Source: an optimization exercise on an open RTL-to-GDS flow (aim: small area and a short achievable clock period). Production flows keep margins and buffers that such runs may drop. Some runs may be left out. An edit can pass the tests and still lose a function that they never use. No functional check of the RTL was part of any run shown here.

run_1/layer_met4.png
Supply wires on this layer in grey.
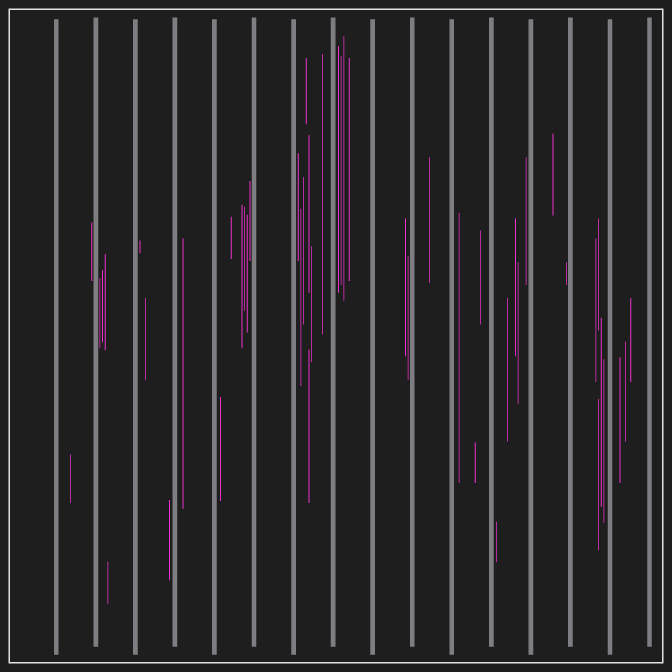
run_1/layer_met1.png
Bar = 50 µm. Supply wires on this layer in grey.
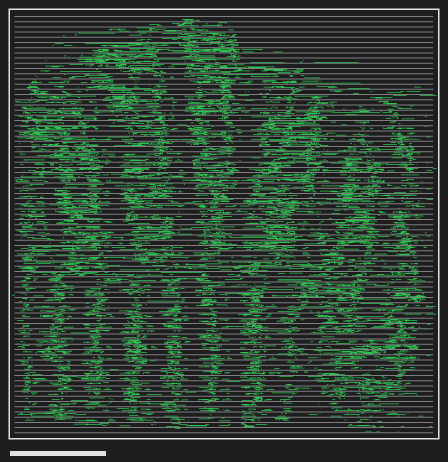
run_1/layer_met2.png
Bar = 50 µm.
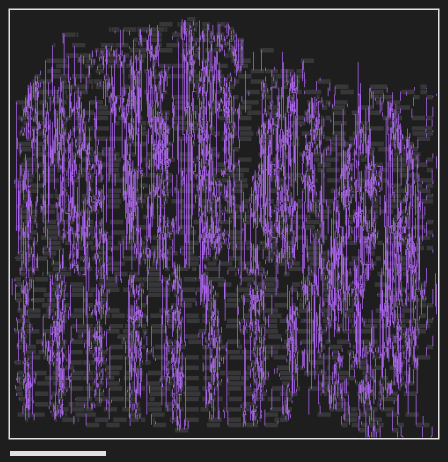
[flow/run.sh]
#!/bin/bash
# synth_recipe.tcl (not shown) runs the flow's synth.tcl, then flattens the netlist and writes it again
# the make line also repeats each setting of config.mk as NAME=value (left out here)
make -C /OpenROAD-flow-scripts/flow DESIGN_CONFIG=/design/flow/config.mk WORK_HOME=/design/flow/orfs CLKGATE_MAP_FILE= SYNTH_SCRIPT=/design/flow/synth_recipe.tcl finish
[flow/config.mk]
export PLATFORM = sky130hd
export DESIGN_NAME = cordic_top
export DESIGN_NICKNAME = cordic_top
export VERILOG_FILES = /design/flow/design.v
export SDC_FILE = /design/flow/constraint.sdc
export NUM_CORES = 4
export LEC_CHECK = 0
export CAP_MARGIN = 20
export CORE_MARGIN = 2
export CORE_UTILIZATION = 45
export SLEW_MARGIN = 20
[flow/constraint.sdc]
create_clock -name core_clock -period 3.3 [get_ports {clk}]
set_input_delay 0.6600 -clock core_clock [delete_from_list [all_inputs] [get_ports {clk}]]
set_output_delay 0.6600 -clock core_clock [all_outputs]
set_load 0.01 [all_outputs]
[flow/design.v]
module CORDIC_pipelined #(parameter int LENGTH = 8, parameter logic signed[15:0] GAIN = 16'sd9949, parameter logic [16*LENGTH-1:0] ATAN_LUT = '0)(
    input clk,
    input logic signed[15:0] angle,
    output logic signed[15:0] sin, cos
);
logic signed[15:0] angle_diff_regs[LENGTH:0];
logic signed[15:0] x_regs[LENGTH:0];
logic signed[15:0] y_regs[LENGTH:0];
assign cos = x_regs[LENGTH];
assign sin = y_regs[LENGTH];
always_ff @(posedge clk) begin
    x_regs[0] <= GAIN;
    y_regs[0] <= '0;
    angle_diff_regs[0] <= ~angle + 1;  
    for (int i = 0; i < LENGTH; i++) begin
        if (angle_diff_regs[i] < 0) begin
            angle_diff_regs[i+1] <= angle_diff_regs[i] + $signed(ATAN_LUT[16*i +: 16]);
            x_regs[i+1] <= x_regs[i] - (y_regs[i] >>> i);
            y_regs[i+1] <= y_regs[i] + (x_regs[i] >>> i);
        end
        else begin
            angle_diff_regs[i+1] <= angle_diff_regs[i] - $signed(ATAN_LUT[16*i +: 16]);
            x_regs[i+1] <= x_regs[i] + (y_regs[i] >>> i);
            y_regs[i+1] <= y_regs[i] - (x_regs[i] >>> i);
        end
    end
end
endmodule
module cordic_top (
    input  logic clk,
    input  logic signed[15:0] angle,
    output logic signed[15:0] sin, cos
);
    localparam int LENGTH = 8;
    localparam logic [16*LENGTH-1:0] ATAN_LUT = {
        16'sd127,    
        16'sd255,    
        16'sd511,    
        16'sd1022,   
        16'sd2037,   
        16'sd4013,   
        16'sd7596,   
        16'sd12867   
    };
    localparam logic signed[15:0] GAIN = 16'sd9949;
    CORDIC_pipelined #(.GAIN(GAIN), .LENGTH(LENGTH), .ATAN_LUT(ATAN_LUT)) dut_basic(
        .clk(clk),
        .angle(angle),
        .sin(sin),
        .cos(cos)
    );
endmodule
==> flow_summary.ini, run 1 <==
[outcome]
status = complete, no violations

[synthesis]
ys_ff_latch = 332
ys_types = 77
yosys_warnings = 4
synth_common_cells = dfxtp_1, ha_1, xnor2_1, a21oi_1, nor2_1
synthMuxAreaShare = 0.0105
synth_area_leaders = dfxtp_1, ha_1, xnor2_1
synth-seq-area-share = 0.306
synth-xor-area-share = 0.145
synth_top_area_frac = 0.306
syn_area_um2 = 21700
synth_cells = 2387
synth_compound_area_frac = 0.186
dominantRegCellSynth = dfxtp_1
yosys.area_share.simple = 0.126
synth.avg_cell_area_um2 = 9.10
synth_edf_count = 0
async_flop_share = 0
synth_fa_ha_area_frac = 0.201
syn-num-nets = 2740
synth_top_family_by_area = adder cells
yosys.cell_count.top_type = dfxtp_1
synth_top_cell_by_area = dfxtp_1

[finish]
largest_cell_class = multi-input gates
area_delta_synth_final_pct = 14.1
area_share_clock_buf_inv = 0.0545
utilization = 0.520
largest_reg_flops = 113
multi_input_gates = 1910
postLayoutCellArea_um2 = 24800
inverters_excl_clock = 118
design.seq.count = 332
final_cells = 3158
fin_nets = 2866
drive_gt1_frac = 0.0767
clock_buffers = 56
num-nonclk-buffers = 111

[grt]
antenna_found_initial = 0
grt.total_usage = 0.190
grt_max_degree = 30
grt_pass1_vias = 16700
grt_pass1_wl_um = 78200
overflow = 0

[timing]
clock.fmax_mhz = 319
rsz0062_at_grt = no
max_slew_margin = 0.581
hold_violations = 0
maxSlewViolCount = 0
period_needed_ps = 3130
tightest_slew_ps = 623
final.setup.tns_ps = 0
fin_worst_skew_ps = 11.0
fin_hold_ws_ps = 327

[clock_network]
clk_latency_ps = 570
clkSinkCount = 332
post_cts_resized = 0
cts_setup_buffers = 0
clk_pin_slew_ps = 50
cts-root-buf = clkbuf_16
ctsHoldBuffers = 0

[floorplanning]
rows = 80
die_x_um = 224
io_pins = 49
fp.dieH_um = 224
tap_cells = 615
start_util = 0.456
coreArea_um2 = 47600

[placed_design]
io_buffers = 48
gp_congestion = 0.894
dp_hpwl_um = 38700
placed_area_um2 = 23400

[setup_path]
rr_endpoint = dut_basic.y_regs[5][14]
r2r_setup_slack_ps = 170
startpoint_type = flop
rr_worst_depth = 12
crit-reg2reg-launch = dut_basic.x_regs[4][4]

[routing]
ant_nets = 0
viasPerCell = 5.27
drt-pass1-iter-count = 5

[worst_hold_path]
hold_depth = 0
hold_end = dut_basic.angle_diff_regs[2][1]
hold_class = reg2reg
About layer_met4.png:
The layer holds 4.4% of the routed length. The wires run mostly vertical. The longest straight run is 95.9 µm.

About layer_met1.png:
2,724 nets have wire on it. The layer holds 40% of the routed length. The wires run mostly horizontal. The layer carries 18,900 µm of wire. The longest straight run is 40.0 µm.
met1 usage in global routing: 0.194
vias post-DR: 16,600

About layer_met2.png:
The layer carries 25.1 mm of wire. The longest straight run is 103 µm. The wires run mostly vertical. 2,306 nets have wire on it. The layer holds 53% of the routed length.

## run 1: per-layer routing
layer	GRT usage	wire length, µm	share of wire
met5	0	0	0
met4	0.0899	2100	0.044
met2	0.377	25100	0.53
met3	0.0256	1190	0.025
met1	0.194	18900	0.40
## run 1: layout by cell type (no fill, tap or decap), types with 6 or more instances in the layout
cell type        count
mux2_2              14
nor2b_1             29
nor3_1              73
a22oi_1              6
a21o_1              87
a211o_1              7
o21a_1              56
fa_1                21
clkinv_2             6
nand3_1             23
o211ai_1            14
o21bai_1            26
nand4_1             15
inv_1              118
clkbuf_1             7
clkbuf_16           40
xnor2_1            245
and2_1               9
mux2i_1              7
o21ai_0             78
dfxtp_1            329
clkbuf_8             9
nor4_1               6
and3_1               7
a211oi_1            23
nand2b_1            37
nor2_1             216
buf_4               61
o41ai_1              7
a21oi_2              9
a31oi_1             25
a21oi_1            232
o31ai_1              8
nand2_1             94
or4_1               10
ha_1               315
clkdlybuf4s50_1     48
xor2_1             113
## run 1: worst max-delay path: stages (launching register included)
cell and delay (ps):
dfxtp_1 330, inv_1 50, ha_1 270, mux2_2 300
fa_1 460, a211oi_1 250, o21bai_1 140, a31oi_2 370
o22ai_1 200, nor4_2 240, o41ai_1 140, a21oi_1 180
xnor2_1 130
## run 1: worst max path at each step
stage,from,end,slack (ps),cells after the start
2_1_floorplan,dut_basic.angle_diff_regs[3][15],dut_basic.x_regs[4][15],190,12
3_3_place_gp,dut_basic.y_regs[3][4],dut_basic.x_regs[4][15],60,17
3_5_place_dp,dut_basic.y_regs[7][7],dut_basic.x_regs[8][15],40,15
4_1_cts,dut_basic.y_regs[7][7],dut_basic.x_regs[8][15],10,15
5_1_grt,dut_basic.x_regs[6][7],dut_basic.y_regs[7][15],6,13
6_report,dut_basic.x_regs[4][4],dut_basic.y_regs[5][14],170,12
## run 1: logic make-up after synthesis
logic type / Yosys count
AND/OR/NAND/NOR: 561
flip-flops: 332
XOR/XNOR: 359
adder cells (fa/ha/maj): 336
multiplexers: 21
AO/OA/AOI/OAI: 632
buffers and inverters: 145
other: 1
## Run 2: files that changed since run 1, shown whole
==> flow/design.v <==
module CORDIC_pipelined (
    input clk,
    input logic signed[15:0] angle,
    output logic signed[15:0] sin, cos
);
logic [15:0] a_q;
logic [14:0] u1_q;
logic [1:0] e1_q;    
logic [13:0] u2_q;
logic [2:0] e2_q;    
logic [13:0] u3_q;
logic [3:0] e3_q;    
logic [12:0] u4_q;
logic [4:0] e4_q;    
logic [12:0] u5_q;
logic [5:0] e5_q;    
logic [12:0] u6_q;
logic [6:0] e6_q;    
logic [7:0] e7_q;
logic [31:0] rom_d;
logic s0;
assign s0 = a_q[15] ^ (|a_q[14:0]);
logic [16:0] v0;
assign v0 = (s0 ? {1'b0, a_q} : {~a_q[15], ~a_q}) - (s0 ? 17'd12868 : 17'd12866);
logic [14:0] f1;
assign f1 = v0[14:0] ^ {15{v0[16]}};
logic [14:0] u1;
assign u1 = f1;
logic [15:0] v1;
assign v1 = {1'b0, u1_q} - 16'd7596;
logic [13:0] f2;
assign f2 = v1[13:0] ^ {14{v1[15]}};
logic [13:0] u2;
assign u2 = f2;
logic [14:0] v2;
assign v2 = {1'b0, u2_q} - 15'd4013;
logic [13:0] f3;
assign f3 = v2[13:0] ^ {14{v2[14]}};
logic [13:0] u3;
assign u3 = f3;
logic [14:0] v3;
assign v3 = {1'b0, u3_q} - 15'd2037;
logic [12:0] f4;
assign f4 = v3[12:0] ^ {13{v3[14]}};
logic [12:0] u4;
assign u4 = f4;
logic [13:0] v4;
assign v4 = {1'b0, u4_q} - 14'd1022;
logic [12:0] f5;
assign f5 = v4[12:0] ^ {13{v4[13]}};
logic [12:0] u5;
assign u5 = f5;
logic [13:0] v5;
assign v5 = {1'b0, u5_q} - 14'd511;
logic [12:0] f6;
assign f6 = v5[12:0] ^ {13{v5[13]}};
logic [12:0] u6;
assign u6 = f6;
logic [13:0] v6;
assign v6 = {1'b0, u6_q} - 14'd255;
always_ff @(posedge clk) begin
    a_q <= angle;
    u1_q <= u1;
    e1_q <= {s0, v0[16]};
    u2_q <= u2;
    e2_q <= {e1_q, v1[15]};
    u3_q <= u3;
    e3_q <= {e2_q, v2[14]};
    u4_q <= u4;
    e4_q <= {e3_q, v3[14]};
    u5_q <= u5;
    e5_q <= {e4_q, v4[13]};
    u6_q <= u6;
    e6_q <= {e5_q, v5[13]};
    e7_q <= {e6_q, v6[13]};
    {sin, cos} <= rom_d;
end
cordic_rom rom_i (.d(e7_q), .q(rom_d));
endmodule
module cordic_rom(d, q);
  input [7:0] d;
  wire [7:0] d;
  output [31:0] q;
  wire [31:0] q;
  wire _0_;
  wire _100_;
  wire _101_;
  wire _102_;
  wire _103_;
  wire _104_;
  wire _105_;
  wire _106_;
  wire _107_;
  wire _108_;
  wire _109_;
  wire _10_;
  wire _110_;
  wire _111_;
  wire _112_;
  wire _113_;
  wire _114_;
  wire _115_;
  wire _116_;
  wire _117_;
  wire _118_;
  wire _119_;
  wire _11_;
  wire _120_;
  wire _121_;
  wire _122_;
  wire _123_;
  wire _124_;
  wire _125_;
  wire _126_;
  wire _127_;
  wire _128_;
  wire _129_;
  wire _12_;
  wire _130_;
  wire _131_;
  wire _132_;
  wire _133_;
  wire _134_;
  wire _135_;
  wire _136_;
  wire _137_;
  wire _138_;
  wire _139_;
  wire _13_;
  wire _140_;
  wire _141_;
  wire _142_;
  wire _143_;
  wire _144_;
  wire _145_;
  wire _146_;
  wire _147_;
  wire _148_;
  wire _149_;
  wire _14_;
  wire _150_;
  wire _151_;
  wire _152_;
  wire _153_;
  wire _154_;
  wire _155_;
  wire _156_;
  wire _157_;
  wire _158_;
  wire _159_;
  wire _15_;
  wire _160_;
  wire _161_;
  wire _162_;
  wire _163_;
  wire _164_;
  wire _165_;
  wire _166_;
  wire _167_;
  wire _168_;
  wire _169_;
  wire _16_;
  wire _170_;
  wire _171_;
  wire _172_;
  wire _173_;
  wire _174_;
  wire _175_;
  wire _176_;
  wire _177_;
  wire _178_;
  wire _179_;
  wire _17_;
  wire _180_;
  wire _181_;
  wire _182_;
  wire _183_;
  wire _184_;
  wire _185_;
  wire _186_;
  wire _187_;
  wire _188_;
  wire _189_;
  wire _18_;
  wire _190_;
  wire _191_;
  wire _192_;
  wire _193_;
  wire _194_;
  wire _195_;
  wire _196_;
  wire _197_;
  wire _198_;
  wire _199_;
  wire _19_;
  wire _1_;
  wire _200_;
  wire _201_;
  wire _202_;
  wire _203_;
  wire _204_;
  wire _205_;
  wire _206_;
  wire _207_;
  wire _208_;
  wire _209_;
  wire _20_;
  wire _210_;
  wire _211_;
  wire _212_;
  wire _213_;
  wire _214_;
  wire _215_;
  wire _216_;
  wire _217_;
  wire _218_;
  wire _219_;
  wire _21_;
  wire _220_;
  wire _221_;
  wire _222_;
  wire _223_;
  wire _224_;
  wire _225_;
  wire _226_;
  wire _227_;
  wire _228_;
  wire _229_;
  wire _22_;
  wire _230_;
  wire _231_;
  wire _232_;
  wire _233_;
  wire _234_;
  wire _235_;
  wire _236_;
  wire _237_;
  wire _238_;
  wire _239_;
  wire _23_;
  wire _240_;
  wire _241_;
  wire _242_;
  wire _243_;
  wire _244_;
  wire _245_;
  wire _246_;
  wire _247_;
  wire _248_;
  wire _249_;
  wire _24_;
  wire _250_;
  wire _251_;
  wire _252_;
  wire _253_;
  wire _254_;
  wire _255_;
  wire _256_;
  wire _257_;
  wire _258_;
  wire _259_;
  wire _25_;
  wire _260_;
  wire _261_;
  wire _262_;
  wire _263_;
  wire _264_;
  wire _265_;
  wire _266_;
  wire _267_;
  wire _268_;
  wire _269_;
  wire _26_;
  wire _270_;
  wire _271_;
  wire _272_;
  wire _273_;
  wire _274_;
  wire _275_;
  wire _276_;
  wire _277_;
  wire _278_;
  wire _279_;
  wire _27_;
  wire _280_;
  wire _281_;
  wire _282_;
  wire _283_;
  wire _284_;
  wire _285_;
  wire _286_;
  wire _287_;
  wire _288_;
  wire _289_;
  wire _28_;
  wire _290_;
  wire _291_;
  wire _292_;
  wire _293_;
  wire _294_;
  wire _295_;
  wire _296_;
  wire _297_;
  wire _298_;
  wire _299_;
  wire _29_;
  wire _2_;
  wire _300_;
  wire _301_;
  wire _302_;
  wire _303_;
  wire _304_;
  wire _305_;
  wire _306_;
  wire _307_;
  wire _308_;
  wire _309_;
  wire _30_;
  wire _310_;
  wire _311_;
  wire _312_;
  wire _313_;
  wire _314_;
  wire _315_;
  wire _316_;
  wire _317_;
  wire _318_;
  wire _319_;
  wire _31_;
  wire _320_;
  wire _321_;
  wire _322_;
  wire _323_;
  wire _324_;
  wire _325_;
  wire _326_;
  wire _327_;
  wire _328_;
  wire _329_;
  wire _32_;
  wire _330_;
  wire _331_;
  wire _332_;
  wire _333_;
  wire _334_;
  wire _335_;
  wire _336_;
  wire _337_;
  wire _338_;
  wire _339_;
  wire _33_;
  wire _340_;
  wire _341_;
  wire _342_;
  wire _343_;
  wire _344_;
  wire _345_;
  wire _346_;
  wire _347_;
  wire _348_;
  wire _349_;
  wire _34_;
  wire _350_;
  wire _351_;
  wire _352_;
  wire _353_;
  wire _354_;
  wire _355_;
  wire _356_;
  wire _357_;
  wire _358_;
  wire _359_;
  wire _35_;
  wire _360_;
  wire _361_;
  wire _362_;
  wire _363_;
  wire _364_;
  wire _365_;
  wire _366_;
  wire _367_;
  wire _368_;
  wire _369_;
  wire _36_;
  wire _370_;
  wire _371_;
  wire _372_;
  wire _373_;
  wire _374_;
  wire _375_;
  wire _376_;
  wire _377_;
  wire _378_;
  wire _379_;
  wire _37_;
  wire _380_;
  wire _381_;
  wire _382_;
  wire _383_;
  wire _384_;
  wire _385_;
  wire _386_;
  wire _387_;
  wire _388_;
  wire _389_;
  wire _38_;
  wire _390_;
  wire _391_;
  wire _392_;
  wire _393_;
  wire _394_;
  wire _395_;
  wire _396_;
  wire _397_;
  wire _398_;
  wire _399_;
  wire _39_;
  wire _3_;
  wire _400_;
  wire _401_;
  wire _402_;
  wire _403_;
  wire _404_;
  wire _405_;
  wire _406_;
  wire _407_;
  wire _408_;
  wire _409_;
  wire _40_;
  wire _410_;
  wire _411_;
  wire _412_;
  wire _413_;
  wire _414_;
  wire _415_;
  wire _416_;
  wire _417_;
  wire _418_;
  wire _419_;
  wire _41_;
  wire _420_;
  wire _421_;
  wire _422_;
  wire _423_;
  wire _424_;
  wire _425_;
  wire _426_;
  wire _427_;
  wire _428_;
  wire _429_;
  wire _42_;
  wire _430_;
  wire _431_;
  wire _432_;
  wire _433_;
  wire _434_;
  wire _435_;
  wire _436_;
  wire _437_;
  wire _438_;
  wire _439_;
  wire _43_;
  wire _440_;
  wire _441_;
  wire _442_;
  wire _443_;
  wire _444_;
  wire _445_;
  wire _446_;
  wire _447_;
  wire _448_;
  wire _449_;
  wire _44_;
  wire _450_;
  wire _451_;
  wire _452_;
  wire _453_;
  wire _454_;
  wire _455_;
  wire _456_;
  wire _457_;
  wire _458_;
  wire _459_;
  wire _45_;
  wire _460_;
  wire _461_;
  wire _462_;
  wire _463_;
  wire _464_;
  wire _465_;
  wire _466_;
  wire _467_;
  wire _468_;
  wire _469_;
  wire _46_;
  wire _470_;
  wire _471_;
  wire _472_;
  wire _473_;
  wire _474_;
  wire _475_;
  wire _476_;
  wire _477_;
  wire _478_;
  wire _479_;
  wire _47_;
  wire _480_;
  wire _481_;
  wire _482_;
  wire _483_;
  wire _484_;
  wire _485_;
  wire _486_;
  wire _487_;
  wire _488_;
  wire _489_;
  wire _48_;
  wire _490_;
  wire _491_;
  wire _492_;
  wire _493_;
  wire _494_;
  wire _495_;
  wire _496_;
  wire _497_;
  wire _498_;
  wire _499_;
  wire _49_;
  wire _4_;
  wire _500_;
  wire _501_;
  wire _502_;
  wire _503_;
  wire _504_;
  wire _505_;
  wire _506_;
  wire _507_;
  wire _508_;
  wire _509_;
  wire _50_;
  wire _510_;
  wire _511_;
  wire _512_;
  wire _513_;
  wire _514_;
  wire _515_;
  wire _516_;
  wire _517_;
  wire _518_;
  wire _519_;
  wire _51_;
  wire _520_;
  wire _521_;
  wire _522_;
  wire _523_;
  wire _524_;
  wire _525_;
  wire _526_;
  wire _527_;
  wire _528_;
  wire _529_;
  wire _52_;
  wire _530_;
  wire _531_;
  wire _532_;
  wire _533_;
  wire _534_;
  wire _535_;
  wire _536_;
  wire _537_;
  wire _538_;
  wire _539_;
  wire _53_;
  wire _540_;
  wire _541_;
  wire _542_;
  wire _543_;
  wire _544_;
  wire _545_;
  wire _546_;
  wire _547_;
  wire _548_;
  wire _549_;
  wire _54_;
  wire _550_;
  wire _551_;
  wire _552_;
  wire _553_;
  wire _554_;
  wire _555_;
  wire _556_;
  wire _557_;
  wire _558_;
  wire _559_;
  wire _55_;
  wire _560_;
  wire _561_;
  wire _562_;
  wire _563_;
  wire _564_;
  wire _565_;
  wire _566_;
  wire _567_;
  wire _568_;
  wire _569_;
  wire _56_;
  wire _570_;
  wire _571_;
  wire _572_;
  wire _573_;
  wire _574_;
  wire _575_;
  wire _576_;
  wire _577_;
  wire _578_;
  wire _579_;
  wire _57_;
  wire _580_;
  wire _581_;
  wire _582_;
  wire _583_;
  wire _584_;
  wire _585_;
  wire _586_;
  wire _587_;
  wire _588_;
  wire _589_;
  wire _58_;
  wire _590_;
  wire _591_;
  wire _592_;
  wire _593_;
  wire _594_;
  wire _595_;
  wire _596_;
  wire _597_;
  wire _598_;
  wire _599_;
  wire _59_;
  wire _5_;
  wire _600_;
  wire _601_;
  wire _602_;
  wire _603_;
  wire _604_;
  wire _605_;
  wire _606_;
  wire _607_;
  wire _608_;
  wire _609_;
  wire _60_;
  wire _610_;
  wire _611_;
  wire _612_;
  wire _613_;
  wire _614_;
  wire _615_;
  wire _616_;
  wire _617_;
  wire _618_;
  wire _619_;
  wire _61_;
  wire _620_;
  wire _621_;
  wire _622_;
  wire _623_;
  wire _624_;
  wire _625_;
  wire _626_;
  wire _627_;
  wire _628_;
  wire _629_;
  wire _62_;
  wire _630_;
  wire _631_;
  wire _632_;
  wire _633_;
  wire _634_;
  wire _635_;
  wire _636_;
  wire _637_;
  wire _638_;
  wire _639_;
  wire _63_;
  wire _640_;
  wire _641_;
  wire _642_;
  wire _643_;
  wire _644_;
  wire _645_;
  wire _646_;
  wire _647_;
  wire _648_;
  wire _649_;
  wire _64_;
  wire _650_;
  wire _651_;
  wire _652_;
  wire _653_;
  wire _654_;
  wire _655_;
  wire _656_;
  wire _657_;
  wire _658_;
  wire _659_;
  wire _65_;
  wire _660_;
  wire _661_;
  wire _662_;
  wire _663_;
  wire _664_;
  wire _665_;
  wire _666_;
  wire _667_;
  wire _668_;
  wire _669_;
  wire _66_;
  wire _670_;
  wire _671_;
  wire _672_;
  wire _673_;
  wire _674_;
  wire _675_;
  wire _676_;
  wire _677_;
  wire _678_;
  wire _679_;
  wire _67_;
  wire _680_;
  wire _681_;
  wire _682_;
  wire _683_;
  wire _684_;
  wire _685_;
  wire _686_;
  wire _687_;
  wire _688_;
  wire _689_;
  wire _68_;
  wire _690_;
  wire _691_;
  wire _692_;
  wire _693_;
  wire _694_;
  wire _695_;
  wire _696_;
  wire _697_;
  wire _698_;
  wire _699_;
  wire _69_;
  wire _6_;
  wire _700_;
  wire _701_;
  wire _702_;
  wire _703_;
  wire _704_;
  wire _705_;
  wire _706_;
  wire _707_;
  wire _708_;
  wire _709_;
  wire _70_;
  wire _710_;
  wire _711_;
  wire _712_;
  wire _713_;
  wire _714_;
  wire _715_;
  wire _716_;
  wire _717_;
  wire _718_;
  wire _719_;
  wire _71_;
  wire _720_;
  wire _721_;
  wire _722_;
  wire _723_;
  wire _724_;
  wire _725_;
  wire _726_;
  wire _727_;
  wire _728_;
  wire _729_;
  wire _72_;
  wire _730_;
  wire _731_;
  wire _732_;
  wire _733_;
  wire _734_;
  wire _735_;
  wire _736_;
  wire _737_;
  wire _738_;
  wire _739_;
  wire _73_;
  wire _740_;
  wire _741_;
  wire _742_;
  wire _743_;
  wire _744_;
  wire _745_;
  wire _746_;
  wire _747_;
  wire _748_;
  wire _749_;
  wire _74_;
  wire _750_;
  wire _751_;
  wire _752_;
  wire _753_;
  wire _754_;
  wire _755_;
  wire _756_;
  wire _757_;
  wire _758_;
  wire _759_;
  wire _75_;
  wire _760_;
  wire _761_;
  wire _762_;
  wire _763_;
  wire _764_;
  wire _765_;
  wire _766_;
  wire _767_;
  wire _768_;
  wire _769_;
  wire _76_;
  wire _770_;
  wire _771_;
  wire _772_;
  wire _773_;
  wire _774_;
  wire _775_;
  wire _776_;
  wire _777_;
  wire _778_;
  wire _779_;
  wire _77_;
  wire _780_;
  wire _781_;
  wire _782_;
  wire _783_;
  wire _784_;
  wire _785_;
  wire _786_;
  wire _78_;
  wire _79_;
  wire _7_;
  wire _80_;
  wire _81_;
  wire _82_;
  wire _83_;
  wire _84_;
  wire _85_;
  wire _86_;
  wire _87_;
  wire _88_;
  wire _89_;
  wire _8_;
  wire _90_;
  wire _91_;
  wire _92_;
  wire _93_;
  wire _94_;
  wire _95_;
  wire _96_;
  wire _97_;
  wire _98_;
  wire _99_;
  wire _9_;
  assign _540_ = _678_ | ~(_663_);
  assign _539_ = _648_ & ~(_540_);
  assign _538_ = _539_ | _594_;
  assign _537_ = _538_ | _541_;
  assign _536_ = _692_ & _740_;
  assign _535_ = _671_ & ~(_576_);
  assign _534_ = _535_ | _536_;
  assign _533_ = ~_741_;
  assign _532_ = _533_ & ~(_611_);
  assign _531_ = d[0] | ~(d[4]);
  assign _530_ = d[3] ? _663_ : _531_;
  assign _529_ = _747_ & ~(_530_);
  assign _528_ = _529_ | _532_;
  assign _527_ = _528_ | _534_;
  assign _526_ = _527_ | _537_;
  assign _525_ = _526_ | _544_;
  assign _524_ = _525_ | _618_;
  assign _523_ = _525_ & _618_;
  assign _522_ = _523_ | d[6];
  assign _521_ = _524_ & ~(_522_);
  assign q[23] = _521_ | _548_;
  assign _520_ = ~(_722_ & _746_);
  assign _519_ = ~(_520_ | _563_);
  assign _518_ = _519_ | _606_;
  assign _517_ = _712_ | _671_;
  assign _516_ = _517_ | _518_;
  assign _515_ = _692_ & ~(_722_);
  assign _514_ = ~(_515_ | _726_);
  assign _513_ = _642_ & ~(_678_);
  assign _512_ = _513_ & ~(_707_);
  assign _511_ = ~(_670_ | _713_);
  assign _510_ = _543_ & ~(_511_);
  assign _509_ = ~(_510_ | _512_);
  assign _508_ = ~(_509_ & _514_);
  assign _507_ = d[2] | d[0];
  assign _506_ = ~(_507_ | _678_);
  assign _505_ = ~(_506_ | _536_);
  assign _504_ = _642_ & ~(_505_);
  assign _503_ = _504_ | _508_;
  assign _502_ = ~_612_;
  assign _501_ = ~(_670_ | _705_);
  assign _500_ = _501_ & ~(_609_);
  assign _499_ = _606_ | _745_;
  assign _498_ = _499_ & ~(_500_);
  assign _497_ = _502_ & ~(_498_);
  assign _496_ = _663_ | _630_;
  assign _495_ = _735_ & ~(_741_);
  assign _494_ = _496_ & ~(_495_);
  assign _493_ = _747_ & ~(_494_);
  assign _492_ = _493_ | _497_;
  assign _491_ = _492_ | _503_;
  assign _490_ = _516_ & ~(_491_);
  assign _489_ = _490_ ^ d[7];
  assign _488_ = _723_ & ~(_489_);
  assign _487_ = ~(_663_ | _714_);
  assign _486_ = _656_ | _701_;
  assign _485_ = d[3] & ~(_745_);
  assign _484_ = _680_ & _740_;
  assign _483_ = _484_ | _485_;
  assign _482_ = _483_ | _486_;
  assign _481_ = ~(_482_ | _487_);
  assign _480_ = _670_ & ~(_566_);
  assign _479_ = _698_ | ~(_678_);
  assign _478_ = _479_ | d[2];
  assign _477_ = _531_ | _595_;
  assign _476_ = _478_ & ~(_477_);
  assign _475_ = _476_ | _480_;
  assign _474_ = _481_ & ~(_475_);
  assign _473_ = _474_ ^ _619_;
  assign _472_ = _635_ & ~(_473_);
  assign q[22] = _472_ | _488_;
  assign _471_ = _747_ & ~(_745_);
  assign _470_ = ~(_713_ & _471_);
  assign _469_ = _470_ & ~(_575_);
  assign _468_ = _612_ & ~(d[0]);
  assign _467_ = _469_ & ~(_468_);
  assign _466_ = d[4] & ~(_467_);
  assign _465_ = ~_698_;
  assign _464_ = _669_ | _465_;
  assign _463_ = d[0] & ~(_464_);
  assign _462_ = _463_ | _532_;
  assign _461_ = ~(_612_ & _692_);
  assign _460_ = d[1] & ~(_461_);
  assign _459_ = _705_ | _642_;
  assign _458_ = d[1] & ~(_459_);
  assign _457_ = _458_ | _460_;
  assign _456_ = _627_ & ~(_478_);
  assign _455_ = _456_ | _457_;
  assign _454_ = _455_ | _462_;
  assign _453_ = _454_ | _466_;
  assign _452_ = d[6] & ~(_453_);
  assign _451_ = d[0] & ~(d[5]);
  assign _450_ = _451_ & ~(d[3]);
  assign _449_ = _599_ & ~(_450_);
  assign _448_ = _449_ | _695_;
  assign _447_ = _496_ & ~(_463_);
  assign _446_ = d[1] & ~(_447_);
  assign _445_ = _716_ & ~(_531_);
  assign _444_ = _445_ | _542_;
  assign _443_ = _507_ & _737_;
  assign _442_ = _443_ | _444_;
  assign _441_ = _442_ | _446_;
  assign _440_ = _663_ | d[1];
  assign _439_ = _698_ & ~(_440_);
  assign _438_ = _565_ & ~(_583_);
  assign _437_ = _438_ | _439_;
  assign _436_ = _437_ | _471_;
  assign _435_ = _436_ & ~(d[2]);
  assign _434_ = ~(_722_ | _714_);
  assign _433_ = _692_ & ~(_583_);
  assign _432_ = _433_ | d[6];
  assign _431_ = _432_ | _434_;
  assign _430_ = _431_ | _435_;
  assign _429_ = _430_ | _441_;
  assign _428_ = _448_ & ~(_429_);
  assign _427_ = _428_ | _452_;
  assign _426_ = d[2] & ~(d[7]);
  assign _425_ = _733_ & ~(_426_);
  assign _424_ = _565_ & ~(_425_);
  assign _423_ = d[6] & ~(d[5]);
  assign _422_ = ~_423_;
  assign _421_ = _424_ & ~(_422_);
  assign _420_ = d[7] & ~(_421_);
  assign _419_ = _663_ | _642_;
  assign _418_ = _677_ & ~(_419_);
  assign _417_ = _418_ | _727_;
  assign _416_ = _747_ & ~(_648_);
  assign _415_ = ~(_416_ | _417_);
  assign _414_ = _683_ | d[4];
  assign _413_ = _716_ & ~(_414_);
  assign _412_ = _413_ | _513_;
  assign _411_ = _412_ | _436_;
  assign _410_ = ~(_411_ | _441_);
  assign _409_ = _410_ & ~(_415_);
  assign _408_ = _409_ | _618_;
  assign q[21] = _427_ ? _420_ : _408_;
  assign _407_ = _565_ & ~(_743_);
  assign _406_ = ~(_630_ | _714_);
  assign _405_ = _461_ & ~(_406_);
  assign _404_ = _405_ & ~(_608_);
  assign _403_ = _404_ | _407_;
  assign _402_ = _433_ | _694_;
  assign _401_ = _402_ | _541_;
  assign _400_ = ~(_507_ & _714_);
  assign _399_ = _419_ & ~(_672_);
  assign _398_ = _399_ | _486_;
  assign _397_ = _400_ & ~(_398_);
  assign _396_ = _397_ | _401_;
  assign _395_ = _403_ & ~(_396_);
  assign _394_ = ~(_479_ | _745_);
  assign _393_ = ~(_692_ & _642_);
  assign _392_ = _684_ & _607_;
  assign _391_ = _393_ & ~(_392_);
  assign _390_ = ~(_391_ | _533_);
  assign _389_ = _390_ | _394_;
  assign _388_ = _395_ & ~(_389_);
  assign _387_ = _619_ & ~(_451_);
  assign _386_ = _387_ | _388_;
  assign _385_ = _471_ | d[7];
  assign _384_ = _385_ | ~(_388_);
  assign _383_ = ~(_384_ & _635_);
  assign _382_ = _386_ & ~(_383_);
  assign _381_ = _701_ & ~(_658_);
  assign _380_ = _381_ | _592_;
  assign _379_ = _380_ | _581_;
  assign _378_ = _642_ ? _746_ : _745_;
  assign _377_ = _698_ & ~(_378_);
  assign _376_ = ~(_377_ | _379_);
  assign _375_ = _609_ | d[5];
  assign _374_ = ~(_375_ | _574_);
  assign _373_ = _706_ ? _745_ : _375_;
  assign _372_ = ~(_595_ | _740_);
  assign _371_ = ~_372_;
  assign _370_ = _642_ ? _542_ : _371_;
  assign _369_ = _373_ & ~(_370_);
  assign _368_ = _565_ & ~(_369_);
  assign _367_ = _368_ | _374_;
  assign _366_ = _376_ & ~(_367_);
  assign _365_ = _439_ | _619_;
  assign _364_ = _366_ & ~(_365_);
  assign _363_ = _723_ & ~(_364_);
  assign _362_ = _647_ | _619_;
  assign _361_ = _362_ | _434_;
  assign _360_ = _361_ ^ _366_;
  assign _359_ = _363_ & ~(_360_);
  assign q[20] = _359_ | _382_;
  assign _358_ = ~(_612_ & d[0]);
  assign _357_ = _358_ | _698_;
  assign _356_ = _656_ | ~(_739_);
  assign _355_ = _356_ | _406_;
  assign _354_ = _357_ & ~(_355_);
  assign _353_ = ~(_680_ & _744_);
  assign _352_ = _642_ & ~(_531_);
  assign _351_ = ~(_352_ | _570_);
  assign _350_ = ~(_351_ & _353_);
  assign _349_ = _354_ & ~(_350_);
  assign _348_ = _349_ | _619_;
  assign _347_ = d[7] & ~(_416_);
  assign _346_ = _349_ & ~(_347_);
  assign _345_ = _346_ | _731_;
  assign _344_ = _348_ & ~(_345_);
  assign _343_ = _344_ | _727_;
  assign _342_ = d[7] & ~(d[6]);
  assign _341_ = _565_ ? _710_ : _701_;
  assign _340_ = _341_ & ~(_609_);
  assign _339_ = _566_ & ~(_358_);
  assign _338_ = _339_ | _340_;
  assign _337_ = ~(_678_ | _741_);
  assign _336_ = _704_ & ~(_337_);
  assign _335_ = d[1] & ~(_336_);
  assign _334_ = _335_ | _338_;
  assign _333_ = _377_ | ~(_469_);
  assign _332_ = _680_ & ~(d[0]);
  assign _331_ = d[2] ? _352_ : _332_;
  assign _330_ = ~(_648_ | _690_);
  assign _329_ = _330_ | _506_;
  assign _328_ = _329_ | _331_;
  assign _327_ = _328_ | _333_;
  assign _326_ = _327_ | _334_;
  assign _325_ = _342_ & ~(_326_);
  assign _324_ = ~(_683_ & _747_);
  assign _323_ = d[1] & ~(d[5]);
  assign _322_ = ~(_583_ | _696_);
  assign _321_ = _322_ | _323_;
  assign _320_ = _321_ | ~(_324_);
  assign _319_ = ~(_320_ & _684_);
  assign _318_ = _713_ & ~(_375_);
  assign _317_ = _670_ | _710_;
  assign _316_ = ~(_696_ & _565_);
  assign _315_ = _317_ & ~(_316_);
  assign _314_ = d[7] | d[6];
  assign _313_ = _314_ | _315_;
  assign _312_ = _313_ | _318_;
  assign _311_ = _319_ & ~(_312_);
  assign _310_ = _451_ & ~(_725_);
  assign _309_ = _405_ & ~(_310_);
  assign _308_ = _577_ & ~(_309_);
  assign _307_ = _713_ & ~(_661_);
  assign _306_ = _479_ & ~(_419_);
  assign _305_ = _306_ | _307_;
  assign _304_ = _305_ | _308_;
  assign _303_ = _311_ & ~(_304_);
  assign _302_ = _303_ | _325_;
  assign q[19] = _343_ & ~(_302_);
  assign _301_ = _479_ | d[1];
  assign _300_ = d[2] & ~(d[0]);
  assign _299_ = ~(_300_ | _670_);
  assign _298_ = _299_ | _301_;
  assign _297_ = _501_ | _710_;
  assign _296_ = _300_ | _746_;
  assign _295_ = _297_ & ~(_296_);
  assign _294_ = _295_ | _417_;
  assign _293_ = _298_ & ~(_294_);
  assign _292_ = d[1] ? d[2] : _515_;
  assign _291_ = _292_ & _407_;
  assign _290_ = _332_ & _323_;
  assign _289_ = _641_ & ~(_609_);
  assign _288_ = _289_ | _633_;
  assign _287_ = _288_ | _290_;
  assign _286_ = _287_ | _291_;
  assign _285_ = _293_ & ~(_286_);
  assign _284_ = ~(_520_ | _630_);
  assign _283_ = _692_ & _735_;
  assign _282_ = ~_283_;
  assign _281_ = ~(_282_ & _464_);
  assign _280_ = ~(_281_ | _284_);
  assign _279_ = _495_ | d[6];
  assign _278_ = _595_ & _680_;
  assign _277_ = _628_ & _612_;
  assign _276_ = _277_ | _278_;
  assign _275_ = _276_ | _279_;
  assign _274_ = _465_ & ~(_440_);
  assign _273_ = _513_ & ~(_740_);
  assign _272_ = _273_ | _274_;
  assign _271_ = _272_ | _275_;
  assign _270_ = _280_ & ~(_271_);
  assign _269_ = _270_ | _285_;
  assign _268_ = _669_ & ~(_296_);
  assign _267_ = ~(_670_ & _746_);
  assign _266_ = ~(_267_ & _496_);
  assign _265_ = _266_ | _268_;
  assign _264_ = _265_ | _705_;
  assign _263_ = d[5] & ~(d[6]);
  assign _262_ = _663_ | ~(_725_);
  assign _261_ = _263_ & ~(_262_);
  assign _260_ = _422_ & ~(_261_);
  assign _259_ = _264_ & ~(_260_);
  assign _258_ = _618_ & ~(_259_);
  assign _257_ = _423_ & ~(_265_);
  assign _256_ = _257_ | _617_;
  assign q[18] = _269_ ? _258_ : _256_;
  assign _255_ = d[4] & ~(_663_);
  assign _254_ = _255_ & ~(_398_);
  assign _253_ = _735_ & ~(_459_);
  assign _252_ = d[0] & ~(_658_);
  assign _251_ = _252_ & ~(_725_);
  assign _250_ = _251_ | _253_;
  assign _249_ = ~(_710_ & d[4]);
  assign _248_ = _372_ & ~(_249_);
  assign _247_ = _277_ | _322_;
  assign _246_ = _247_ | _248_;
  assign _245_ = _246_ | _250_;
  assign _244_ = ~(_245_ | _254_);
  assign _243_ = _747_ & ~(_662_);
  assign _242_ = _679_ & ~(_706_);
  assign _241_ = _242_ | _513_;
  assign _240_ = _241_ | _417_;
  assign _239_ = ~(_240_ | _243_);
  assign _238_ = ~(_239_ & _244_);
  assign _237_ = _511_ & ~(_515_);
  assign _236_ = _237_ | _577_;
  assign _235_ = _542_ & ~(_630_);
  assign _234_ = _432_ | ~(_470_);
  assign _233_ = _506_ & _520_;
  assign _232_ = d[4] ? d[3] : d[2];
  assign _231_ = _232_ & _451_;
  assign _230_ = _231_ | _233_;
  assign _229_ = _230_ | _234_;
  assign _228_ = _229_ | _235_;
  assign _227_ = _236_ & ~(_228_);
  assign _226_ = _238_ & ~(_227_);
  assign _225_ = ~(_226_ | _365_);
  assign _224_ = _399_ & ~(_248_);
  assign _223_ = _671_ ? _670_ : _669_;
  assign _222_ = _223_ | _371_;
  assign _221_ = _672_ & ~(_222_);
  assign _220_ = _221_ | _224_;
  assign _219_ = _407_ & _662_;
  assign _218_ = d[6] & ~(_570_);
  assign _217_ = _218_ & ~(_219_);
  assign _216_ = ~(_217_ & _220_);
  assign _215_ = _721_ & ~(_514_);
  assign _214_ = _618_ & ~(_215_);
  assign _213_ = _735_ & ~(_563_);
  assign _212_ = _705_ & ~(_663_);
  assign _211_ = _212_ & ~(_571_);
  assign _210_ = _232_ & _628_;
  assign _209_ = ~(_210_ | _318_);
  assign _208_ = _209_ & ~(_211_);
  assign _207_ = _208_ & ~(_213_);
  assign _206_ = _207_ | d[6];
  assign _205_ = ~(_206_ & _214_);
  assign _204_ = _216_ & ~(_205_);
  assign q[17] = _204_ | _225_;
  assign _203_ = ~_595_;
  assign _202_ = _713_ | ~(_741_);
  assign _201_ = _203_ & ~(_202_);
  assign _200_ = _635_ & ~(_201_);
  assign _199_ = _604_ | _677_;
  assign _198_ = _648_ & _698_;
  assign _197_ = _650_ ? _199_ : _198_;
  assign _196_ = _200_ & ~(_197_);
  assign _195_ = d[6] & ~(d[7]);
  assign _194_ = ~_195_;
  assign _193_ = _641_ & ~(_194_);
  assign _192_ = _337_ & ~(_619_);
  assign _191_ = _690_ & ~(_192_);
  assign _190_ = _191_ | _746_;
  assign _189_ = _656_ | ~(_715_);
  assign _188_ = _189_ | ~(_723_);
  assign _187_ = _190_ & ~(_188_);
  assign _186_ = _187_ | _193_;
  assign q[16] = _186_ | _196_;
  assign q[15] = _730_ & ~(_732_);
  assign _185_ = d[6] & ~(_424_);
  assign _184_ = _185_ | q[15];
  assign _183_ = ~(_184_ | _719_);
  assign _182_ = _183_ & _635_;
  assign q[14] = _182_ | q[15];
  assign q[13] = ~_183_;
  assign _181_ = d[6] & ~(_711_);
  assign _180_ = _181_ | _700_;
  assign q[12] = _180_ | _184_;
  assign _179_ = _674_ & ~(d[6]);
  assign _178_ = _525_ | d[6];
  assign _177_ = _183_ | ~(_688_);
  assign _176_ = _178_ & ~(_177_);
  assign q[11] = _176_ | _179_;
  assign _175_ = _671_ ? _607_ : _669_;
  assign _174_ = _175_ | d[6];
  assign _173_ = _174_ & ~(_183_);
  assign _172_ = _173_ | _652_;
  assign q[10] = _172_ & ~(_181_);
  assign _171_ = _727_ & ~(_622_);
  assign _170_ = _424_ & ~(d[5]);
  assign _169_ = _170_ | _727_;
  assign _168_ = _637_ & ~(_169_);
  assign q[9] = _168_ | _171_;
  assign _167_ = _727_ & ~(_558_);
  assign _166_ = _599_ & ~(_169_);
  assign q[8] = _166_ | _167_;
  assign _165_ = ~_342_;
  assign _164_ = _416_ & ~(_642_);
  assign _163_ = _164_ | _165_;
  assign _162_ = _680_ & ~(_507_);
  assign _161_ = _314_ | ~(_678_);
  assign _160_ = ~(_161_ | _162_);
  assign _159_ = _160_ & _626_;
  assign _158_ = _163_ & ~(_159_);
  assign _157_ = _678_ | _671_;
  assign _156_ = _157_ & ~(_471_);
  assign _155_ = _156_ & ~(_453_);
  assign _154_ = _155_ | _158_;
  assign _153_ = _337_ & ~(_154_);
  assign _152_ = _525_ | ~(_432_);
  assign _151_ = _550_ & ~(_432_);
  assign _150_ = _151_ | _170_;
  assign _149_ = _152_ & ~(_150_);
  assign q[7] = _149_ | _153_;
  assign _148_ = _625_ & ~(q[21]);
  assign _147_ = _148_ | _727_;
  assign _146_ = _680_ & ~(d[2]);
  assign _145_ = _146_ & ~(q[21]);
  assign _144_ = _147_ & ~(_145_);
  assign _143_ = _144_ | _490_;
  assign _142_ = _474_ & ~(d[6]);
  assign _141_ = _170_ ? d[6] : _142_;
  assign _140_ = _141_ | _153_;
  assign q[6] = _143_ & ~(_140_);
  assign _139_ = _426_ & ~(_696_);
  assign _138_ = _139_ & ~(_642_);
  assign _137_ = _138_ | _410_;
  assign _136_ = _706_ & ~(_137_);
  assign _135_ = _677_ & ~(_136_);
  assign _134_ = _135_ | _154_;
  assign _133_ = d[6] & ~(_137_);
  assign _132_ = _695_ | ~(_714_);
  assign _131_ = _132_ & ~(_625_);
  assign _130_ = _195_ & ~(_131_);
  assign _129_ = _130_ | _133_;
  assign q[5] = _134_ & ~(_129_);
  assign _128_ = _713_ & ~(_743_);
  assign _127_ = _128_ | _500_;
  assign _126_ = _495_ & ~(_747_);
  assign _125_ = _330_ | _126_;
  assign _124_ = ~(_125_ | _127_);
  assign _123_ = _124_ & ~(_253_);
  assign _122_ = d[2] ? d[4] : d[1];
  assign _121_ = _122_ | ~(_543_);
  assign _120_ = _121_ & ~(_506_);
  assign _119_ = d[3] & ~(_120_);
  assign _118_ = _119_ | _379_;
  assign _117_ = _123_ & ~(_118_);
  assign _116_ = d[6] & ~(_117_);
  assign _115_ = _116_ & ~(_364_);
  assign _114_ = _376_ & ~(_290_);
  assign _113_ = d[7] & ~(_114_);
  assign _112_ = _605_ & ~(d[0]);
  assign _111_ = _593_ | d[6];
  assign _110_ = _111_ | _112_;
  assign _109_ = _395_ & ~(_110_);
  assign _108_ = _109_ | _113_;
  assign _107_ = _108_ | _115_;
  assign _106_ = ~(_165_ | _388_);
  assign _105_ = _106_ | _153_;
  assign q[4] = _107_ & ~(_105_);
  assign _104_ = ~(_426_ & _653_);
  assign _103_ = _282_ & ~(_213_);
  assign _102_ = _103_ | _642_;
  assign _101_ = _641_ | ~(_324_);
  assign _100_ = ~(_507_ & _746_);
  assign _99_ = _101_ & ~(_100_);
  assign _98_ = d[1] & ~(_612_);
  assign _97_ = _479_ | ~(_583_);
  assign _96_ = _98_ & ~(_97_);
  assign _95_ = _670_ & ~(_671_);
  assign _94_ = _512_ | _95_;
  assign _93_ = _94_ | _96_;
  assign _92_ = _93_ | _99_;
  assign _91_ = _102_ & ~(_92_);
  assign _90_ = _104_ & ~(_91_);
  assign _89_ = _390_ & _653_;
  assign _88_ = _596_ & ~(_690_);
  assign _87_ = _564_ & ~(_609_);
  assign _86_ = _337_ | _571_;
  assign _85_ = ~(_86_ | _87_);
  assign _84_ = _85_ & ~(_88_);
  assign _83_ = _619_ & ~(_84_);
  assign _82_ = _83_ | _89_;
  assign _81_ = _82_ | _90_;
  assign _80_ = _619_ & ~(_616_);
  assign _79_ = _80_ | _170_;
  assign _78_ = _326_ & ~(_79_);
  assign _77_ = _658_ & _722_;
  assign _76_ = _619_ & ~(_77_);
  assign _75_ = _139_ | ~(_704_);
  assign _74_ = _75_ | _76_;
  assign _73_ = _531_ & ~(_680_);
  assign _72_ = _607_ & ~(_73_);
  assign _71_ = _72_ | _332_;
  assign _70_ = _351_ & ~(_71_);
  assign _69_ = _74_ & ~(_70_);
  assign _68_ = _69_ | _78_;
  assign q[3] = _727_ ? _81_ : _68_;
  assign _67_ = _461_ | _609_;
  assign _66_ = _658_ & ~(d[3]);
  assign _65_ = _66_ | _678_;
  assign _64_ = _695_ & ~(_746_);
  assign _63_ = _64_ & ~(_669_);
  assign _62_ = _63_ | _546_;
  assign _61_ = _65_ & ~(_62_);
  assign _60_ = ~(_128_ | _332_);
  assign _59_ = d[2] & ~(_60_);
  assign _58_ = _59_ | _374_;
  assign _57_ = _61_ & ~(_58_);
  assign _56_ = _727_ & ~(_57_);
  assign _55_ = _606_ | _743_;
  assign _54_ = _543_ & ~(d[2]);
  assign _53_ = _54_ | _381_;
  assign _52_ = _55_ & ~(_53_);
  assign _51_ = _615_ | ~(_461_);
  assign _50_ = _52_ & ~(_51_);
  assign _49_ = _697_ | _727_;
  assign _48_ = _49_ | _519_;
  assign _47_ = _50_ & ~(_48_);
  assign _46_ = ~(_406_ & d[2]);
  assign _45_ = ~(_46_ & _618_);
  assign _44_ = _45_ | _47_;
  assign _43_ = _44_ | _56_;
  assign _748_ = ~_451_;
  assign _749_ = _630_ ? q[28] : _748_;
  assign _750_ = _749_ | d[1];
  assign _751_ = _678_ ? _300_ : _485_;
  assign _752_ = _751_ & ~(_394_);
  assign _753_ = _392_ | _406_;
  assign _754_ = _753_ | _165_;
  assign _755_ = _515_ & _609_;
  assign _756_ = d[1] ? _747_ : _698_;
  assign _757_ = _756_ & _670_;
  assign _758_ = _757_ | _310_;
  assign _759_ = _758_ | _755_;
  assign _760_ = _759_ | _754_;
  assign _761_ = _760_ | _752_;
  assign _762_ = _750_ & ~(_761_);
  assign _763_ = _43_ & ~(_762_);
  assign _764_ = _67_ & ~(_763_);
  assign _765_ = ~(_479_ & _642_);
  assign _766_ = _765_ & ~(_440_);
  assign _767_ = _735_ & ~(_574_);
  assign _768_ = ~(_767_ | _460_);
  assign _769_ = ~(_768_ & _280_);
  assign _770_ = _769_ | _766_;
  assign _771_ = _618_ | _727_;
  assign _772_ = _770_ & ~(_771_);
  assign q[2] = _772_ | _764_;
  assign _773_ = _242_ & ~(_747_);
  assign _774_ = _684_ & ~(_609_);
  assign _775_ = ~(_157_ | _669_);
  assign _776_ = _775_ | _774_;
  assign _777_ = _776_ | _773_;
  assign _778_ = _777_ | _335_;
  assign _779_ = _244_ & ~(_778_);
  assign _780_ = ~(_779_ | _550_);
  assign _781_ = _630_ & _740_;
  assign _782_ = ~(_595_ | _678_);
  assign _783_ = ~(_782_ | _781_);
  assign _784_ = _630_ | ~(_451_);
  assign _785_ = _582_ | ~(_784_);
  assign _786_ = _783_ & ~(_785_);
  assign _0_ = _235_ | _437_;
  assign _1_ = _786_ & ~(_0_);
  assign _2_ = _417_ | _619_;
  assign _3_ = _2_ | _1_;
  assign _4_ = _3_ | _780_;
  assign _5_ = _671_ & ~(_518_);
  assign _6_ = _160_ & ~(_5_);
  assign _7_ = _6_ | _737_;
  assign _8_ = _745_ & ~(d[2]);
  assign _9_ = _8_ & ~(_311_);
  assign _10_ = _534_ & ~(_122_);
  assign _11_ = _10_ | _87_;
  assign _12_ = _11_ | _9_;
  assign _13_ = _7_ & ~(_12_);
  assign _14_ = _342_ & ~(_779_);
  assign _15_ = _746_ & ~(_710_);
  assign _16_ = _15_ & ~(_669_);
  assign _17_ = _716_ & _543_;
  assign _18_ = _747_ & ~(_658_);
  assign _19_ = _18_ | _565_;
  assign _20_ = _19_ | _17_;
  assign _21_ = _20_ | _16_;
  assign _22_ = _283_ & ~(_706_);
  assign _23_ = _88_ | _194_;
  assign _24_ = _23_ | _22_;
  assign _25_ = _21_ & ~(_24_);
  assign _26_ = _25_ | _14_;
  assign _27_ = _26_ | _13_;
  assign q[1] = _4_ & ~(_27_);
  assign _28_ = d[6] & ~(_690_);
  assign _29_ = d[7] & ~(_28_);
  assign _30_ = _29_ & ~(_729_);
  assign _31_ = _317_ & ~(_189_);
  assign _32_ = ~(_657_ & d[5]);
  assign _33_ = _32_ | _49_;
  assign _34_ = _479_ | _203_;
  assign _35_ = _713_ & _714_;
  assign _36_ = _35_ | d[6];
  assign _37_ = _34_ & ~(_36_);
  assign _38_ = _33_ & ~(_37_);
  assign _39_ = ~(_38_ | _31_);
  assign _40_ = ~_39_;
  assign _41_ = d[7] & d[2];
  assign _42_ = _39_ & ~(_41_);
  assign q[0] = _30_ ? _40_ : _42_;
  assign q[30] = ~_728_;
  assign _747_ = ~d[5];
  assign _746_ = ~d[1];
  assign _745_ = d[0] | d[1];
  assign _744_ = d[5] ? _746_ : _745_;
  assign _743_ = ~(d[5] & d[0]);
  assign _742_ = ~_743_;
  assign _741_ = d[3] | d[2];
  assign _740_ = d[0] & d[1];
  assign _739_ = _740_ | _741_;
  assign _738_ = _739_ | _742_;
  assign _737_ = _744_ & ~(_738_);
  assign _736_ = _737_ | _747_;
  assign _735_ = d[1] & ~(d[0]);
  assign _734_ = d[2] & ~(_735_);
  assign _733_ = d[3] & ~(_734_);
  assign _732_ = _733_ | d[4];
  assign _731_ = _736_ & ~(_732_);
  assign _730_ = ~(d[6] | d[5]);
  assign _729_ = _731_ & ~(_730_);
  assign _728_ = _729_ | d[7];
  assign _727_ = ~d[6];
  assign _726_ = d[5] & ~(_745_);
  assign _725_ = d[4] | d[3];
  assign _724_ = _726_ & ~(_725_);
  assign _723_ = _727_ & ~(_724_);
  assign _722_ = d[2] | ~(d[3]);
  assign _721_ = ~(_722_ | _735_);
  assign _720_ = d[4] & ~(_721_);
  assign _719_ = ~(_720_ | _736_);
  assign _718_ = ~(_719_ | _723_);
  assign q[29] = _718_ ^ _728_;
  assign _717_ = d[1] & ~(d[3]);
  assign _716_ = d[2] & ~(_717_);
  assign _715_ = ~(_716_ & d[5]);
  assign _714_ = ~(d[5] & d[1]);
  assign _713_ = d[4] & ~(d[3]);
  assign _712_ = _713_ & ~(_714_);
  assign _711_ = _715_ & ~(_712_);
  assign _710_ = d[5] & ~(d[3]);
  assign _709_ = _710_ & _711_;
  assign _708_ = _709_ | d[6];
  assign _707_ = ~_735_;
  assign _706_ = ~d[2];
  assign _705_ = d[5] | ~(d[4]);
  assign _704_ = _705_ | _706_;
  assign _703_ = _707_ & ~(_704_);
  assign _702_ = _720_ & ~(_703_);
  assign _701_ = d[3] & ~(d[5]);
  assign _700_ = _702_ & ~(_701_);
  assign _699_ = _708_ & ~(_700_);
  assign q[28] = _699_ ^ _728_;
  assign _698_ = d[5] & d[4];
  assign _697_ = _698_ & ~(_722_);
  assign _696_ = d[1] | ~(d[5]);
  assign _695_ = d[4] | ~(d[2]);
  assign _694_ = ~(_695_ | _696_);
  assign _693_ = ~(_694_ | _697_);
  assign _692_ = d[5] & ~(d[4]);
  assign _691_ = _692_ & ~(_745_);
  assign _690_ = ~(_692_ & d[3]);
  assign _689_ = _691_ | ~(_690_);
  assign _688_ = _693_ & ~(_689_);
  assign _687_ = _713_ & ~(d[5]);
  assign _686_ = _687_ & ~(_734_);
  assign _685_ = _706_ & ~(_745_);
  assign _684_ = d[4] & ~(d[2]);
  assign _683_ = d[3] & ~(d[0]);
  assign _682_ = _684_ & ~(_683_);
  assign _681_ = _682_ | _685_;
  assign _680_ = d[3] & ~(d[4]);
  assign _679_ = _680_ & _745_;
  assign _678_ = d[5] | d[4];
  assign _677_ = ~_678_;
  assign _676_ = _677_ | _679_;
  assign _675_ = _676_ | _681_;
  assign _674_ = ~(_675_ | _686_);
  assign _673_ = _727_ ? _688_ : _674_;
  assign q[27] = ~(_673_ ^ _728_);
  assign _672_ = ~_705_;
  assign _671_ = ~d[0];
  assign _670_ = d[2] & ~(d[3]);
  assign _669_ = _722_ & ~(_670_);
  assign _668_ = _671_ ? d[1] : _669_;
  assign _667_ = _672_ & ~(_668_);
  assign _666_ = ~(_669_ & d[0]);
  assign _665_ = d[5] & ~(_666_);
  assign _664_ = ~(_665_ | _667_);
  assign _663_ = d[2] | ~(d[0]);
  assign _662_ = d[1] ? _706_ : _663_;
  assign _661_ = ~(_662_ & d[0]);
  assign _660_ = _744_ | ~(_733_);
  assign _659_ = _661_ & ~(_660_);
  assign _658_ = d[2] | ~(d[1]);
  assign _657_ = _658_ | ~(_692_);
  assign _656_ = _684_ & _710_;
  assign _655_ = _656_ | ~(_657_);
  assign _654_ = _655_ | _659_;
  assign _653_ = _664_ & ~(_654_);
  assign _652_ = ~_653_;
  assign _651_ = _723_ ? _711_ : _652_;
  assign _650_ = _651_ ^ _728_;
  assign q[26] = ~_650_;
  assign _649_ = _692_ & ~(_663_);
  assign _648_ = d[2] | d[1];
  assign _647_ = _710_ & ~(_648_);
  assign _646_ = _696_ | _725_;
  assign _645_ = _647_ | ~(_646_);
  assign _644_ = ~(_645_ | _649_);
  assign _643_ = _686_ | _691_;
  assign _642_ = ~d[3];
  assign _641_ = _698_ & ~(_642_);
  assign _640_ = ~_690_;
  assign _639_ = d[2] ? _641_ : _640_;
  assign _638_ = _639_ | _643_;
  assign _637_ = _644_ & ~(_638_);
  assign _636_ = ~(_637_ & _727_);
  assign _635_ = d[6] & ~(_731_);
  assign _634_ = ~(_695_ | _745_);
  assign _633_ = _698_ & ~(_648_);
  assign _632_ = _633_ | ~(_646_);
  assign _631_ = _632_ | _634_;
  assign _630_ = ~(d[4] & d[3]);
  assign _629_ = ~(_630_ | _743_);
  assign _628_ = ~(d[5] | d[0]);
  assign _627_ = _657_ & ~(_628_);
  assign _626_ = ~(_717_ & d[2]);
  assign _625_ = _698_ & ~(_626_);
  assign _624_ = _625_ | ~(_627_);
  assign _623_ = _624_ | _629_;
  assign _622_ = _623_ | _631_;
  assign _621_ = _635_ & ~(_622_);
  assign _620_ = _636_ & ~(_621_);
  assign q[25] = _620_ ^ _728_;
  assign _619_ = ~d[7];
  assign _618_ = _619_ & ~(_724_);
  assign _617_ = ~_618_;
  assign _616_ = _722_ & ~(_671_);
  assign _615_ = _706_ & ~(_646_);
  assign _614_ = _657_ & ~(_615_);
  assign _613_ = _614_ | _616_;
  assign _612_ = d[3] & d[2];
  assign _611_ = d[4] ? _714_ : _743_;
  assign _610_ = _612_ & ~(_611_);
  assign _609_ = d[1] | ~(d[0]);
  assign _608_ = _710_ & ~(_609_);
  assign _607_ = ~(d[5] | d[1]);
  assign _606_ = ~(d[4] & d[2]);
  assign _605_ = _607_ & ~(_606_);
  assign _604_ = _605_ | _633_;
  assign _603_ = _604_ | _608_;
  assign _602_ = _603_ | _610_;
  assign _601_ = _713_ & ~(_668_);
  assign _600_ = _601_ | _602_;
  assign _599_ = _613_ & ~(_600_);
  assign _598_ = _599_ ^ _617_;
  assign _597_ = _727_ & ~(_598_);
  assign _596_ = ~_745_;
  assign _595_ = d[2] & d[1];
  assign _594_ = _595_ & ~(_743_);
  assign _593_ = _670_ & ~(_743_);
  assign _592_ = _593_ | _594_;
  assign _591_ = _592_ | _596_;
  assign _590_ = ~(_591_ & _641_);
  assign _589_ = _740_ | ~(_745_);
  assign _588_ = ~(_669_ & _677_);
  assign _587_ = _589_ & ~(_588_);
  assign _586_ = ~_692_;
  assign _585_ = d[0] ? _746_ : _670_;
  assign _584_ = _585_ & ~(_586_);
  assign _583_ = d[3] | d[0];
  assign _582_ = _607_ & ~(_583_);
  assign _581_ = _582_ & ~(_606_);
  assign _580_ = _581_ | _584_;
  assign _579_ = _580_ | _587_;
  assign _578_ = _590_ & ~(_579_);
  assign _577_ = ~_740_;
  assign _576_ = ~(_713_ & _706_);
  assign _575_ = _612_ & ~(d[5]);
  assign _574_ = _576_ & ~(_575_);
  assign _573_ = ~(_745_ & d[4]);
  assign _572_ = _573_ | _574_;
  assign _571_ = ~(_648_ | _630_);
  assign _570_ = _571_ & ~(d[0]);
  assign _569_ = _570_ | _697_;
  assign _568_ = _572_ & ~(_569_);
  assign _567_ = _577_ & ~(_568_);
  assign _566_ = _589_ | d[4];
  assign _565_ = ~d[4];
  assign _564_ = _670_ & ~(_565_);
  assign _563_ = _705_ & ~(_564_);
  assign _562_ = _740_ & ~(_563_);
  assign _561_ = _562_ | ~(_566_);
  assign _560_ = _561_ & ~(_669_);
  assign _559_ = _560_ | _567_;
  assign _558_ = _578_ & ~(_559_);
  assign _557_ = _558_ ^ _619_;
  assign _556_ = _635_ & ~(_557_);
  assign q[24] = _556_ | _597_;
  assign _555_ = _648_ & ~(_616_);
  assign _554_ = ~(_555_ | _586_);
  assign _553_ = _612_ | ~(_745_);
  assign _552_ = ~(_698_ & _741_);
  assign _551_ = _553_ & ~(_552_);
  assign _550_ = ~(_551_ | _554_);
  assign _549_ = _550_ ^ _619_;
  assign _548_ = _635_ & ~(_549_);
  assign _547_ = _603_ | ~(_745_);
  assign _546_ = _633_ & ~(d[0]);
  assign _545_ = _546_ | _642_;
  assign _544_ = _547_ & ~(_545_);
  assign _543_ = d[5] & ~(d[0]);
  assign _542_ = _543_ & ~(_658_);
  assign _541_ = _542_ & ~(_565_);
  assign q[31] = q[30];
endmodule
module cordic_top (
    input  logic clk,
    input  logic signed[15:0] angle,
    output logic signed[15:0] sin, cos
);
    CORDIC_pipelined dut_basic(
        .clk(clk),
        .angle(angle),
        .sin(sin),
        .cos(cos)
    );
endmodule
==> run 2 against run 1 <==
Cell area is 54% lower; global-route usage is 10 points higher; sequential cell count is 168 lower; synthesized cell count is 52% lower; area after synthesis is 56% lower; die area is 56% lower; via count is 45% lower; sequential share of layout area is 2.3 points higher; setup slack better by 30 ps; register-to-register slack better by 30 ps; count of clock-buffer cells in the layout is 36 lower.
==> flow_summary.ini, run 2 <==
[worst_hold_path]
hold_class = reg2reg

[synthesis]
synth.avg_cell_area_um2 = 8.18
synth-seq-area-share = 0.347
ys_ff_latch = 164
synth_top_area_frac = 0.347
synth_area_leaders = dfxtp_1, xnor2_1, a21oi_1
synth_top_cell_by_area = dfxtp_1
syn-num-nets = 1193
synth_edf_count = 0
synth_common_cells = dfxtp_1, xnor2_1, nand2_1, nor2_1, a21oi_1
yosys.cell_count.top_type = dfxtp_1
yosys_warnings = 1
async_flop_share = 0
ys_types = 81

[routing]
wl_met2_um = 13200
wl_met3_um = 4060
viasPerCell = 6.00
drt-pass1-iter-count = 6
m1WireLength_um = 13600

[timing]
fin_hold_ws_ps = 326
rsz0062_at_grt = no
maxSlewViolCount = 0
tightest_slew_ps = 998
final.setup.tns_ps = 0
max_slew_margin = 0.331
hold_violations = 0
clock.fmax_mhz = 322

[grt]
overflow = 0
grt_pass1_wl_um = 48800
grt_max_degree = 54

[floorplanning]
coreArea_um2 = 20800
rows = 53
start_util = 0.454
io_pins = 49
fp.dieH_um = 149

[placed_design]
gp_congestion = 1.01
io_buffers = 48
dp_hpwl_um = 23700
placed_area_um2 = 10700

[finish]
postLayoutCellArea_um2 = 11300
final_common_cell = dfxtp_1
fin_nets = 1263
final_cell_mix = dfxtp_1, xnor2_1, nand2_1
drive_gt1_frac = 0.129
area_delta_synth_final_pct = 19.5
final_cells = 1515
utilization = 0.543

[setup_path]
startpoint_type = flop
r2r_setup_slack_ps = 200

[clock_network]
cts-root-buf = clkbuf_16
clk_pin_slew_ps = 70

[outcome]
status = complete, no violations
-- run 2: cell types whose count changed after synthesis, sizes merged, moves of 44 or more --
| cell | change |
|---|---|
| dfxtp | -168 |
| nor3 | -52 |
| a21o | -81 |
| a21oi | -162 |
| inv | -82 |
| ha | -295 |
| xor2 | -74 |
| nor2 | -130 |
| clkbuf | +44 |
| o21a | -49 |
| xnor2 | -147 |
-- run 2: cell type report --
| cell class | instances | area (µm²) | share of cell area |
|---|---|---|---|
| antenna | 1 | 2.50 | 0.000221 |
| clock buffer | 20 | 457 | 0.0404 |
| clock inverter | 12 | 136 | 0.0121 |
| inverter | 36 | 135 | 0.0120 |
| multi-input combinational | 869 | 5730 | 0.507 |
| sequential | 164 | 3290 | 0.291 |
| tap | 275 | 344 | 0.0304 |
| timing repair buffer | 138 | 1210 | 0.107 |
-- run 2: logic make-up after synthesis --
| logic type | after synthesis | synth area share |
|---|---|---|
| AOI/OAI and AO/OA | 312 | 0.217 |
| adders and majority gates | 20 | 0.0265 |
| and+or+nand+nor | 387 | 0.211 |
| xor gates and xnor gates | 138 | 0.132 |
| buffers and inverters | 123 | 0.0524 |
| muxes | 12 | 0.0131 |
| DFF | 164 | 0.347 |
-- run 2: worst max-delay path, stage by stage, from the launching register on --
cell and delay [ps]:
dfxtp_1 330, nor4_2 290, and4_1 220, ha_1 250
inv_2 130, ha_2 210, and4b_2 230, a41o_1 260
o22ai_2 200, a31oi_2 140, nor3_4 270, xor2_4 180
buf_4 170, xor2_1 130
-- run 2: path summary, 6_finish.rpt --
| check | startpoint | endpoint | depth (start not counted) |
|---|---|---|---|
| hold reg to reg | dut_basic.e6_q[5] | dut_basic.e7_q[6] | 0 |
| setup / recovery | dut_basic.a_q[0] | dut_basic.u1_q[1] | 13 |
| setup reg to reg | dut_basic.a_q[0] | dut_basic.u1_q[1] | 13 |
| hold / removal | dut_basic.e6_q[5] | dut_basic.e7_q[6] | 0 |
-- run 2: timing repair --
item                                   in CTS  in global routing
endpoints found under the hold margin       0                  0
setup endpoints to repair                   0                 11
gates resized for setup                     0                  9
run_2/layer_met4.png
Supply wires on this layer in grey.
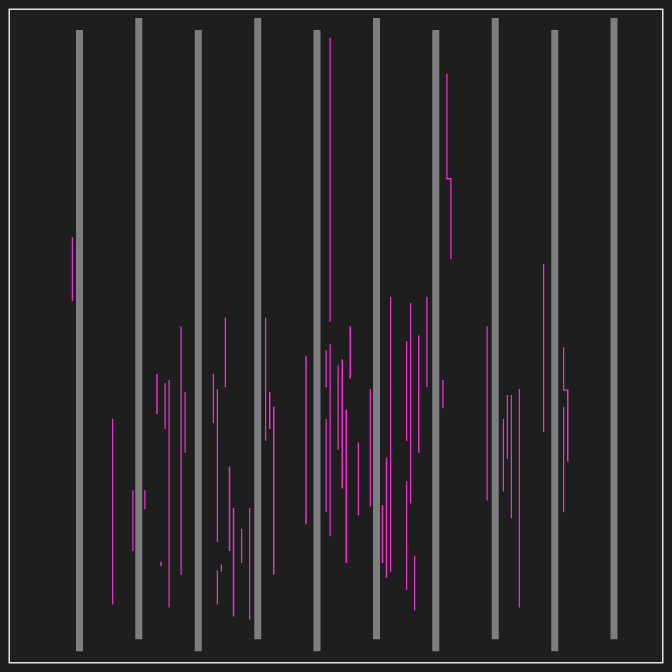
The wires run mostly vertical. The layer carries 1,290 µm of wire. The longest straight run is 64.6 µm. The layer holds 4.0% of the routed length.
vias post-DR: 9,087
final WL: 32,200 µm

run_2/layer_met1.png
Bar = 50 µm. Supply wires on this layer in grey.
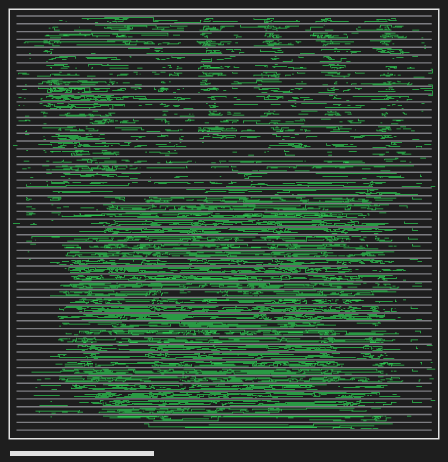
The wires run mostly horizontal. The layer carries 13,600 µm of wire.
met1 usage in global routing: 0.394

run_2/layer_met2.png
Bar = 50 µm.
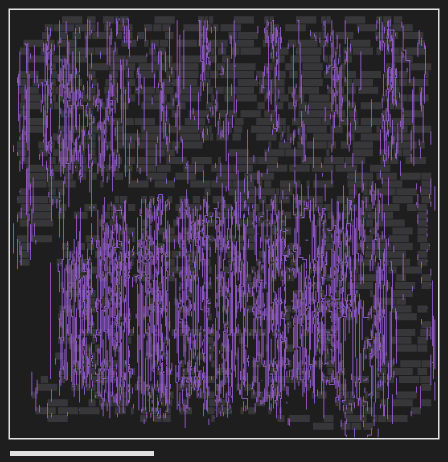
969 nets have wire on it. The wires run mostly vertical.
met2 usage: 0.419

run_2/clocks.png
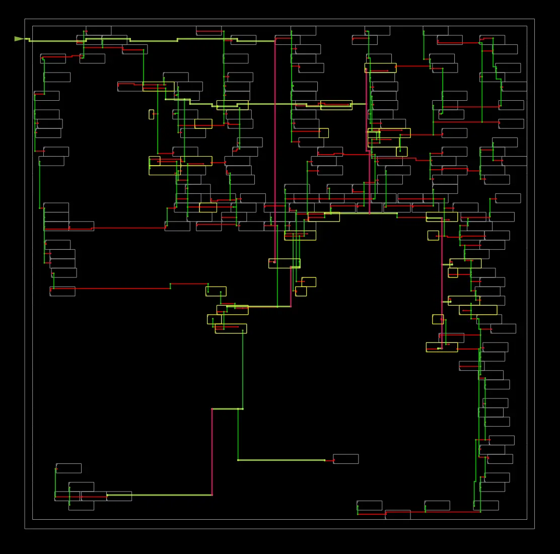
CTS sink cnt: 164
later-pin clock latency in the skew report: 430 ps
Final Skew: 11.5 ps
number of CTS-inserted buffers: 17

## Run 3: what changed since run 2
--- a/flow/config.mk
+++ b/flow/config.mk
@@ -7,2 +7,3 @@
 export LEC_CHECK = 0
+export ABC_AREA = 1
 export CAP_MARGIN = 20
==> run 3 against run 2 <==
Routed wire length grew 5.2%; critical endpoint is now dut_basic.u1_q[3]; maximum frequency is 2.7% higher; sequential cell count stayed put; cell count rose by 6.3%; global-route usage up 4.4 points; sequential share of layout area rose by 1.4 points; die area down 6.0%; synthesized cell count up 6.1%.
==> flow_summary.ini, run 3 <==
[synthesis]
syn_area_um2 = 8870
syn-num-nets = 1263
synth_top_area_frac = 0.370
synth_common_cells = nand2_1, dfxtp_1, inv_1, nor2_1, xor2_1
dominantRegCellSynth = dfxtp_1
ys_types = 51
yosys_warnings = 1
synth-seq-area-share = 0.370
ys_ff_latch = 164
synth_cells = 1226
synth_edf_count = 0
synth.avg_cell_area_um2 = 7.24
async_flop_share = 0
synth_area_leaders = dfxtp_1, nand2_1, xor2_1
synth_top_cell_by_area = dfxtp_1
yosys.cell_count.top_type = nand2_1

[grt]
grt_pass1_wl_um = 51500
grt_max_degree = 26
grt.total_usage = 0.336
antenna_found_initial = 1
grt_pass1_vias = 8558
overflow = 0

[timing]
hold_violations = 0
finalCritPeriodShare = 0.915
tightest_slew_ps = 773
maxSlewViolCount = 0
setup_viol = 0
max_slew_margin = 0.484
period_needed_ps = 3020
clock.fmax_mhz = 331
rsz0062_at_grt = no
final.setup.tns_ps = 0

[setup_path]
required_ps = 3630
startpoint_type = flop
arrival_ps = 3350
worstSetupPathType = reg2reg
cp_max_fo = 15
end_kind = flop

[finish]
fin_nets = 1370
fillers = 1861
area_delta_synth_final_pct = 21.3
final_cell_mix = nand2_1, dfxtp_1, inv_1
utilization = 0.555
seqCellArea_um2 = 3280
multiInputGateArea_um2 = 4880
drive_gt1_frac = 0.105
final_common_cell = nand2_1
diodes = 0
final_cells = 1611
postLayoutCellArea_um2 = 10800

[placed_design]
placed_area_um2 = 10100
io_buffers = 48
dp.cells = 1579
gp_congestion = 1.12
dp_hpwl_um = 26000

[routing]
drt-pass1-iter-count = 14
viasPerCell = 5.56
ant_nets = 0
vias = 8960
drc = 0
drtIter0Drc = 1174
routedWlPerCell_um = 21.0

[run]
drv_cap = 0

[floorplanning]
start_util = 0.457
die_area_um2 = 20900
io_pins = 49
coreArea_um2 = 19400
die_x_um = 144
fp.dieH_um = 144
rows = 51

[clock_network]
clk_pin_slew_ps = 80
cts_buffers = 17
cts_tree = built
cts-root-buf = clkbuf_16
clkSinkCount = 164
cts_max_level = 4
post_cts_resized = 0
clockBufferDepth = 2
cts_setup_buffers = 0
ctsHoldBuffers = 0

[outcome]
status = complete, no violations

[worst_hold_path]
hold_class = reg2reg
-- run 3: kinds of logic (layout without fill, tap and decap cells) --
group,Yosys count,after routing,share of synthesized area
AO/OA/AOI/OAI,176,176,0.122
buffers and inverters,182,302,0.0819
flip-flops,164,164,0.370
multiplexers,1,1,0.00113
AND/OR/NAND/NOR,548,548,0.261
adder cells (fa/ha/maj),20,20,0.0282
XOR/XNOR,135,135,0.135
-- run 3: area by class of cell --
cell class / instances / area share
well taps: 265 / 0.0308
multi-input cells: 880 / 0.454
repair buffers: 131 / 0.103
flip-flops and latches: 164 / 0.305
clock buffers: 17 / 0.0395
inverters: 139 / 0.0485
clock inverters: 15 / 0.0199
-- run 3: stage by stage --
| step | hold WS, ps | worst slack (ps) |
|---|---|---|
| 3_3_place_gp | 310 | 344 |
| 2_1_floorplan | 310 | 213 |
| 6_report | 326 | 281 |
| 4_1_cts | 329 | 244 |
| 5_1_grt | 334 | 6.11 |
| 3_5_place_dp | 312 | 299 |
-- run 3: critical path, cell delays in order, from the launching register on --
cell     delay (ps)
dfxtp_1         320
nor4_1          270
nand2_1         100
nor2_1          110
ha_1            260
inv_2           100
ha_1            250
xnor2_1         200
nor2_1           90
nor2_2          130
nand2_2          90
nand2_2          70
nand2_2          70
o21ai_2         190
nand2_2         110
nand2_4         110
nand2_2          70
nand2_2          90
nand2_4         120
nand2_1         100
nand2_1          60
-- run 3: final timing paths --
| kind | start | end | slack, ps | cells after the start |
|---|---|---|---|---|
| max | dut_basic.a_q[5] | dut_basic.u1_q[3] | 280 | 20 |
| min | dut_basic.e2_q[1] | dut_basic.e3_q[2] | 330 | 0 |
| max reg2reg | dut_basic.a_q[5] | dut_basic.u1_q[3] | 280 | 20 |
| min reg2reg | dut_basic.e2_q[1] | dut_basic.e3_q[2] | 330 | 0 |
-- run 3: routing by layer --
metal,part of all wire,GRT usage,vias to the layer above
met5,0,0,-
met1,0.39,0.422,4009
met2,0.43,0.517,601
li1,-,-,4193
met3,0.12,0.0970,157
met4,0.066,0.185,0
run_3/layer_met3.png
Bar = 50 µm.
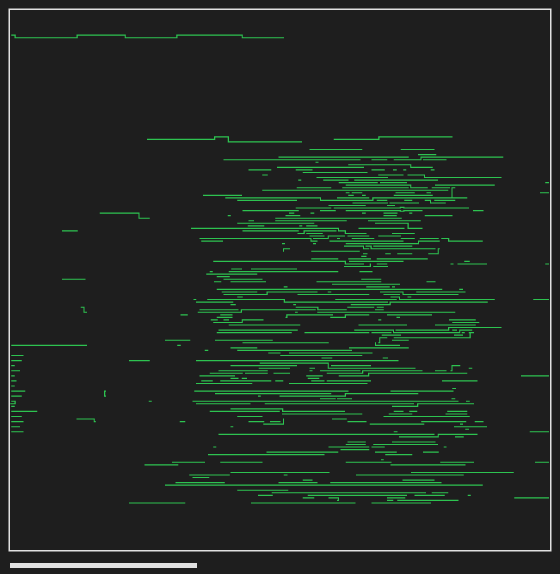
The layer holds 12% of the routed length. The layer carries 3,970 µm of wire. 205 nets have wire on it. The wires run mostly horizontal. The longest straight run is 84.6 µm.
final WL: 33,800 µm
GRT met3 Usage: 0.0970

run_3/clocks.png
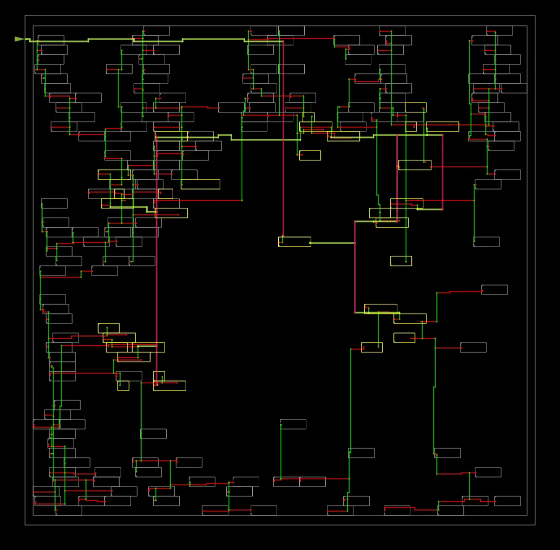
Final Skew: 13.4 ps
later-pin clock latency in the skew report: 440 ps
CLK BUF: 17

run_3/layer_met2.png
Bar = 50 µm.
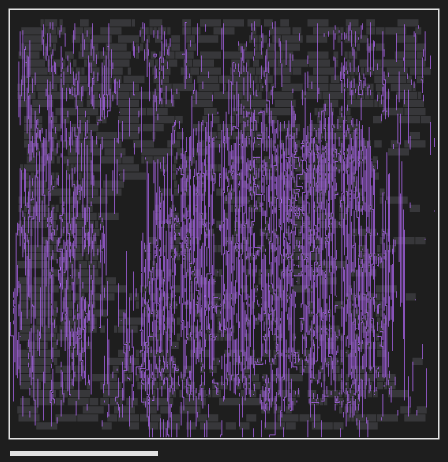
The longest straight run is 57.5 µm. 1,086 nets have wire on it.

run_3/layer_met1.png
Bar = 50 µm. Supply wires on this layer in grey.
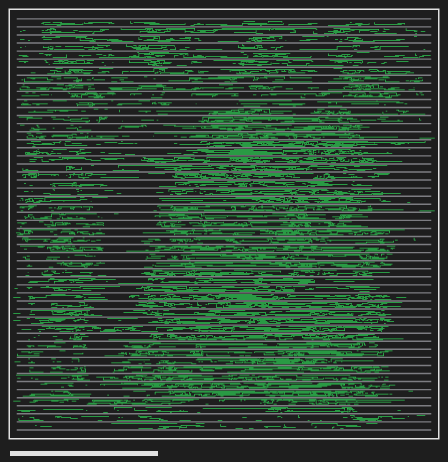
The layer holds 39% of the routed length. The layer carries 13,100 µm of wire. 1,302 nets have wire on it.

## Run 4: what changed since run 3
--- a/flow/design.v
+++ b/flow/design.v
@@ -6,2 +6,3 @@
 logic [15:0] a_q;
+logic s_q;
 logic [14:0] u1_q;
@@ -20,4 +21,6 @@
 logic [31:0] rom_d;
+logic s_in;
+assign s_in = angle[15] ^ (|angle[14:0]);
 logic s0;
-assign s0 = a_q[15] ^ (|a_q[14:0]);
+assign s0 = s_q;
 logic [16:0] v0;
@@ -62,2 +65,3 @@
     a_q <= angle;
+    s_q <= s_in;
     u1_q <= u1;
--- a/flow/config.mk
+++ b/flow/config.mk
@@ -7,3 +7,3 @@
 export LEC_CHECK = 0
-export ABC_AREA = 1
+export ABC_CLOCK_PERIOD_IN_PS = 2000
 export CAP_MARGIN = 20
@@ -11,2 +11,3 @@
 export CORE_UTILIZATION = 45
+export SETUP_SLACK_MARGIN = 1.3
 export SLEW_MARGIN = 20
==> run 4 against run 3 <==
Global-route usage up 0.21 points; via count up 14%; setup slack better by 350 ps; maximum frequency up 13%; cell area up 30%; largest cell class unchanged.
==> flow_summary.ini, run 4 <==
[outcome]
status = complete, no violations

[clock_network]
ctsHoldBuffers = 0
clk_latency_ps = 440
clk_pin_slew_ps = 80
cts-root-buf = clkbuf_16
cts_max_level = 4
cts_tree = built
clkSinkCount = 165
cts_buffers = 17
clockBufferDepth = 2

[placed_design]
io_buffers = 48
gp_congestion = 1.12
dp_hpwl_um = 23800

[setup_path]
crit_family = compound AO/OA/AOI/OAI gates
r2r_setup_slack_ps = 630
startpoint_type = flop
worst-path-buf-inv = 3
end_kind = flop
crit_path_top_delay_cell = dfxtp_4
crit_chain = inv_4 -> buf_12 -> ha_4 -> inv_2 -> nor2_2 -> o211ai_1 -> o2111ai_2 -> o32ai_2 -> mux2i_2 -> mux2_4 -> a221oi_2
arrival_ps = 3010
critPathMaxStageDelay_ps = 450
required_ps = 3640
worstSetupPathType = reg2reg
cp_max_fo = 6

[synthesis]
dominantRegCellSynth = dfxtp_1
synth-seq-area-share = 0.354
synth_area_leaders = dfxtp_1, xnor2_1, o21ai_0
yosys_warnings = 1
synth_common_cells = dfxtp_1, nand2_1, xnor2_1, nor2_1, o21ai_0
syn-num-nets = 1180
synth_top_cell_by_area = dfxtp_1
ys_ff_latch = 165
synth_top_area_frac = 0.354
synth_cells = 1143
synth.avg_cell_area_um2 = 8.16
async_flop_share = 0
yosys.cell_count.top_type = dfxtp_1
syn_area_um2 = 9320
synth_edf_count = 0
ys_types = 83

[timing]
rsz0062_at_grt = yes
final.setup.tns_ps = 0
maxSlewViolCount = 0
period_needed_ps = 2670
hold_violations = 0
finalCritPeriodShare = 0.808
setup_viol = 0
max_slew_margin = 0.341
tightest_slew_ps = 983
fin_worst_skew_ps = 19.9
clock.fmax_mhz = 375
fin_hold_ws_ps = 314

[routing]
viasPerCell = 6.25
drc = 0
routedWlPerCell_um = 23.3
ant_nets = 0
drtIter0Drc = 1390
drt-pass1-iter-count = 10

[floorplanning]
rows = 52
die_area_um2 = 21900
fp.dieH_um = 148
io_pins = 49
die_x_um = 148
start_util = 0.459
coreArea_um2 = 20300

[finish]
diodes = 0
final_common_cell = dfxtp_1
drive_gt1_frac = 0.356
fin_nets = 1386
final_cell_mix = dfxtp_1, buf_4, xnor2_1
area_delta_synth_final_pct = 49.8
fillers = 1568

[worst_hold_path]
hold_class = reg2reg

[grt]
grt_pass1_wl_um = 56100
grt_pass1_vias = 9587
grt.total_usage = 0.338
overflow = 0
grt_max_degree = 40
antenna_found_initial = 1

[run]
drv_cap = 0
[run 4: worst reg2reg max path: cells and delay by family, from the launching register on]
family	cells	cell delay [ps]
adders and majority gates	1	240
buffers and inverters	3	380
AOI/OAI and AO/OA	4	740
and+or+nand+nor	1	100
muxes	2	660
DFF	1	450
[run 4: kinds of logic after synthesis]
kind of cell,synth area share
AND/OR/NAND/NOR,0.198
AO/OA/AOI/OAI,0.224
flip-flops,0.354
XOR/XNOR,0.136
buffers and inverters,0.0487
adder cells (fa/ha/maj),0.0268
multiplexers,0.0121
[run 4: worst paths after layout]
| kind | cells past startpoint | endpoint | from |
|---|---|---|---|
| min | 0 | dut_basic.e6_q[2] | dut_basic.e5_q[1] |
| min reg2reg | 0 | dut_basic.e6_q[2] | dut_basic.e5_q[1] |
| max reg2reg | 11 | dut_basic.cos[6] | dut_basic.e7_q[5] |
| max | 11 | dut_basic.cos[6] | dut_basic.e7_q[5] |
[run 4: per-layer routing]
metal  track usage  part of all wire  vias to the layer above
met3         0.160              0.15                      335
li1              -                 -                     4490
met2         0.471              0.40                      796
met1         0.421              0.37                     4582
met4         0.195             0.083                        4
met5        0.0386            0.0016                        -
[run 4: area by class of cell]
cell class,count,area [µm²],area share
multi-input cells,867,6900,0.494
repair buffers,265,2620,0.188
flip-flops and latches,165,3330,0.239
clock buffers,18,429,0.0307
inverters,33,185,0.0133
well taps,270,338,0.0242
clock inverters,14,158,0.0113
[run 4: stage by stage]
stage / cell area, µm² / setup slack, ps / cells / utilization
global route: 14000 / 615 / 1632 / 0.688
CTS: 13400 / 764 / 1607 / 0.659
detailed placement: 10700 / 503 / 1455 / 0.527
floorplan: 9790 / 697 / 1143 / -
finish: 14000 / 634 / 1632 / 0.688
global placement: 10700 / 521 / 1455 / 0.527
[run 4: timing repair]
action | CTS | global route
setup buffers | 114 | 25
resized for setup | 244 | 106
pin swaps | 98 | 60
setup endpoints to repair | 63 | 83
cloned | 6 | 0
run_4/layer_met3.png
Bar = 50 µm.
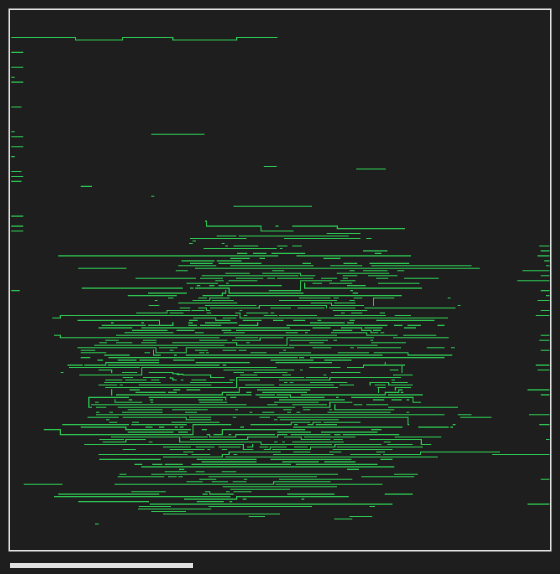
The wires run mostly horizontal. The longest straight run is 95.2 µm. 272 nets have wire on it. The layer holds 15% of the routed length.
final WL: 38,100 µm
GRT met3 Usage: 0.160

run_4/layer_met1.png
Bar = 50 µm. Supply wires on this layer in grey.
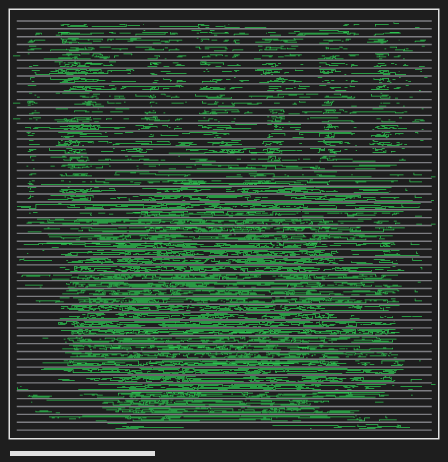
The layer carries 14,100 µm of wire. The wires run mostly horizontal.
met1 usage in global routing: 0.421
vias post-DR: 10,200

run_4/layer_met4.png
Supply wires on this layer in grey.
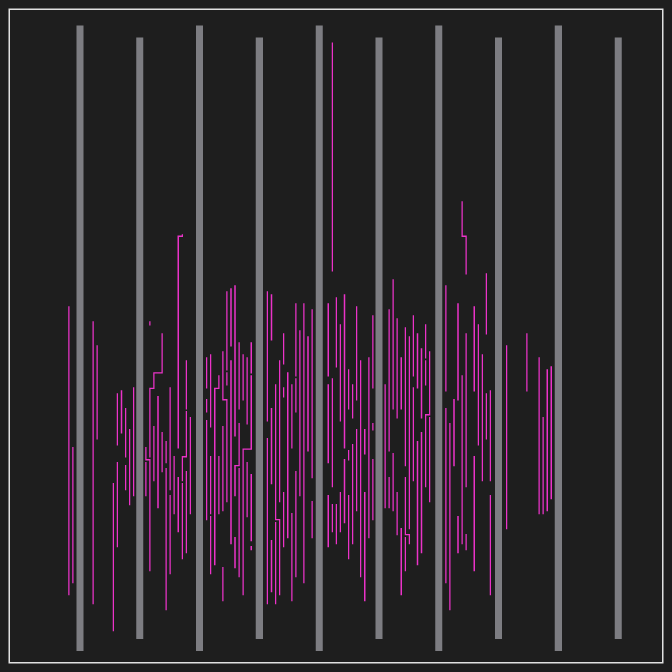
The layer carries 3,160 µm of wire. The layer holds 8.3% of the routed length. The longest straight run is 65.3 µm. The wires run mostly vertical.

run_4/layer_met2.png
Bar = 50 µm.
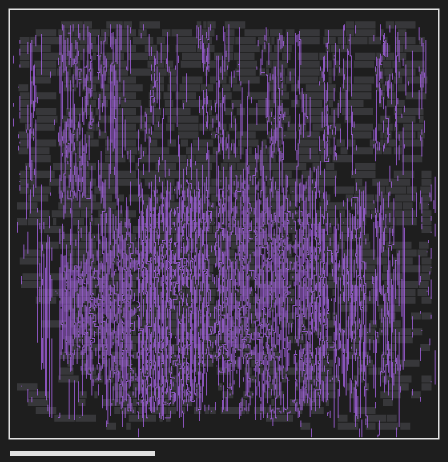
1,162 nets have wire on it. The layer holds 40% of the routed length. The wires run mostly vertical. The layer carries 15,200 µm of wire.
met2 usage: 0.471

--- run 5: outline of the changes from run 4 ---
flow/design.v: 1707 -> 1565 lines; modules unchanged: 1
  CORDIC_pipelined: edited, 83 -> 83 lines
  cordic_rom: edited, 1612 -> 1470 lines
==> module CORDIC_pipelined as of run 5 <==
module CORDIC_pipelined (
    input clk,
    input logic signed[15:0] angle,
    output logic signed[15:0] sin, cos
);
logic [14:0] u0_q;
logic s_q;
logic [14:0] u1_q;
logic [1:0] e1_q;    
logic [13:0] u2_q;
logic [2:0] e2_q;    
logic [12:0] u3_q;
logic [3:0] e3_q;    
logic [11:0] u4_q;
logic [4:0] e4_q;    
logic [10:0] u5_q;
logic [5:0] e5_q;    
logic [8:0] u6_q;
logic [6:0] e6_q;    
logic [7:0] e7_q;
logic [31:0] rom_d;
logic [15:0] t_in;
assign t_in = angle - 16'd1;
logic s0;
assign s0 = s_q;
logic [15:0] v0;
assign v0 = {1'b0, u0_q} - 16'd12867;
logic [14:0] f1;
assign f1 = v0[14:0] ^ {15{v0[15]}};
logic [14:0] u1;
assign u1 = f1;
logic [15:0] v1;
assign v1 = {1'b0, u1_q} - 16'd7596;
logic [13:0] f2;
assign f2 = v1[13:0] ^ {14{v1[15]}};
logic [13:0] u2;
assign u2 = f2;
logic [14:0] v2;
assign v2 = {1'b0, u2_q} - 15'd4013;
logic [13:0] f3;
assign f3 = v2[13:0] ^ {14{v2[14]}};
logic [12:0] u3;
assign u3 = {|f3[13:12], f3[11:0]};
logic [13:0] v3;
assign v3 = {1'b0, u3_q} - 14'd2037;
logic [12:0] f4;
assign f4 = v3[12:0] ^ {13{v3[13]}};
logic [11:0] u4;
assign u4 = {|f4[12:11], f4[10:0]};
logic [12:0] v4;
assign v4 = {1'b0, u4_q} - 13'd1022;
logic [11:0] f5;
assign f5 = v4[11:0] ^ {12{v4[12]}};
logic [10:0] u5;
assign u5 = {|f5[11:10], f5[9:0]};
logic [11:0] v5;
assign v5 = {1'b0, u5_q} - 12'd511;
logic [10:0] f6;
assign f6 = v5[10:0] ^ {11{v5[11]}};
logic [8:0] u6;
assign u6 = {|f6[10:8], f6[7:0]};
logic [9:0] v6;
assign v6 = {1'b0, u6_q} - 10'd255;
always_ff @(posedge clk) begin
    u0_q <= t_in[14:0] ^ {15{t_in[15]}};
    s_q <= ~t_in[15];
    u1_q <= u1;
    e1_q <= {s0, v0[15]};
    u2_q <= u2;
    e2_q <= {e1_q, v1[15]};
    u3_q <= u3;
    e3_q <= {e2_q, v2[14] ^ e2_q[0]};
    u4_q <= u4;
    e4_q <= {e3_q, v3[13] ^ e3_q[0]};
    u5_q <= u5;
    e5_q <= {e4_q, v4[12] ^ e4_q[0]};
    u6_q <= u6;
    e6_q <= {e5_q, v5[11] ^ e5_q[0]};
    e7_q <= {e6_q, v6[9] ^ e6_q[0]};
    {sin, cos} <= rom_d;
end
cordic_rom rom_i (.d(e7_q), .q(rom_d));
endmodule
--- a/flow/config.mk
+++ b/flow/config.mk
@@ -6,8 +6,7 @@
 export NUM_CORES = 4
 export LEC_CHECK = 0
-export ABC_CLOCK_PERIOD_IN_PS = 2000
+export ABC_AREA = 1
 export CAP_MARGIN = 20
 export CORE_MARGIN = 2
 export CORE_UTILIZATION = 45
-export SETUP_SLACK_MARGIN = 1.3
 export SLEW_MARGIN = 20
==> run 5 against run 4 <==
First-iteration DRC count decreased by 43%; register-to-register slack better by 340 ps; sequential cell count shrank 9; maximum frequency is 15% higher; clock skew decreased by 7.6 ps; cell count fell by 2.6%; critical path depth increased by 2; core utilization fell by 16 points.
==> flow_summary.ini, run 5 <==
[grt]
grt_pass1_vias = 7865
grt.total_usage = 0.259
overflow = 0

[setup_path]
required_ps = 3620
worstSetupPathType = reg2reg
crit_top_cell = nand2_1
startpoint_type = flop
worst-path-buf-inv = 1
crit_family = simple AND/OR/NAND/NOR gates
arrival_ps = 2650
cp_max_fo = 12
end_kind = flop
crit_chain = inv_2 -> ha_1 -> nand2_1 -> nand3_1 -> nand2_1 -> nand2_1 -> nand2_1 -> nand2_1 -> nand3_1 -> nand2_1 -> nand2_1 -> nand2_1 -> nand3_1

[floorplanning]
io_pins = 49
rows = 51
start_util = 0.462
die_area_um2 = 21300
coreArea_um2 = 19700

[clock_network]
clk_latency_ps = 440
cts_buffers = 17
clockBufferDepth = 2
post_cts_resized = 0
cts_tree = built
cts-root-buf = clkbuf_16

[routing]
drc = 0
drt-pass1-iter-count = 6
drtIter0Drc = 797
ant_nets = 0

[timing]
final.setup.tns_ps = 0
finalCritPeriodShare = 0.704
fin_hold_ws_ps = 315
clock.fmax_mhz = 430
maxSlewViolCount = 0
setup_viol = 0
hold_violations = 0
tightest_slew_ps = 782

[synthesis]
async_flop_share = 0
synth_top_family_by_area = simple AND/OR/NAND/NOR gates
synth-xor-area-share = 0.153
synth_top_cell_by_area = dfxtp_1
synth_fa_ha_area_frac = 0.0345
syn-num-nets = 1303
syn_area_um2 = 9070
synth_common_cells = nand2_1, dfxtp_1, nand3_1, inv_1, xor2_1
ys_ff_latch = 156
synth.avg_cell_area_um2 = 7.19
synthMuxAreaShare = 0
synth_compound_area_frac = 0.0862
yosys.area_share.simple = 0.305
yosys_warnings = 1

[placed_design]
io_buffers = 48
gp_congestion = 1.12

[finish]
final_cell_mix = nand2_1, dfxtp_1, nand3_1
diodes = 0
fillers = 2025
area_delta_synth_final_pct = 14.5
fin_nets = 1354
final_common_cell = nand2_1

[outcome]
status = complete, no violations

[worst_hold_path]
hold_class = reg2reg
-- run 5: cell types whose count changed after synthesis, moves of 37 or more --
| cell | before | now |
|---|---|---|
| xor2_1 | 31 | 93 |
| nand3_1 | 49 | 133 |
| nand2_1 | 105 | 347 |
| a21oi_1 | 74 | 37 |
| xnor2_1 | 105 | 46 |
| inv_1 | 29 | 103 |
-- run 5: logic make-up after synthesis --
group / Yosys count
compound gates: 138
xor+xnor: 149
fa+ha+maj: 25
buf+inv: 154
flops: 156
simple gates: 639
-- run 5: stage by stage --
| step | utilization | instances | instance area [µm²] | setup slack [ps] |
|---|---|---|---|---|
| after floorplan | - | 1261 | 9070 | 1340 |
| after global placement | 0.499 | 1558 | 9810 | 875 |
| after detailed placement | 0.499 | 1558 | 9810 | 815 |
| after CTS | 0.528 | 1590 | 10400 | 1090 |
| after global routing | 0.528 | 1590 | 10400 | 846 |
| final | 0.528 | 1590 | 10400 | 976 |
-- run 5: cell type report --
type / count / share of cell area
flip-flops and latches: 156 / 0.301
inverters: 112 / 0.0407
multi-input cells: 951 / 0.506
clock buffers: 17 / 0.0410
clock inverters: 15 / 0.0143
well taps: 265 / 0.0319
repair buffers: 74 / 0.0651
-- run 5: path summary, 6_finish.rpt --
| kind | endpoint | startpoint | depth (start not counted) | slack, ps |
|---|---|---|---|---|
| worst min register to register | dut_basic.e7_q[6] | dut_basic.e6_q[5] | 0 | 320 |
| worst max-delay path | dut_basic.sin[8] | dut_basic.e7_q[2] | 13 | 980 |
| worst max register to register | dut_basic.sin[8] | dut_basic.e7_q[2] | 13 | 980 |
| worst min-delay path | dut_basic.e7_q[6] | dut_basic.e6_q[5] | 0 | 320 |
-- run 5: metal layers --
metal / vias to the layer above / share of wire / global-route usage
met5: - / 0 / 0
met4: 0 / 0.048 / 0.122
met3: 99 / 0.099 / 0.0806
met2: 436 / 0.43 / 0.392
met1: 3719 / 0.43 / 0.337
li1: 4145 / - / -
run_5/clocks.png
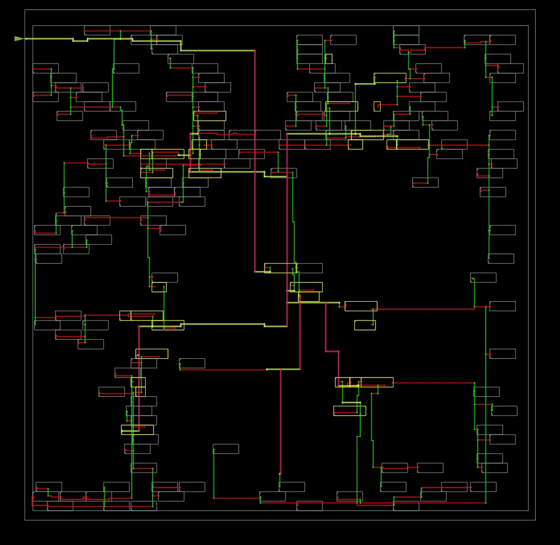
FF+latch count: 156
CTS sink cnt: 156

run_5/layer_met2.png
Bar = 50 µm.
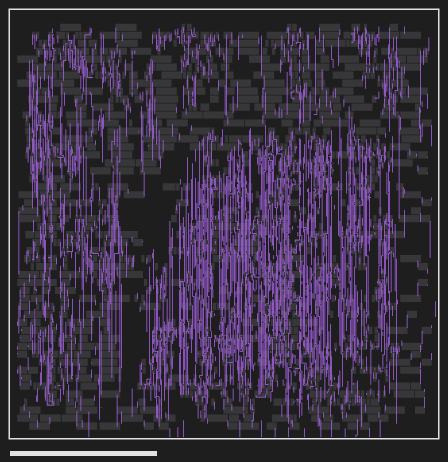
The layer holds 43% of the routed length. 1,052 nets have wire on it. The wires run mostly vertical.

run_5/layer_met1.png
Bar = 50 µm. Supply wires on this layer in grey.
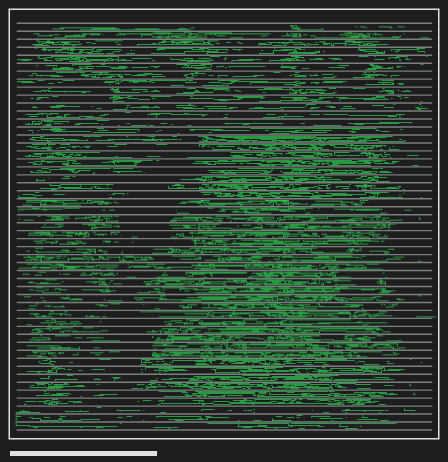
The layer holds 43% of the routed length. 1,253 nets have wire on it. The wires run mostly horizontal. The longest straight run is 56.1 µm.

run_5/layer_met4.png
Supply wires on this layer in grey.
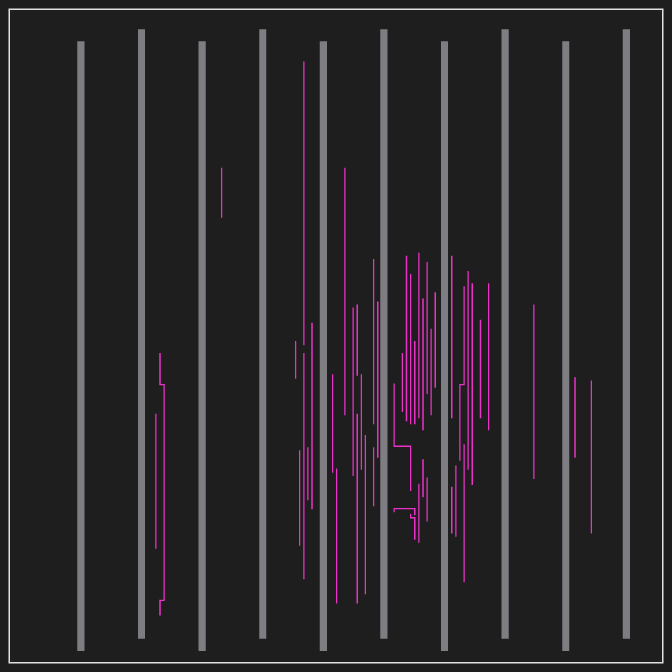
The wires run mostly vertical. 40 nets have wire on it. The layer carries 1,310 µm of wire. The layer holds 4.8% of the routed length. The longest straight run is 63.2 µm.
final WL: 27,600 µm
vias post-DR: 8,399

run_5/layer_met3.png
Bar = 50 µm.
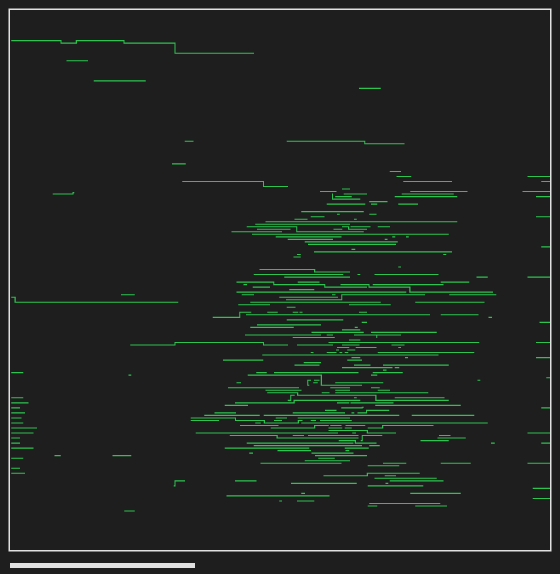

## Run 6: what changed since run 5
--- a/flow/config.mk
+++ b/flow/config.mk
@@ -7,3 +7,2 @@
 export LEC_CHECK = 0
-export ABC_AREA = 1
 export CAP_MARGIN = 20
@@ -11,2 +10,3 @@
 export CORE_UTILIZATION = 45
+export SETUP_SLACK_MARGIN = 0.6
 export SLEW_MARGIN = 20
run_6/layer_met3.png
Bar = 50 µm.
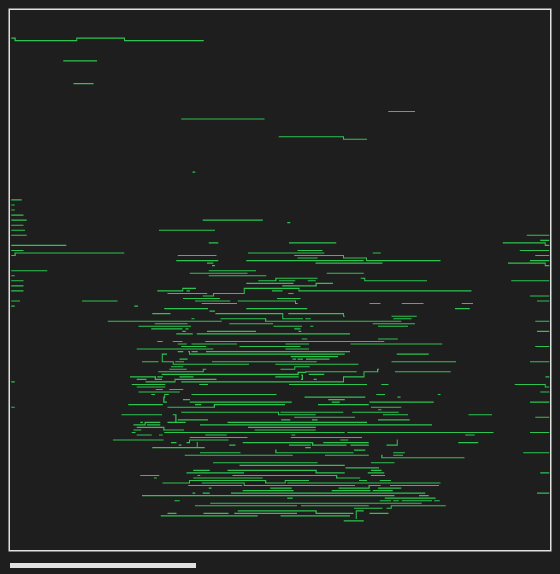
The wires run mostly horizontal. The layer holds 12% of the routed length. 171 nets have wire on it. The layer carries 3,320 µm of wire. The longest straight run is 67.6 µm.
final WL: 27,500 µm
vias post-DR: 8,306
GRT met3 Usage: 0.0858

run_6/layer_met4.png
Supply wires on this layer in grey.
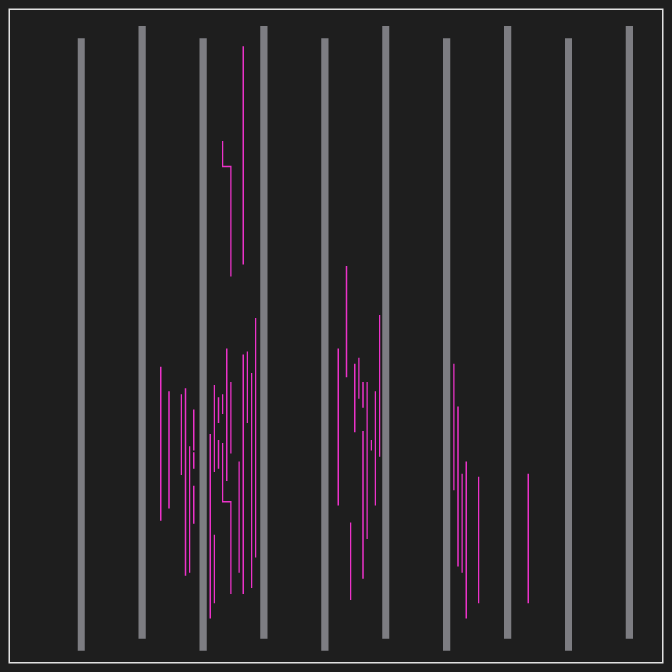
The layer carries 1,020 µm of wire. The wires run mostly vertical. 38 nets have wire on it.

==> run 6 against run 5 <==
Still clean; via count down 1.1%; core utilization up 1.5 points; first-iteration DRC count up 46%; cell area up 2.1%; maximum frequency down 16%; count of clock-buffer cells in the layout up 1; critical path depth down 5; synthesized cell count down 15%; setup slack worse by 440 ps.
==> flow_summary.ini, run 6 <==
[finish]
postLayoutCellArea_um2 = 10600
final_common_cell = dfxtp_1
diodes = 0
utilization = 0.543
drive_gt1_frac = 0.113
area_delta_synth_final_pct = 18.1
fin_nets = 1148
largest_reg_flops = 16
final_cell_mix = dfxtp_1, xnor2_1, nor2_1

[timing]
finalCritPeriodShare = 0.837
tightest_slew_ps = 910
setup_viol = 0
maxSlewViolCount = 0
final.setup.tns_ps = 0
hold_violations = 0
max_slew_margin = 0.392
clock.fmax_mhz = 362
rsz0062_at_grt = yes
period_needed_ps = 2760

[setup_path]
required_ps = 3510
arrival_ps = 2970
worstSetupPathType = reg2reg
cp_max_fo = 20
startpoint_type = flop
end_kind = flop

[synthesis]
yosys.cell_count.top_type = dfxtp_1
syn-num-nets = 1110
yosys_warnings = 1
ys_ff_latch = 156
syn_area_um2 = 8980
synth_cells = 1068
synth_top_cell_by_area = dfxtp_1
dominantRegCellSynth = dfxtp_1
synth_top_area_frac = 0.348
synth_common_cells = dfxtp_1, xnor2_1, nor2_1, nand2_1, o21ai_0
synth-seq-area-share = 0.348
synth.avg_cell_area_um2 = 8.41
synth_area_leaders = dfxtp_1, xnor2_1, o21ai_0
async_flop_share = 0
synth_edf_count = 0
ys_types = 75

[grt]
overflow = 0
grt.total_usage = 0.258
grt_pass1_vias = 7813
grt_max_degree = 100
antenna_found_initial = 0
grt_pass1_wl_um = 43300

[routing]
drt-pass1-iter-count = 6
ant_nets = 0
routedWlPerCell_um = 19.8
drc = 0
viasPerCell = 6.00
drtIter0Drc = 1164

[placed_design]
gp_congestion = 1.08
io_buffers = 48
dp_hpwl_um = 19400
placed_area_um2 = 9890

[clock_network]
clkSinkCount = 156
clk_pin_slew_ps = 70
clockBufferDepth = 2
cts_buffers = 17
cts-root-buf = clkbuf_16
cts_max_level = 4
cts_tree = built

[floorplanning]
io_pins = 49
fp.dieH_um = 145
rows = 51
start_util = 0.460
die_area_um2 = 21100
die_x_um = 145
coreArea_um2 = 19500

[worst_hold_path]
hold_class = reg2reg

[outcome]
status = complete, no violations

[run]
drv_cap = 0
run_6/clocks.png
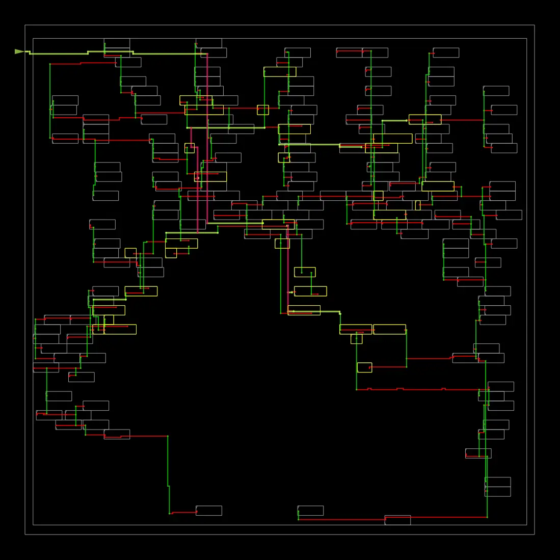
Final Skew: 22.4 ps
CLK BUF: 18
later-pin clock latency in the skew report: 420 ps

run_6/layer_met1.png
Bar = 50 µm. Supply wires on this layer in grey.
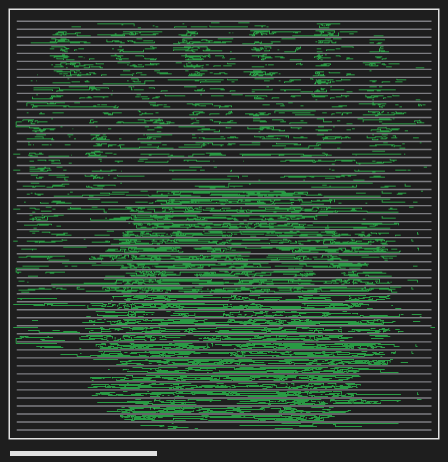
The longest straight run is 48.8 µm. 1,059 nets have wire on it.

run 6: per-layer routing:
| layer | vias to the layer above | global-route usage | part of all wire |
|---|---|---|---|
| met1 | 3767 | 0.356 | 0.43 |
| li1 | 3925 | - | - |
| met2 | 524 | 0.369 | 0.42 |
| met5 | - | 0 | 0 |
| met3 | 90 | 0.0858 | 0.12 |
| met4 | 0 | 0.107 | 0.037 |
run 6: final timing paths:
check | startpoint | endpoint | slack (ps) | depth (start not counted)
max | dut_basic.e7_q[0] | dut_basic.sin[5] | 540 | 8
min | dut_basic.e6_q[6] | dut_basic.e7_q[7] | 320 | 0
max reg2reg | dut_basic.e7_q[0] | dut_basic.sin[5] | 540 | 8
min reg2reg | dut_basic.e6_q[6] | dut_basic.e7_q[7] | 320 | 0
run 6: per-stage QoR:
step | std cells | setup WS [ps] | hold slack, ps
floorplan | 1068 | 580 | 310
global placement | 1350 | 199 | 310
detailed placement | 1350 | 187 | 312
CTS | 1382 | 606 | 324
global route | 1384 | 464 | 326
finish | 1384 | 539 | 321
run 6: kinds of logic (layout without fill, tap and decap cells):
logic type                 Yosys count  after routing  synth area share
buffers and inverters              101            151            0.0450
and+or+nand+nor                    314            314             0.174
muxes                                8              8           0.00975
AOI/OAI and AO/OA                  309            309             0.235
adders and majority gates           25             25            0.0348
DFF                                156            156             0.348
xor gates and xnor gates           155            156             0.154
run 6: critical path, cell delays in order (launching register included):
cell and delay [ps]:
dfxtp_2 430, buf_4 310, ha_1 340, nor2_1 110, a22oi_2 260, nor2_1 60
a2bb2o_1 360, o311ai_0 360, o311ai_0 320
run 6: final cells by class:
class | count | area (µm²)
Sequential cell | 156 | 3130
Clock inverter | 14 | 174
Clock buffer | 18 | 429
Fill cell | 1891 | 8920
Timing Repair Buffer | 95 | 888
Multi-Input combinational cell | 812 | 5560
Tap cell | 265 | 332
Inverter | 24 | 91.3
run 6: repair_timing:
| item | CTS | global route |
|---|---|---|
| cloned | 0 | 1 |
| buffers inserted | 0 | 1 |
| gates resized for setup | 1 | 19 |
| pin swaps | 0 | 5 |
| hold buffers | 0 | 0 |
| endpoints found under the setup margin | 1 | 30 |
## Run 7: large edit since run 6, in outline
flow/design.v: 1565 -> 1778 lines; modules unchanged: 2
  CORDIC_pipelined: edited, 83 -> 43 lines
  cordic_lpos: new, 143 lines
  cordic_qtab: new, 110 lines
==> module cordic_qtab as of run 7 <==
module cordic_qtab(d, q);
  input [8:0] d;
  wire [8:0] d;
  output [5:0] q;
  wire [5:0] q;
  wire _0_;
  wire _10_;
  wire _11_;
  wire _12_;
  wire _13_;
  wire _14_;
  wire _15_;
  wire _16_;
  wire _17_;
  wire _18_;
  wire _19_;
  wire _1_;
  wire _20_;
  wire _21_;
  wire _22_;
  wire _23_;
  wire _24_;
  wire _25_;
  wire _26_;
  wire _27_;
  wire _28_;
  wire _29_;
  wire _2_;
  wire _30_;
  wire _31_;
  wire _32_;
  wire _33_;
  wire _34_;
  wire _35_;
  wire _36_;
  wire _37_;
  wire _38_;
  wire _39_;
  wire _3_;
  wire _40_;
  wire _41_;
  wire _42_;
  wire _43_;
  wire _44_;
  wire _45_;
  wire _46_;
  wire _47_;
  wire _48_;
  wire _4_;
  wire _5_;
  wire _6_;
  wire _7_;
  wire _8_;
  wire _9_;
  assign q[1] = _38_ ? _37_ : _35_;
  assign _34_ = _42_ & ~(_44_);
  assign q[0] = _38_ & ~(_34_);
  assign q[5] = ~(_45_ | _17_);
  assign _33_ = ~d[6];
  assign _32_ = ~(d[4] & d[5]);
  assign _31_ = ~d[3];
  assign _30_ = ~(d[0] | d[1]);
  assign _29_ = _30_ & ~(d[2]);
  assign _28_ = _29_ | _31_;
  assign _27_ = ~(d[0] & d[1]);
  assign _26_ = d[2] & ~(_27_);
  assign _25_ = _31_ & ~(_26_);
  assign _24_ = d[6] & ~(_25_);
  assign _23_ = _28_ & ~(_24_);
  assign _22_ = ~d[4];
  assign _21_ = ~(_25_ | _32_);
  assign _20_ = _21_ | _22_;
  assign _19_ = _23_ & ~(_20_);
  assign _18_ = _22_ & ~(_23_);
  assign _17_ = d[7] | d[8];
  assign _16_ = _17_ | _18_;
  assign _15_ = _16_ | _19_;
  assign _14_ = d[2] & ~(_30_);
  assign _13_ = _31_ & ~(_14_);
  assign _12_ = _13_ ^ d[4];
  assign _11_ = ~d[7];
  assign _10_ = d[6] & ~(_32_);
  assign _9_ = _10_ | d[8];
  assign _8_ = _9_ | _11_;
  assign _7_ = _12_ & ~(_8_);
  assign _6_ = _15_ & ~(_7_);
  assign _5_ = ~(_6_ | _32_);
  assign _4_ = _5_ | _33_;
  assign _3_ = _5_ & ~(d[6]);
  assign _2_ = _3_ | d[8];
  assign q[4] = _4_ & ~(_2_);
  assign _1_ = _6_ | _22_;
  assign _0_ = d[5] | d[8];
  assign _48_ = _1_ & ~(_0_);
  assign q[3] = _48_ | _5_;
  assign q[2] = ~_6_;
  assign _47_ = ~(_12_ | d[8]);
  assign _46_ = _47_ | ~(_6_);
  assign _45_ = _10_ & ~(_25_);
  assign _44_ = _11_ & ~(_45_);
  assign _43_ = _33_ & ~(_21_);
  assign _42_ = ~(_14_ | _29_);
  assign _41_ = _27_ ^ d[2];
  assign _40_ = _43_ ? _42_ : _41_;
  assign _39_ = _44_ & ~(_40_);
  assign _38_ = _46_ & ~(_39_);
  assign _37_ = _14_ ^ d[3];
  assign _36_ = _29_ ^ d[3];
  assign _35_ = _36_ & ~(_9_);
endmodule
--- a/flow/config.mk
+++ b/flow/config.mk
@@ -6,7 +6,7 @@
 export NUM_CORES = 4
 export LEC_CHECK = 0
+export ABC_AREA = 1
 export CAP_MARGIN = 20
 export CORE_MARGIN = 2
 export CORE_UTILIZATION = 45
-export SETUP_SLACK_MARGIN = 0.6
 export SLEW_MARGIN = 20
==> run 7 against run 6 <==
Cell count fell by 1.6%; cell area fell by 20%; global-route usage rose by 5.2 points; routed wire length fell by 7.7%; maximum frequency fell by 0.53%.
==> flow_summary.ini, run 7 <==
[timing]
timing.final.ws_setup_ps = 525
period_needed_ps = 2780
finalCritPeriodShare = 0.841
max_slew_margin = 0.539
clock.fmax_mhz = 360
hold_violations = 0
rsz0062_at_grt = no
final.setup.tns_ps = 0
tightest_slew_ps = 689
maxSlewViolCount = 0
setup_viol = 0

[setup_path]
worstSetupPathType = reg2reg
required_ps = 3620
cp_max_fo = 8
arrival_ps = 3100
end_kind = flop
critPathMaxStageDelay_ps = 430
crit_top_cell = nand2_1
crit_path_top_delay_cell = dfxtp_1
startpoint_type = flop
crit_chain = buf_4 -> inv_2 -> ha_1 -> ha_1 -> nor2_1 -> inv_1 -> nand2_1 -> nand3_1 -> o21ai_0 -> nand2_1 -> nand2_1 -> nand2_1 -> nand2_1 -> nand2_1

[clock_network]
clk_pin_slew_ps = 60
clockBufferDepth = 2
cts_max_level = 4
cts-root-buf = clkbuf_16
post_cts_resized = 0
cts_tree = built
cts_setup_buffers = 0
clk_latency_ps = 420
ctsHoldBuffers = 0
cts_buffers = 17

[run]
drv_cap = 0

[grt]
grt_pass1_wl_um = 39600
overflow = 0
grt_max_degree = 43
grt.total_usage = 0.310
grt_pass1_vias = 7183
antenna_found_initial = 0

[synthesis]
synth_edf_count = 0
syn_area_um2 = 7220
dominantRegCellSynth = dfxtp_1
synth_common_cells = nand2_1, nand3_1, dfxtp_1, nor2_1, inv_1
syn-num-nets = 1143
synth_top_cell_by_area = dfxtp_1
synth.avg_cell_area_um2 = 6.64
async_flop_share = 0
ys_ff_latch = 115
yosys_warnings = 1
synth-seq-area-share = 0.319
ys_types = 44
synth_area_leaders = dfxtp_1, nand2_1, nand3_1
synth_top_area_frac = 0.319
yosys.cell_count.top_type = nand2_1

[routing]
wl_met2_um = 11400
ant_nets = 0
wl_met3_um = 2400
drtIter0Drc = 756
drt-pass1-iter-count = 6
top_layer = met4
viasPerCell = 5.50
routedWlPerCell_um = 18.6
m1WireLength_um = 10200
drc = 0

[placed_design]
io_buffers = 48
dp_hpwl_um = 18900
dp.cells = 1331
gp_congestion = 1.07
pre_cts_slack_ps = 676

[worst_hold_path]
hold_class = reg2reg

[finish]
final_common_cell = nand2_1
utilization = 0.538
drive_gt1_frac = 0.0812
fin_nets = 1189
diodes = 0
area_delta_synth_final_pct = 17.5
fillers = 1657
largest_reg_flops = 16
final_cells = 1362

[floorplanning]
fp.dieH_um = 131
io_pins = 49
coreArea_um2 = 15800
die_x_um = 131
rows = 46

[outcome]
status = complete, no violations
[run 7: changes by cell type after synthesis, sizes merged, moves of 17 or more]
cell / before / now
nor3: 31 / 6
clkbuf: 51 / 11
o21ai: 68 / 49
nand3: 36 / 126
a31oi: 24 / 5
inv: 22 / 98
xnor2: 124 / 15
dfxtp: 156 / 115
nand2b: 27 / 0
nor2b: 17 / 0
nor2: 76 / 104
nand2: 72 / 353
[run 7: cell type report]
class                   count  area (µm²)  area share
well taps                 216         270      0.0319
flip-flops and latches    115        2300       0.272
clock buffers              19         443      0.0522
clock inverters            12         156      0.0184
repair buffers             65         608      0.0717
inverters                 101         382      0.0450
multi-input cells         834        4320       0.509
[run 7: path summary, 6_finish.rpt]
kind | start | depth (start not counted) | slack [ps] | to
worst max-delay path | dut_basic.x4_q[0] | 14 | 520 | dut_basic.sin[2]
worst min-delay path | dut_basic.x2_q[1] | 0 | 320 | dut_basic.x3_q[1]
worst max register to register | dut_basic.x4_q[0] | 14 | 520 | dut_basic.sin[2]
worst min register to register | dut_basic.x2_q[1] | 0 | 320 | dut_basic.x3_q[1]
[run 7: per-stage QoR]
stage / hold WS (ps) / area, µm²
finish: 321 / 8480
global route: 329 / 8480
CTS: 319 / 8480
detailed placement: 312 / 7880
global placement: 310 / 7880
floorplan: 310 / 7220
[run 7: cell families after synthesis]
| family | synth area share |
|---|---|
| AOI/OAI and AO/OA | 0.101 |
| and+or+nand+nor | 0.364 |
| buffers and inverters | 0.0832 |
| xor gates and xnor gates | 0.0678 |
| DFF | 0.319 |
| adders and majority gates | 0.0659 |
[run 7: worst max-delay path: cells and delay by family (launching register included)]
family          cells  cell delay, ps
compound gates      1             180
flops               1             430
simple gates        8             930
fa+ha+maj           2             670
buf+inv             3             460
[run 7: per-layer routing]
metal / vias to the layer above / track usage
met5: - / 0
met4: 0 / 0.179
met3: 115 / 0.0770
met2: 391 / 0.491
met1: 3380 / 0.385
li1: 3606 / -
run_7/clocks.png
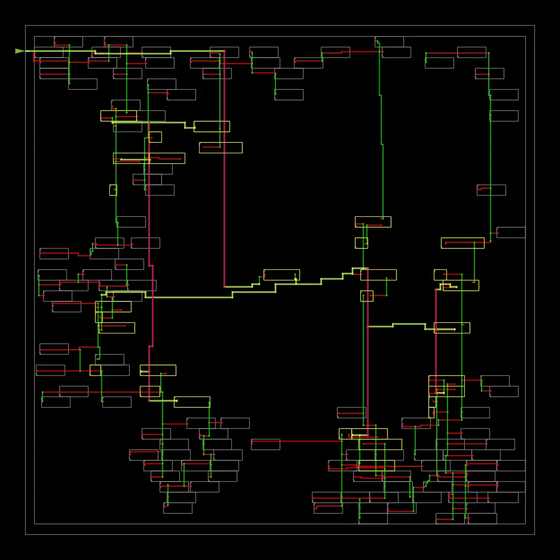
CTS sink cnt: 115
Final Skew: 6.82 ps
CLK BUF: 19

run_7/layer_met4.png
Supply wires on this layer in grey.
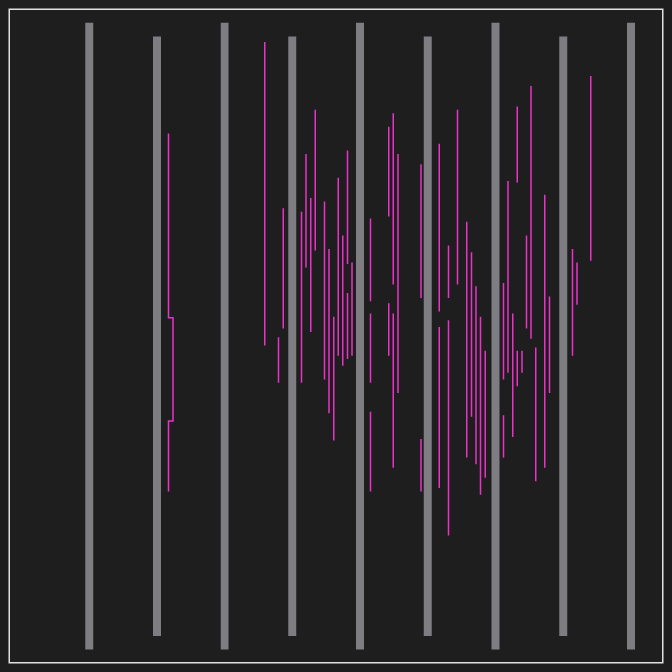
42 nets have wire on it. The layer holds 5.5% of the routed length.
vias post-DR: 7,492
final WL: 25,300 µm

run_7/layer_met3.png
Bar = 50 µm.
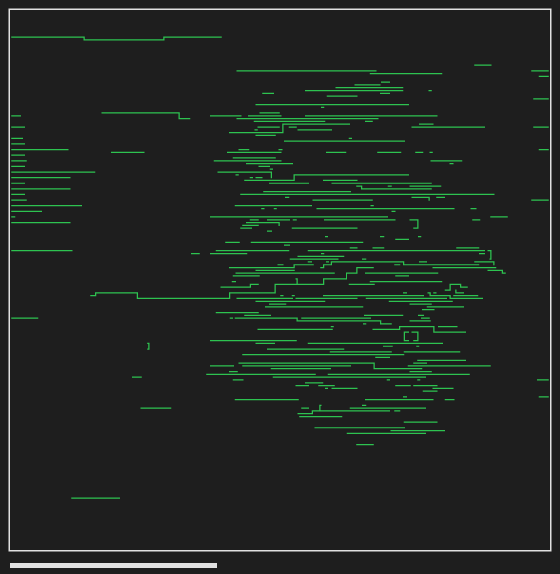
The wires run mostly horizontal. 140 nets have wire on it. The layer carries 2,400 µm of wire.
GRT met3 Usage: 0.0770

run_7/layer_met1.png
Bar = 50 µm. Supply wires on this layer in grey.
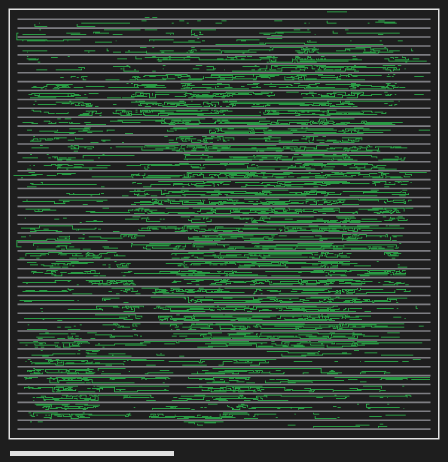
The wires run mostly horizontal. The longest straight run is 34.0 µm. The layer carries 10,200 µm of wire. 1,078 nets have wire on it.

==> what the ideal ports hide <==
In the flow no input, the clock included, has a driving cell. The finished layouts below were timed again as built, in two steps. Step 1 sets driving cells, clkbuf_16 on the clock port and buf_2 on the other inputs (assumed; they add their load-dependent delay and slew). Step 2 also shifts input and output timing later by t, the mid clock arrival at the registers, as if the neighbouring blocks saw the same clock. a / b / c = ideal / step 1 / step 2; a / b = the first two.
| run | shift t [ns] | slack for setup (ns) | clock arrival spread, ns | worst register clock-pin slew, ns |
|---|---|---|---|---|
| run 1 | 0.621 | 0.168 / 0.168 / 0.168 | 0.018 / 0.018 | 0.06 / 0.06 |
| run 2 | 0.467 | 0.198 / 0.198 / 0.198 | 0.012 / 0.012 | 0.08 / 0.08 |
| run 3 | 0.479 | 0.281 / 0.281 / 0.281 | 0.014 / 0.013 | 0.08 / 0.08 |
| run 4 | 0.473 | 0.634 / 0.634 / 0.634 | 0.020 / 0.021 | 0.08 / 0.08 |
| run 5 | 0.477 | 0.976 / 0.976 / 0.823 | 0.013 / 0.013 | 0.08 / 0.08 |
| run 6 | 0.452 | 0.539 / 0.539 / 0.270 | 0.022 / 0.023 | 0.08 / 0.08 |
| run 7 | 0.467 | 0.525 / 0.525 / 0.525 | 0.008 / 0.007 | 0.06 / 0.06 |
After both steps every run listed still meets setup and hold. The setup slack of run 6, which loses most, moves by 0.000 ns with the drivers and by -0.269 ns with both steps.
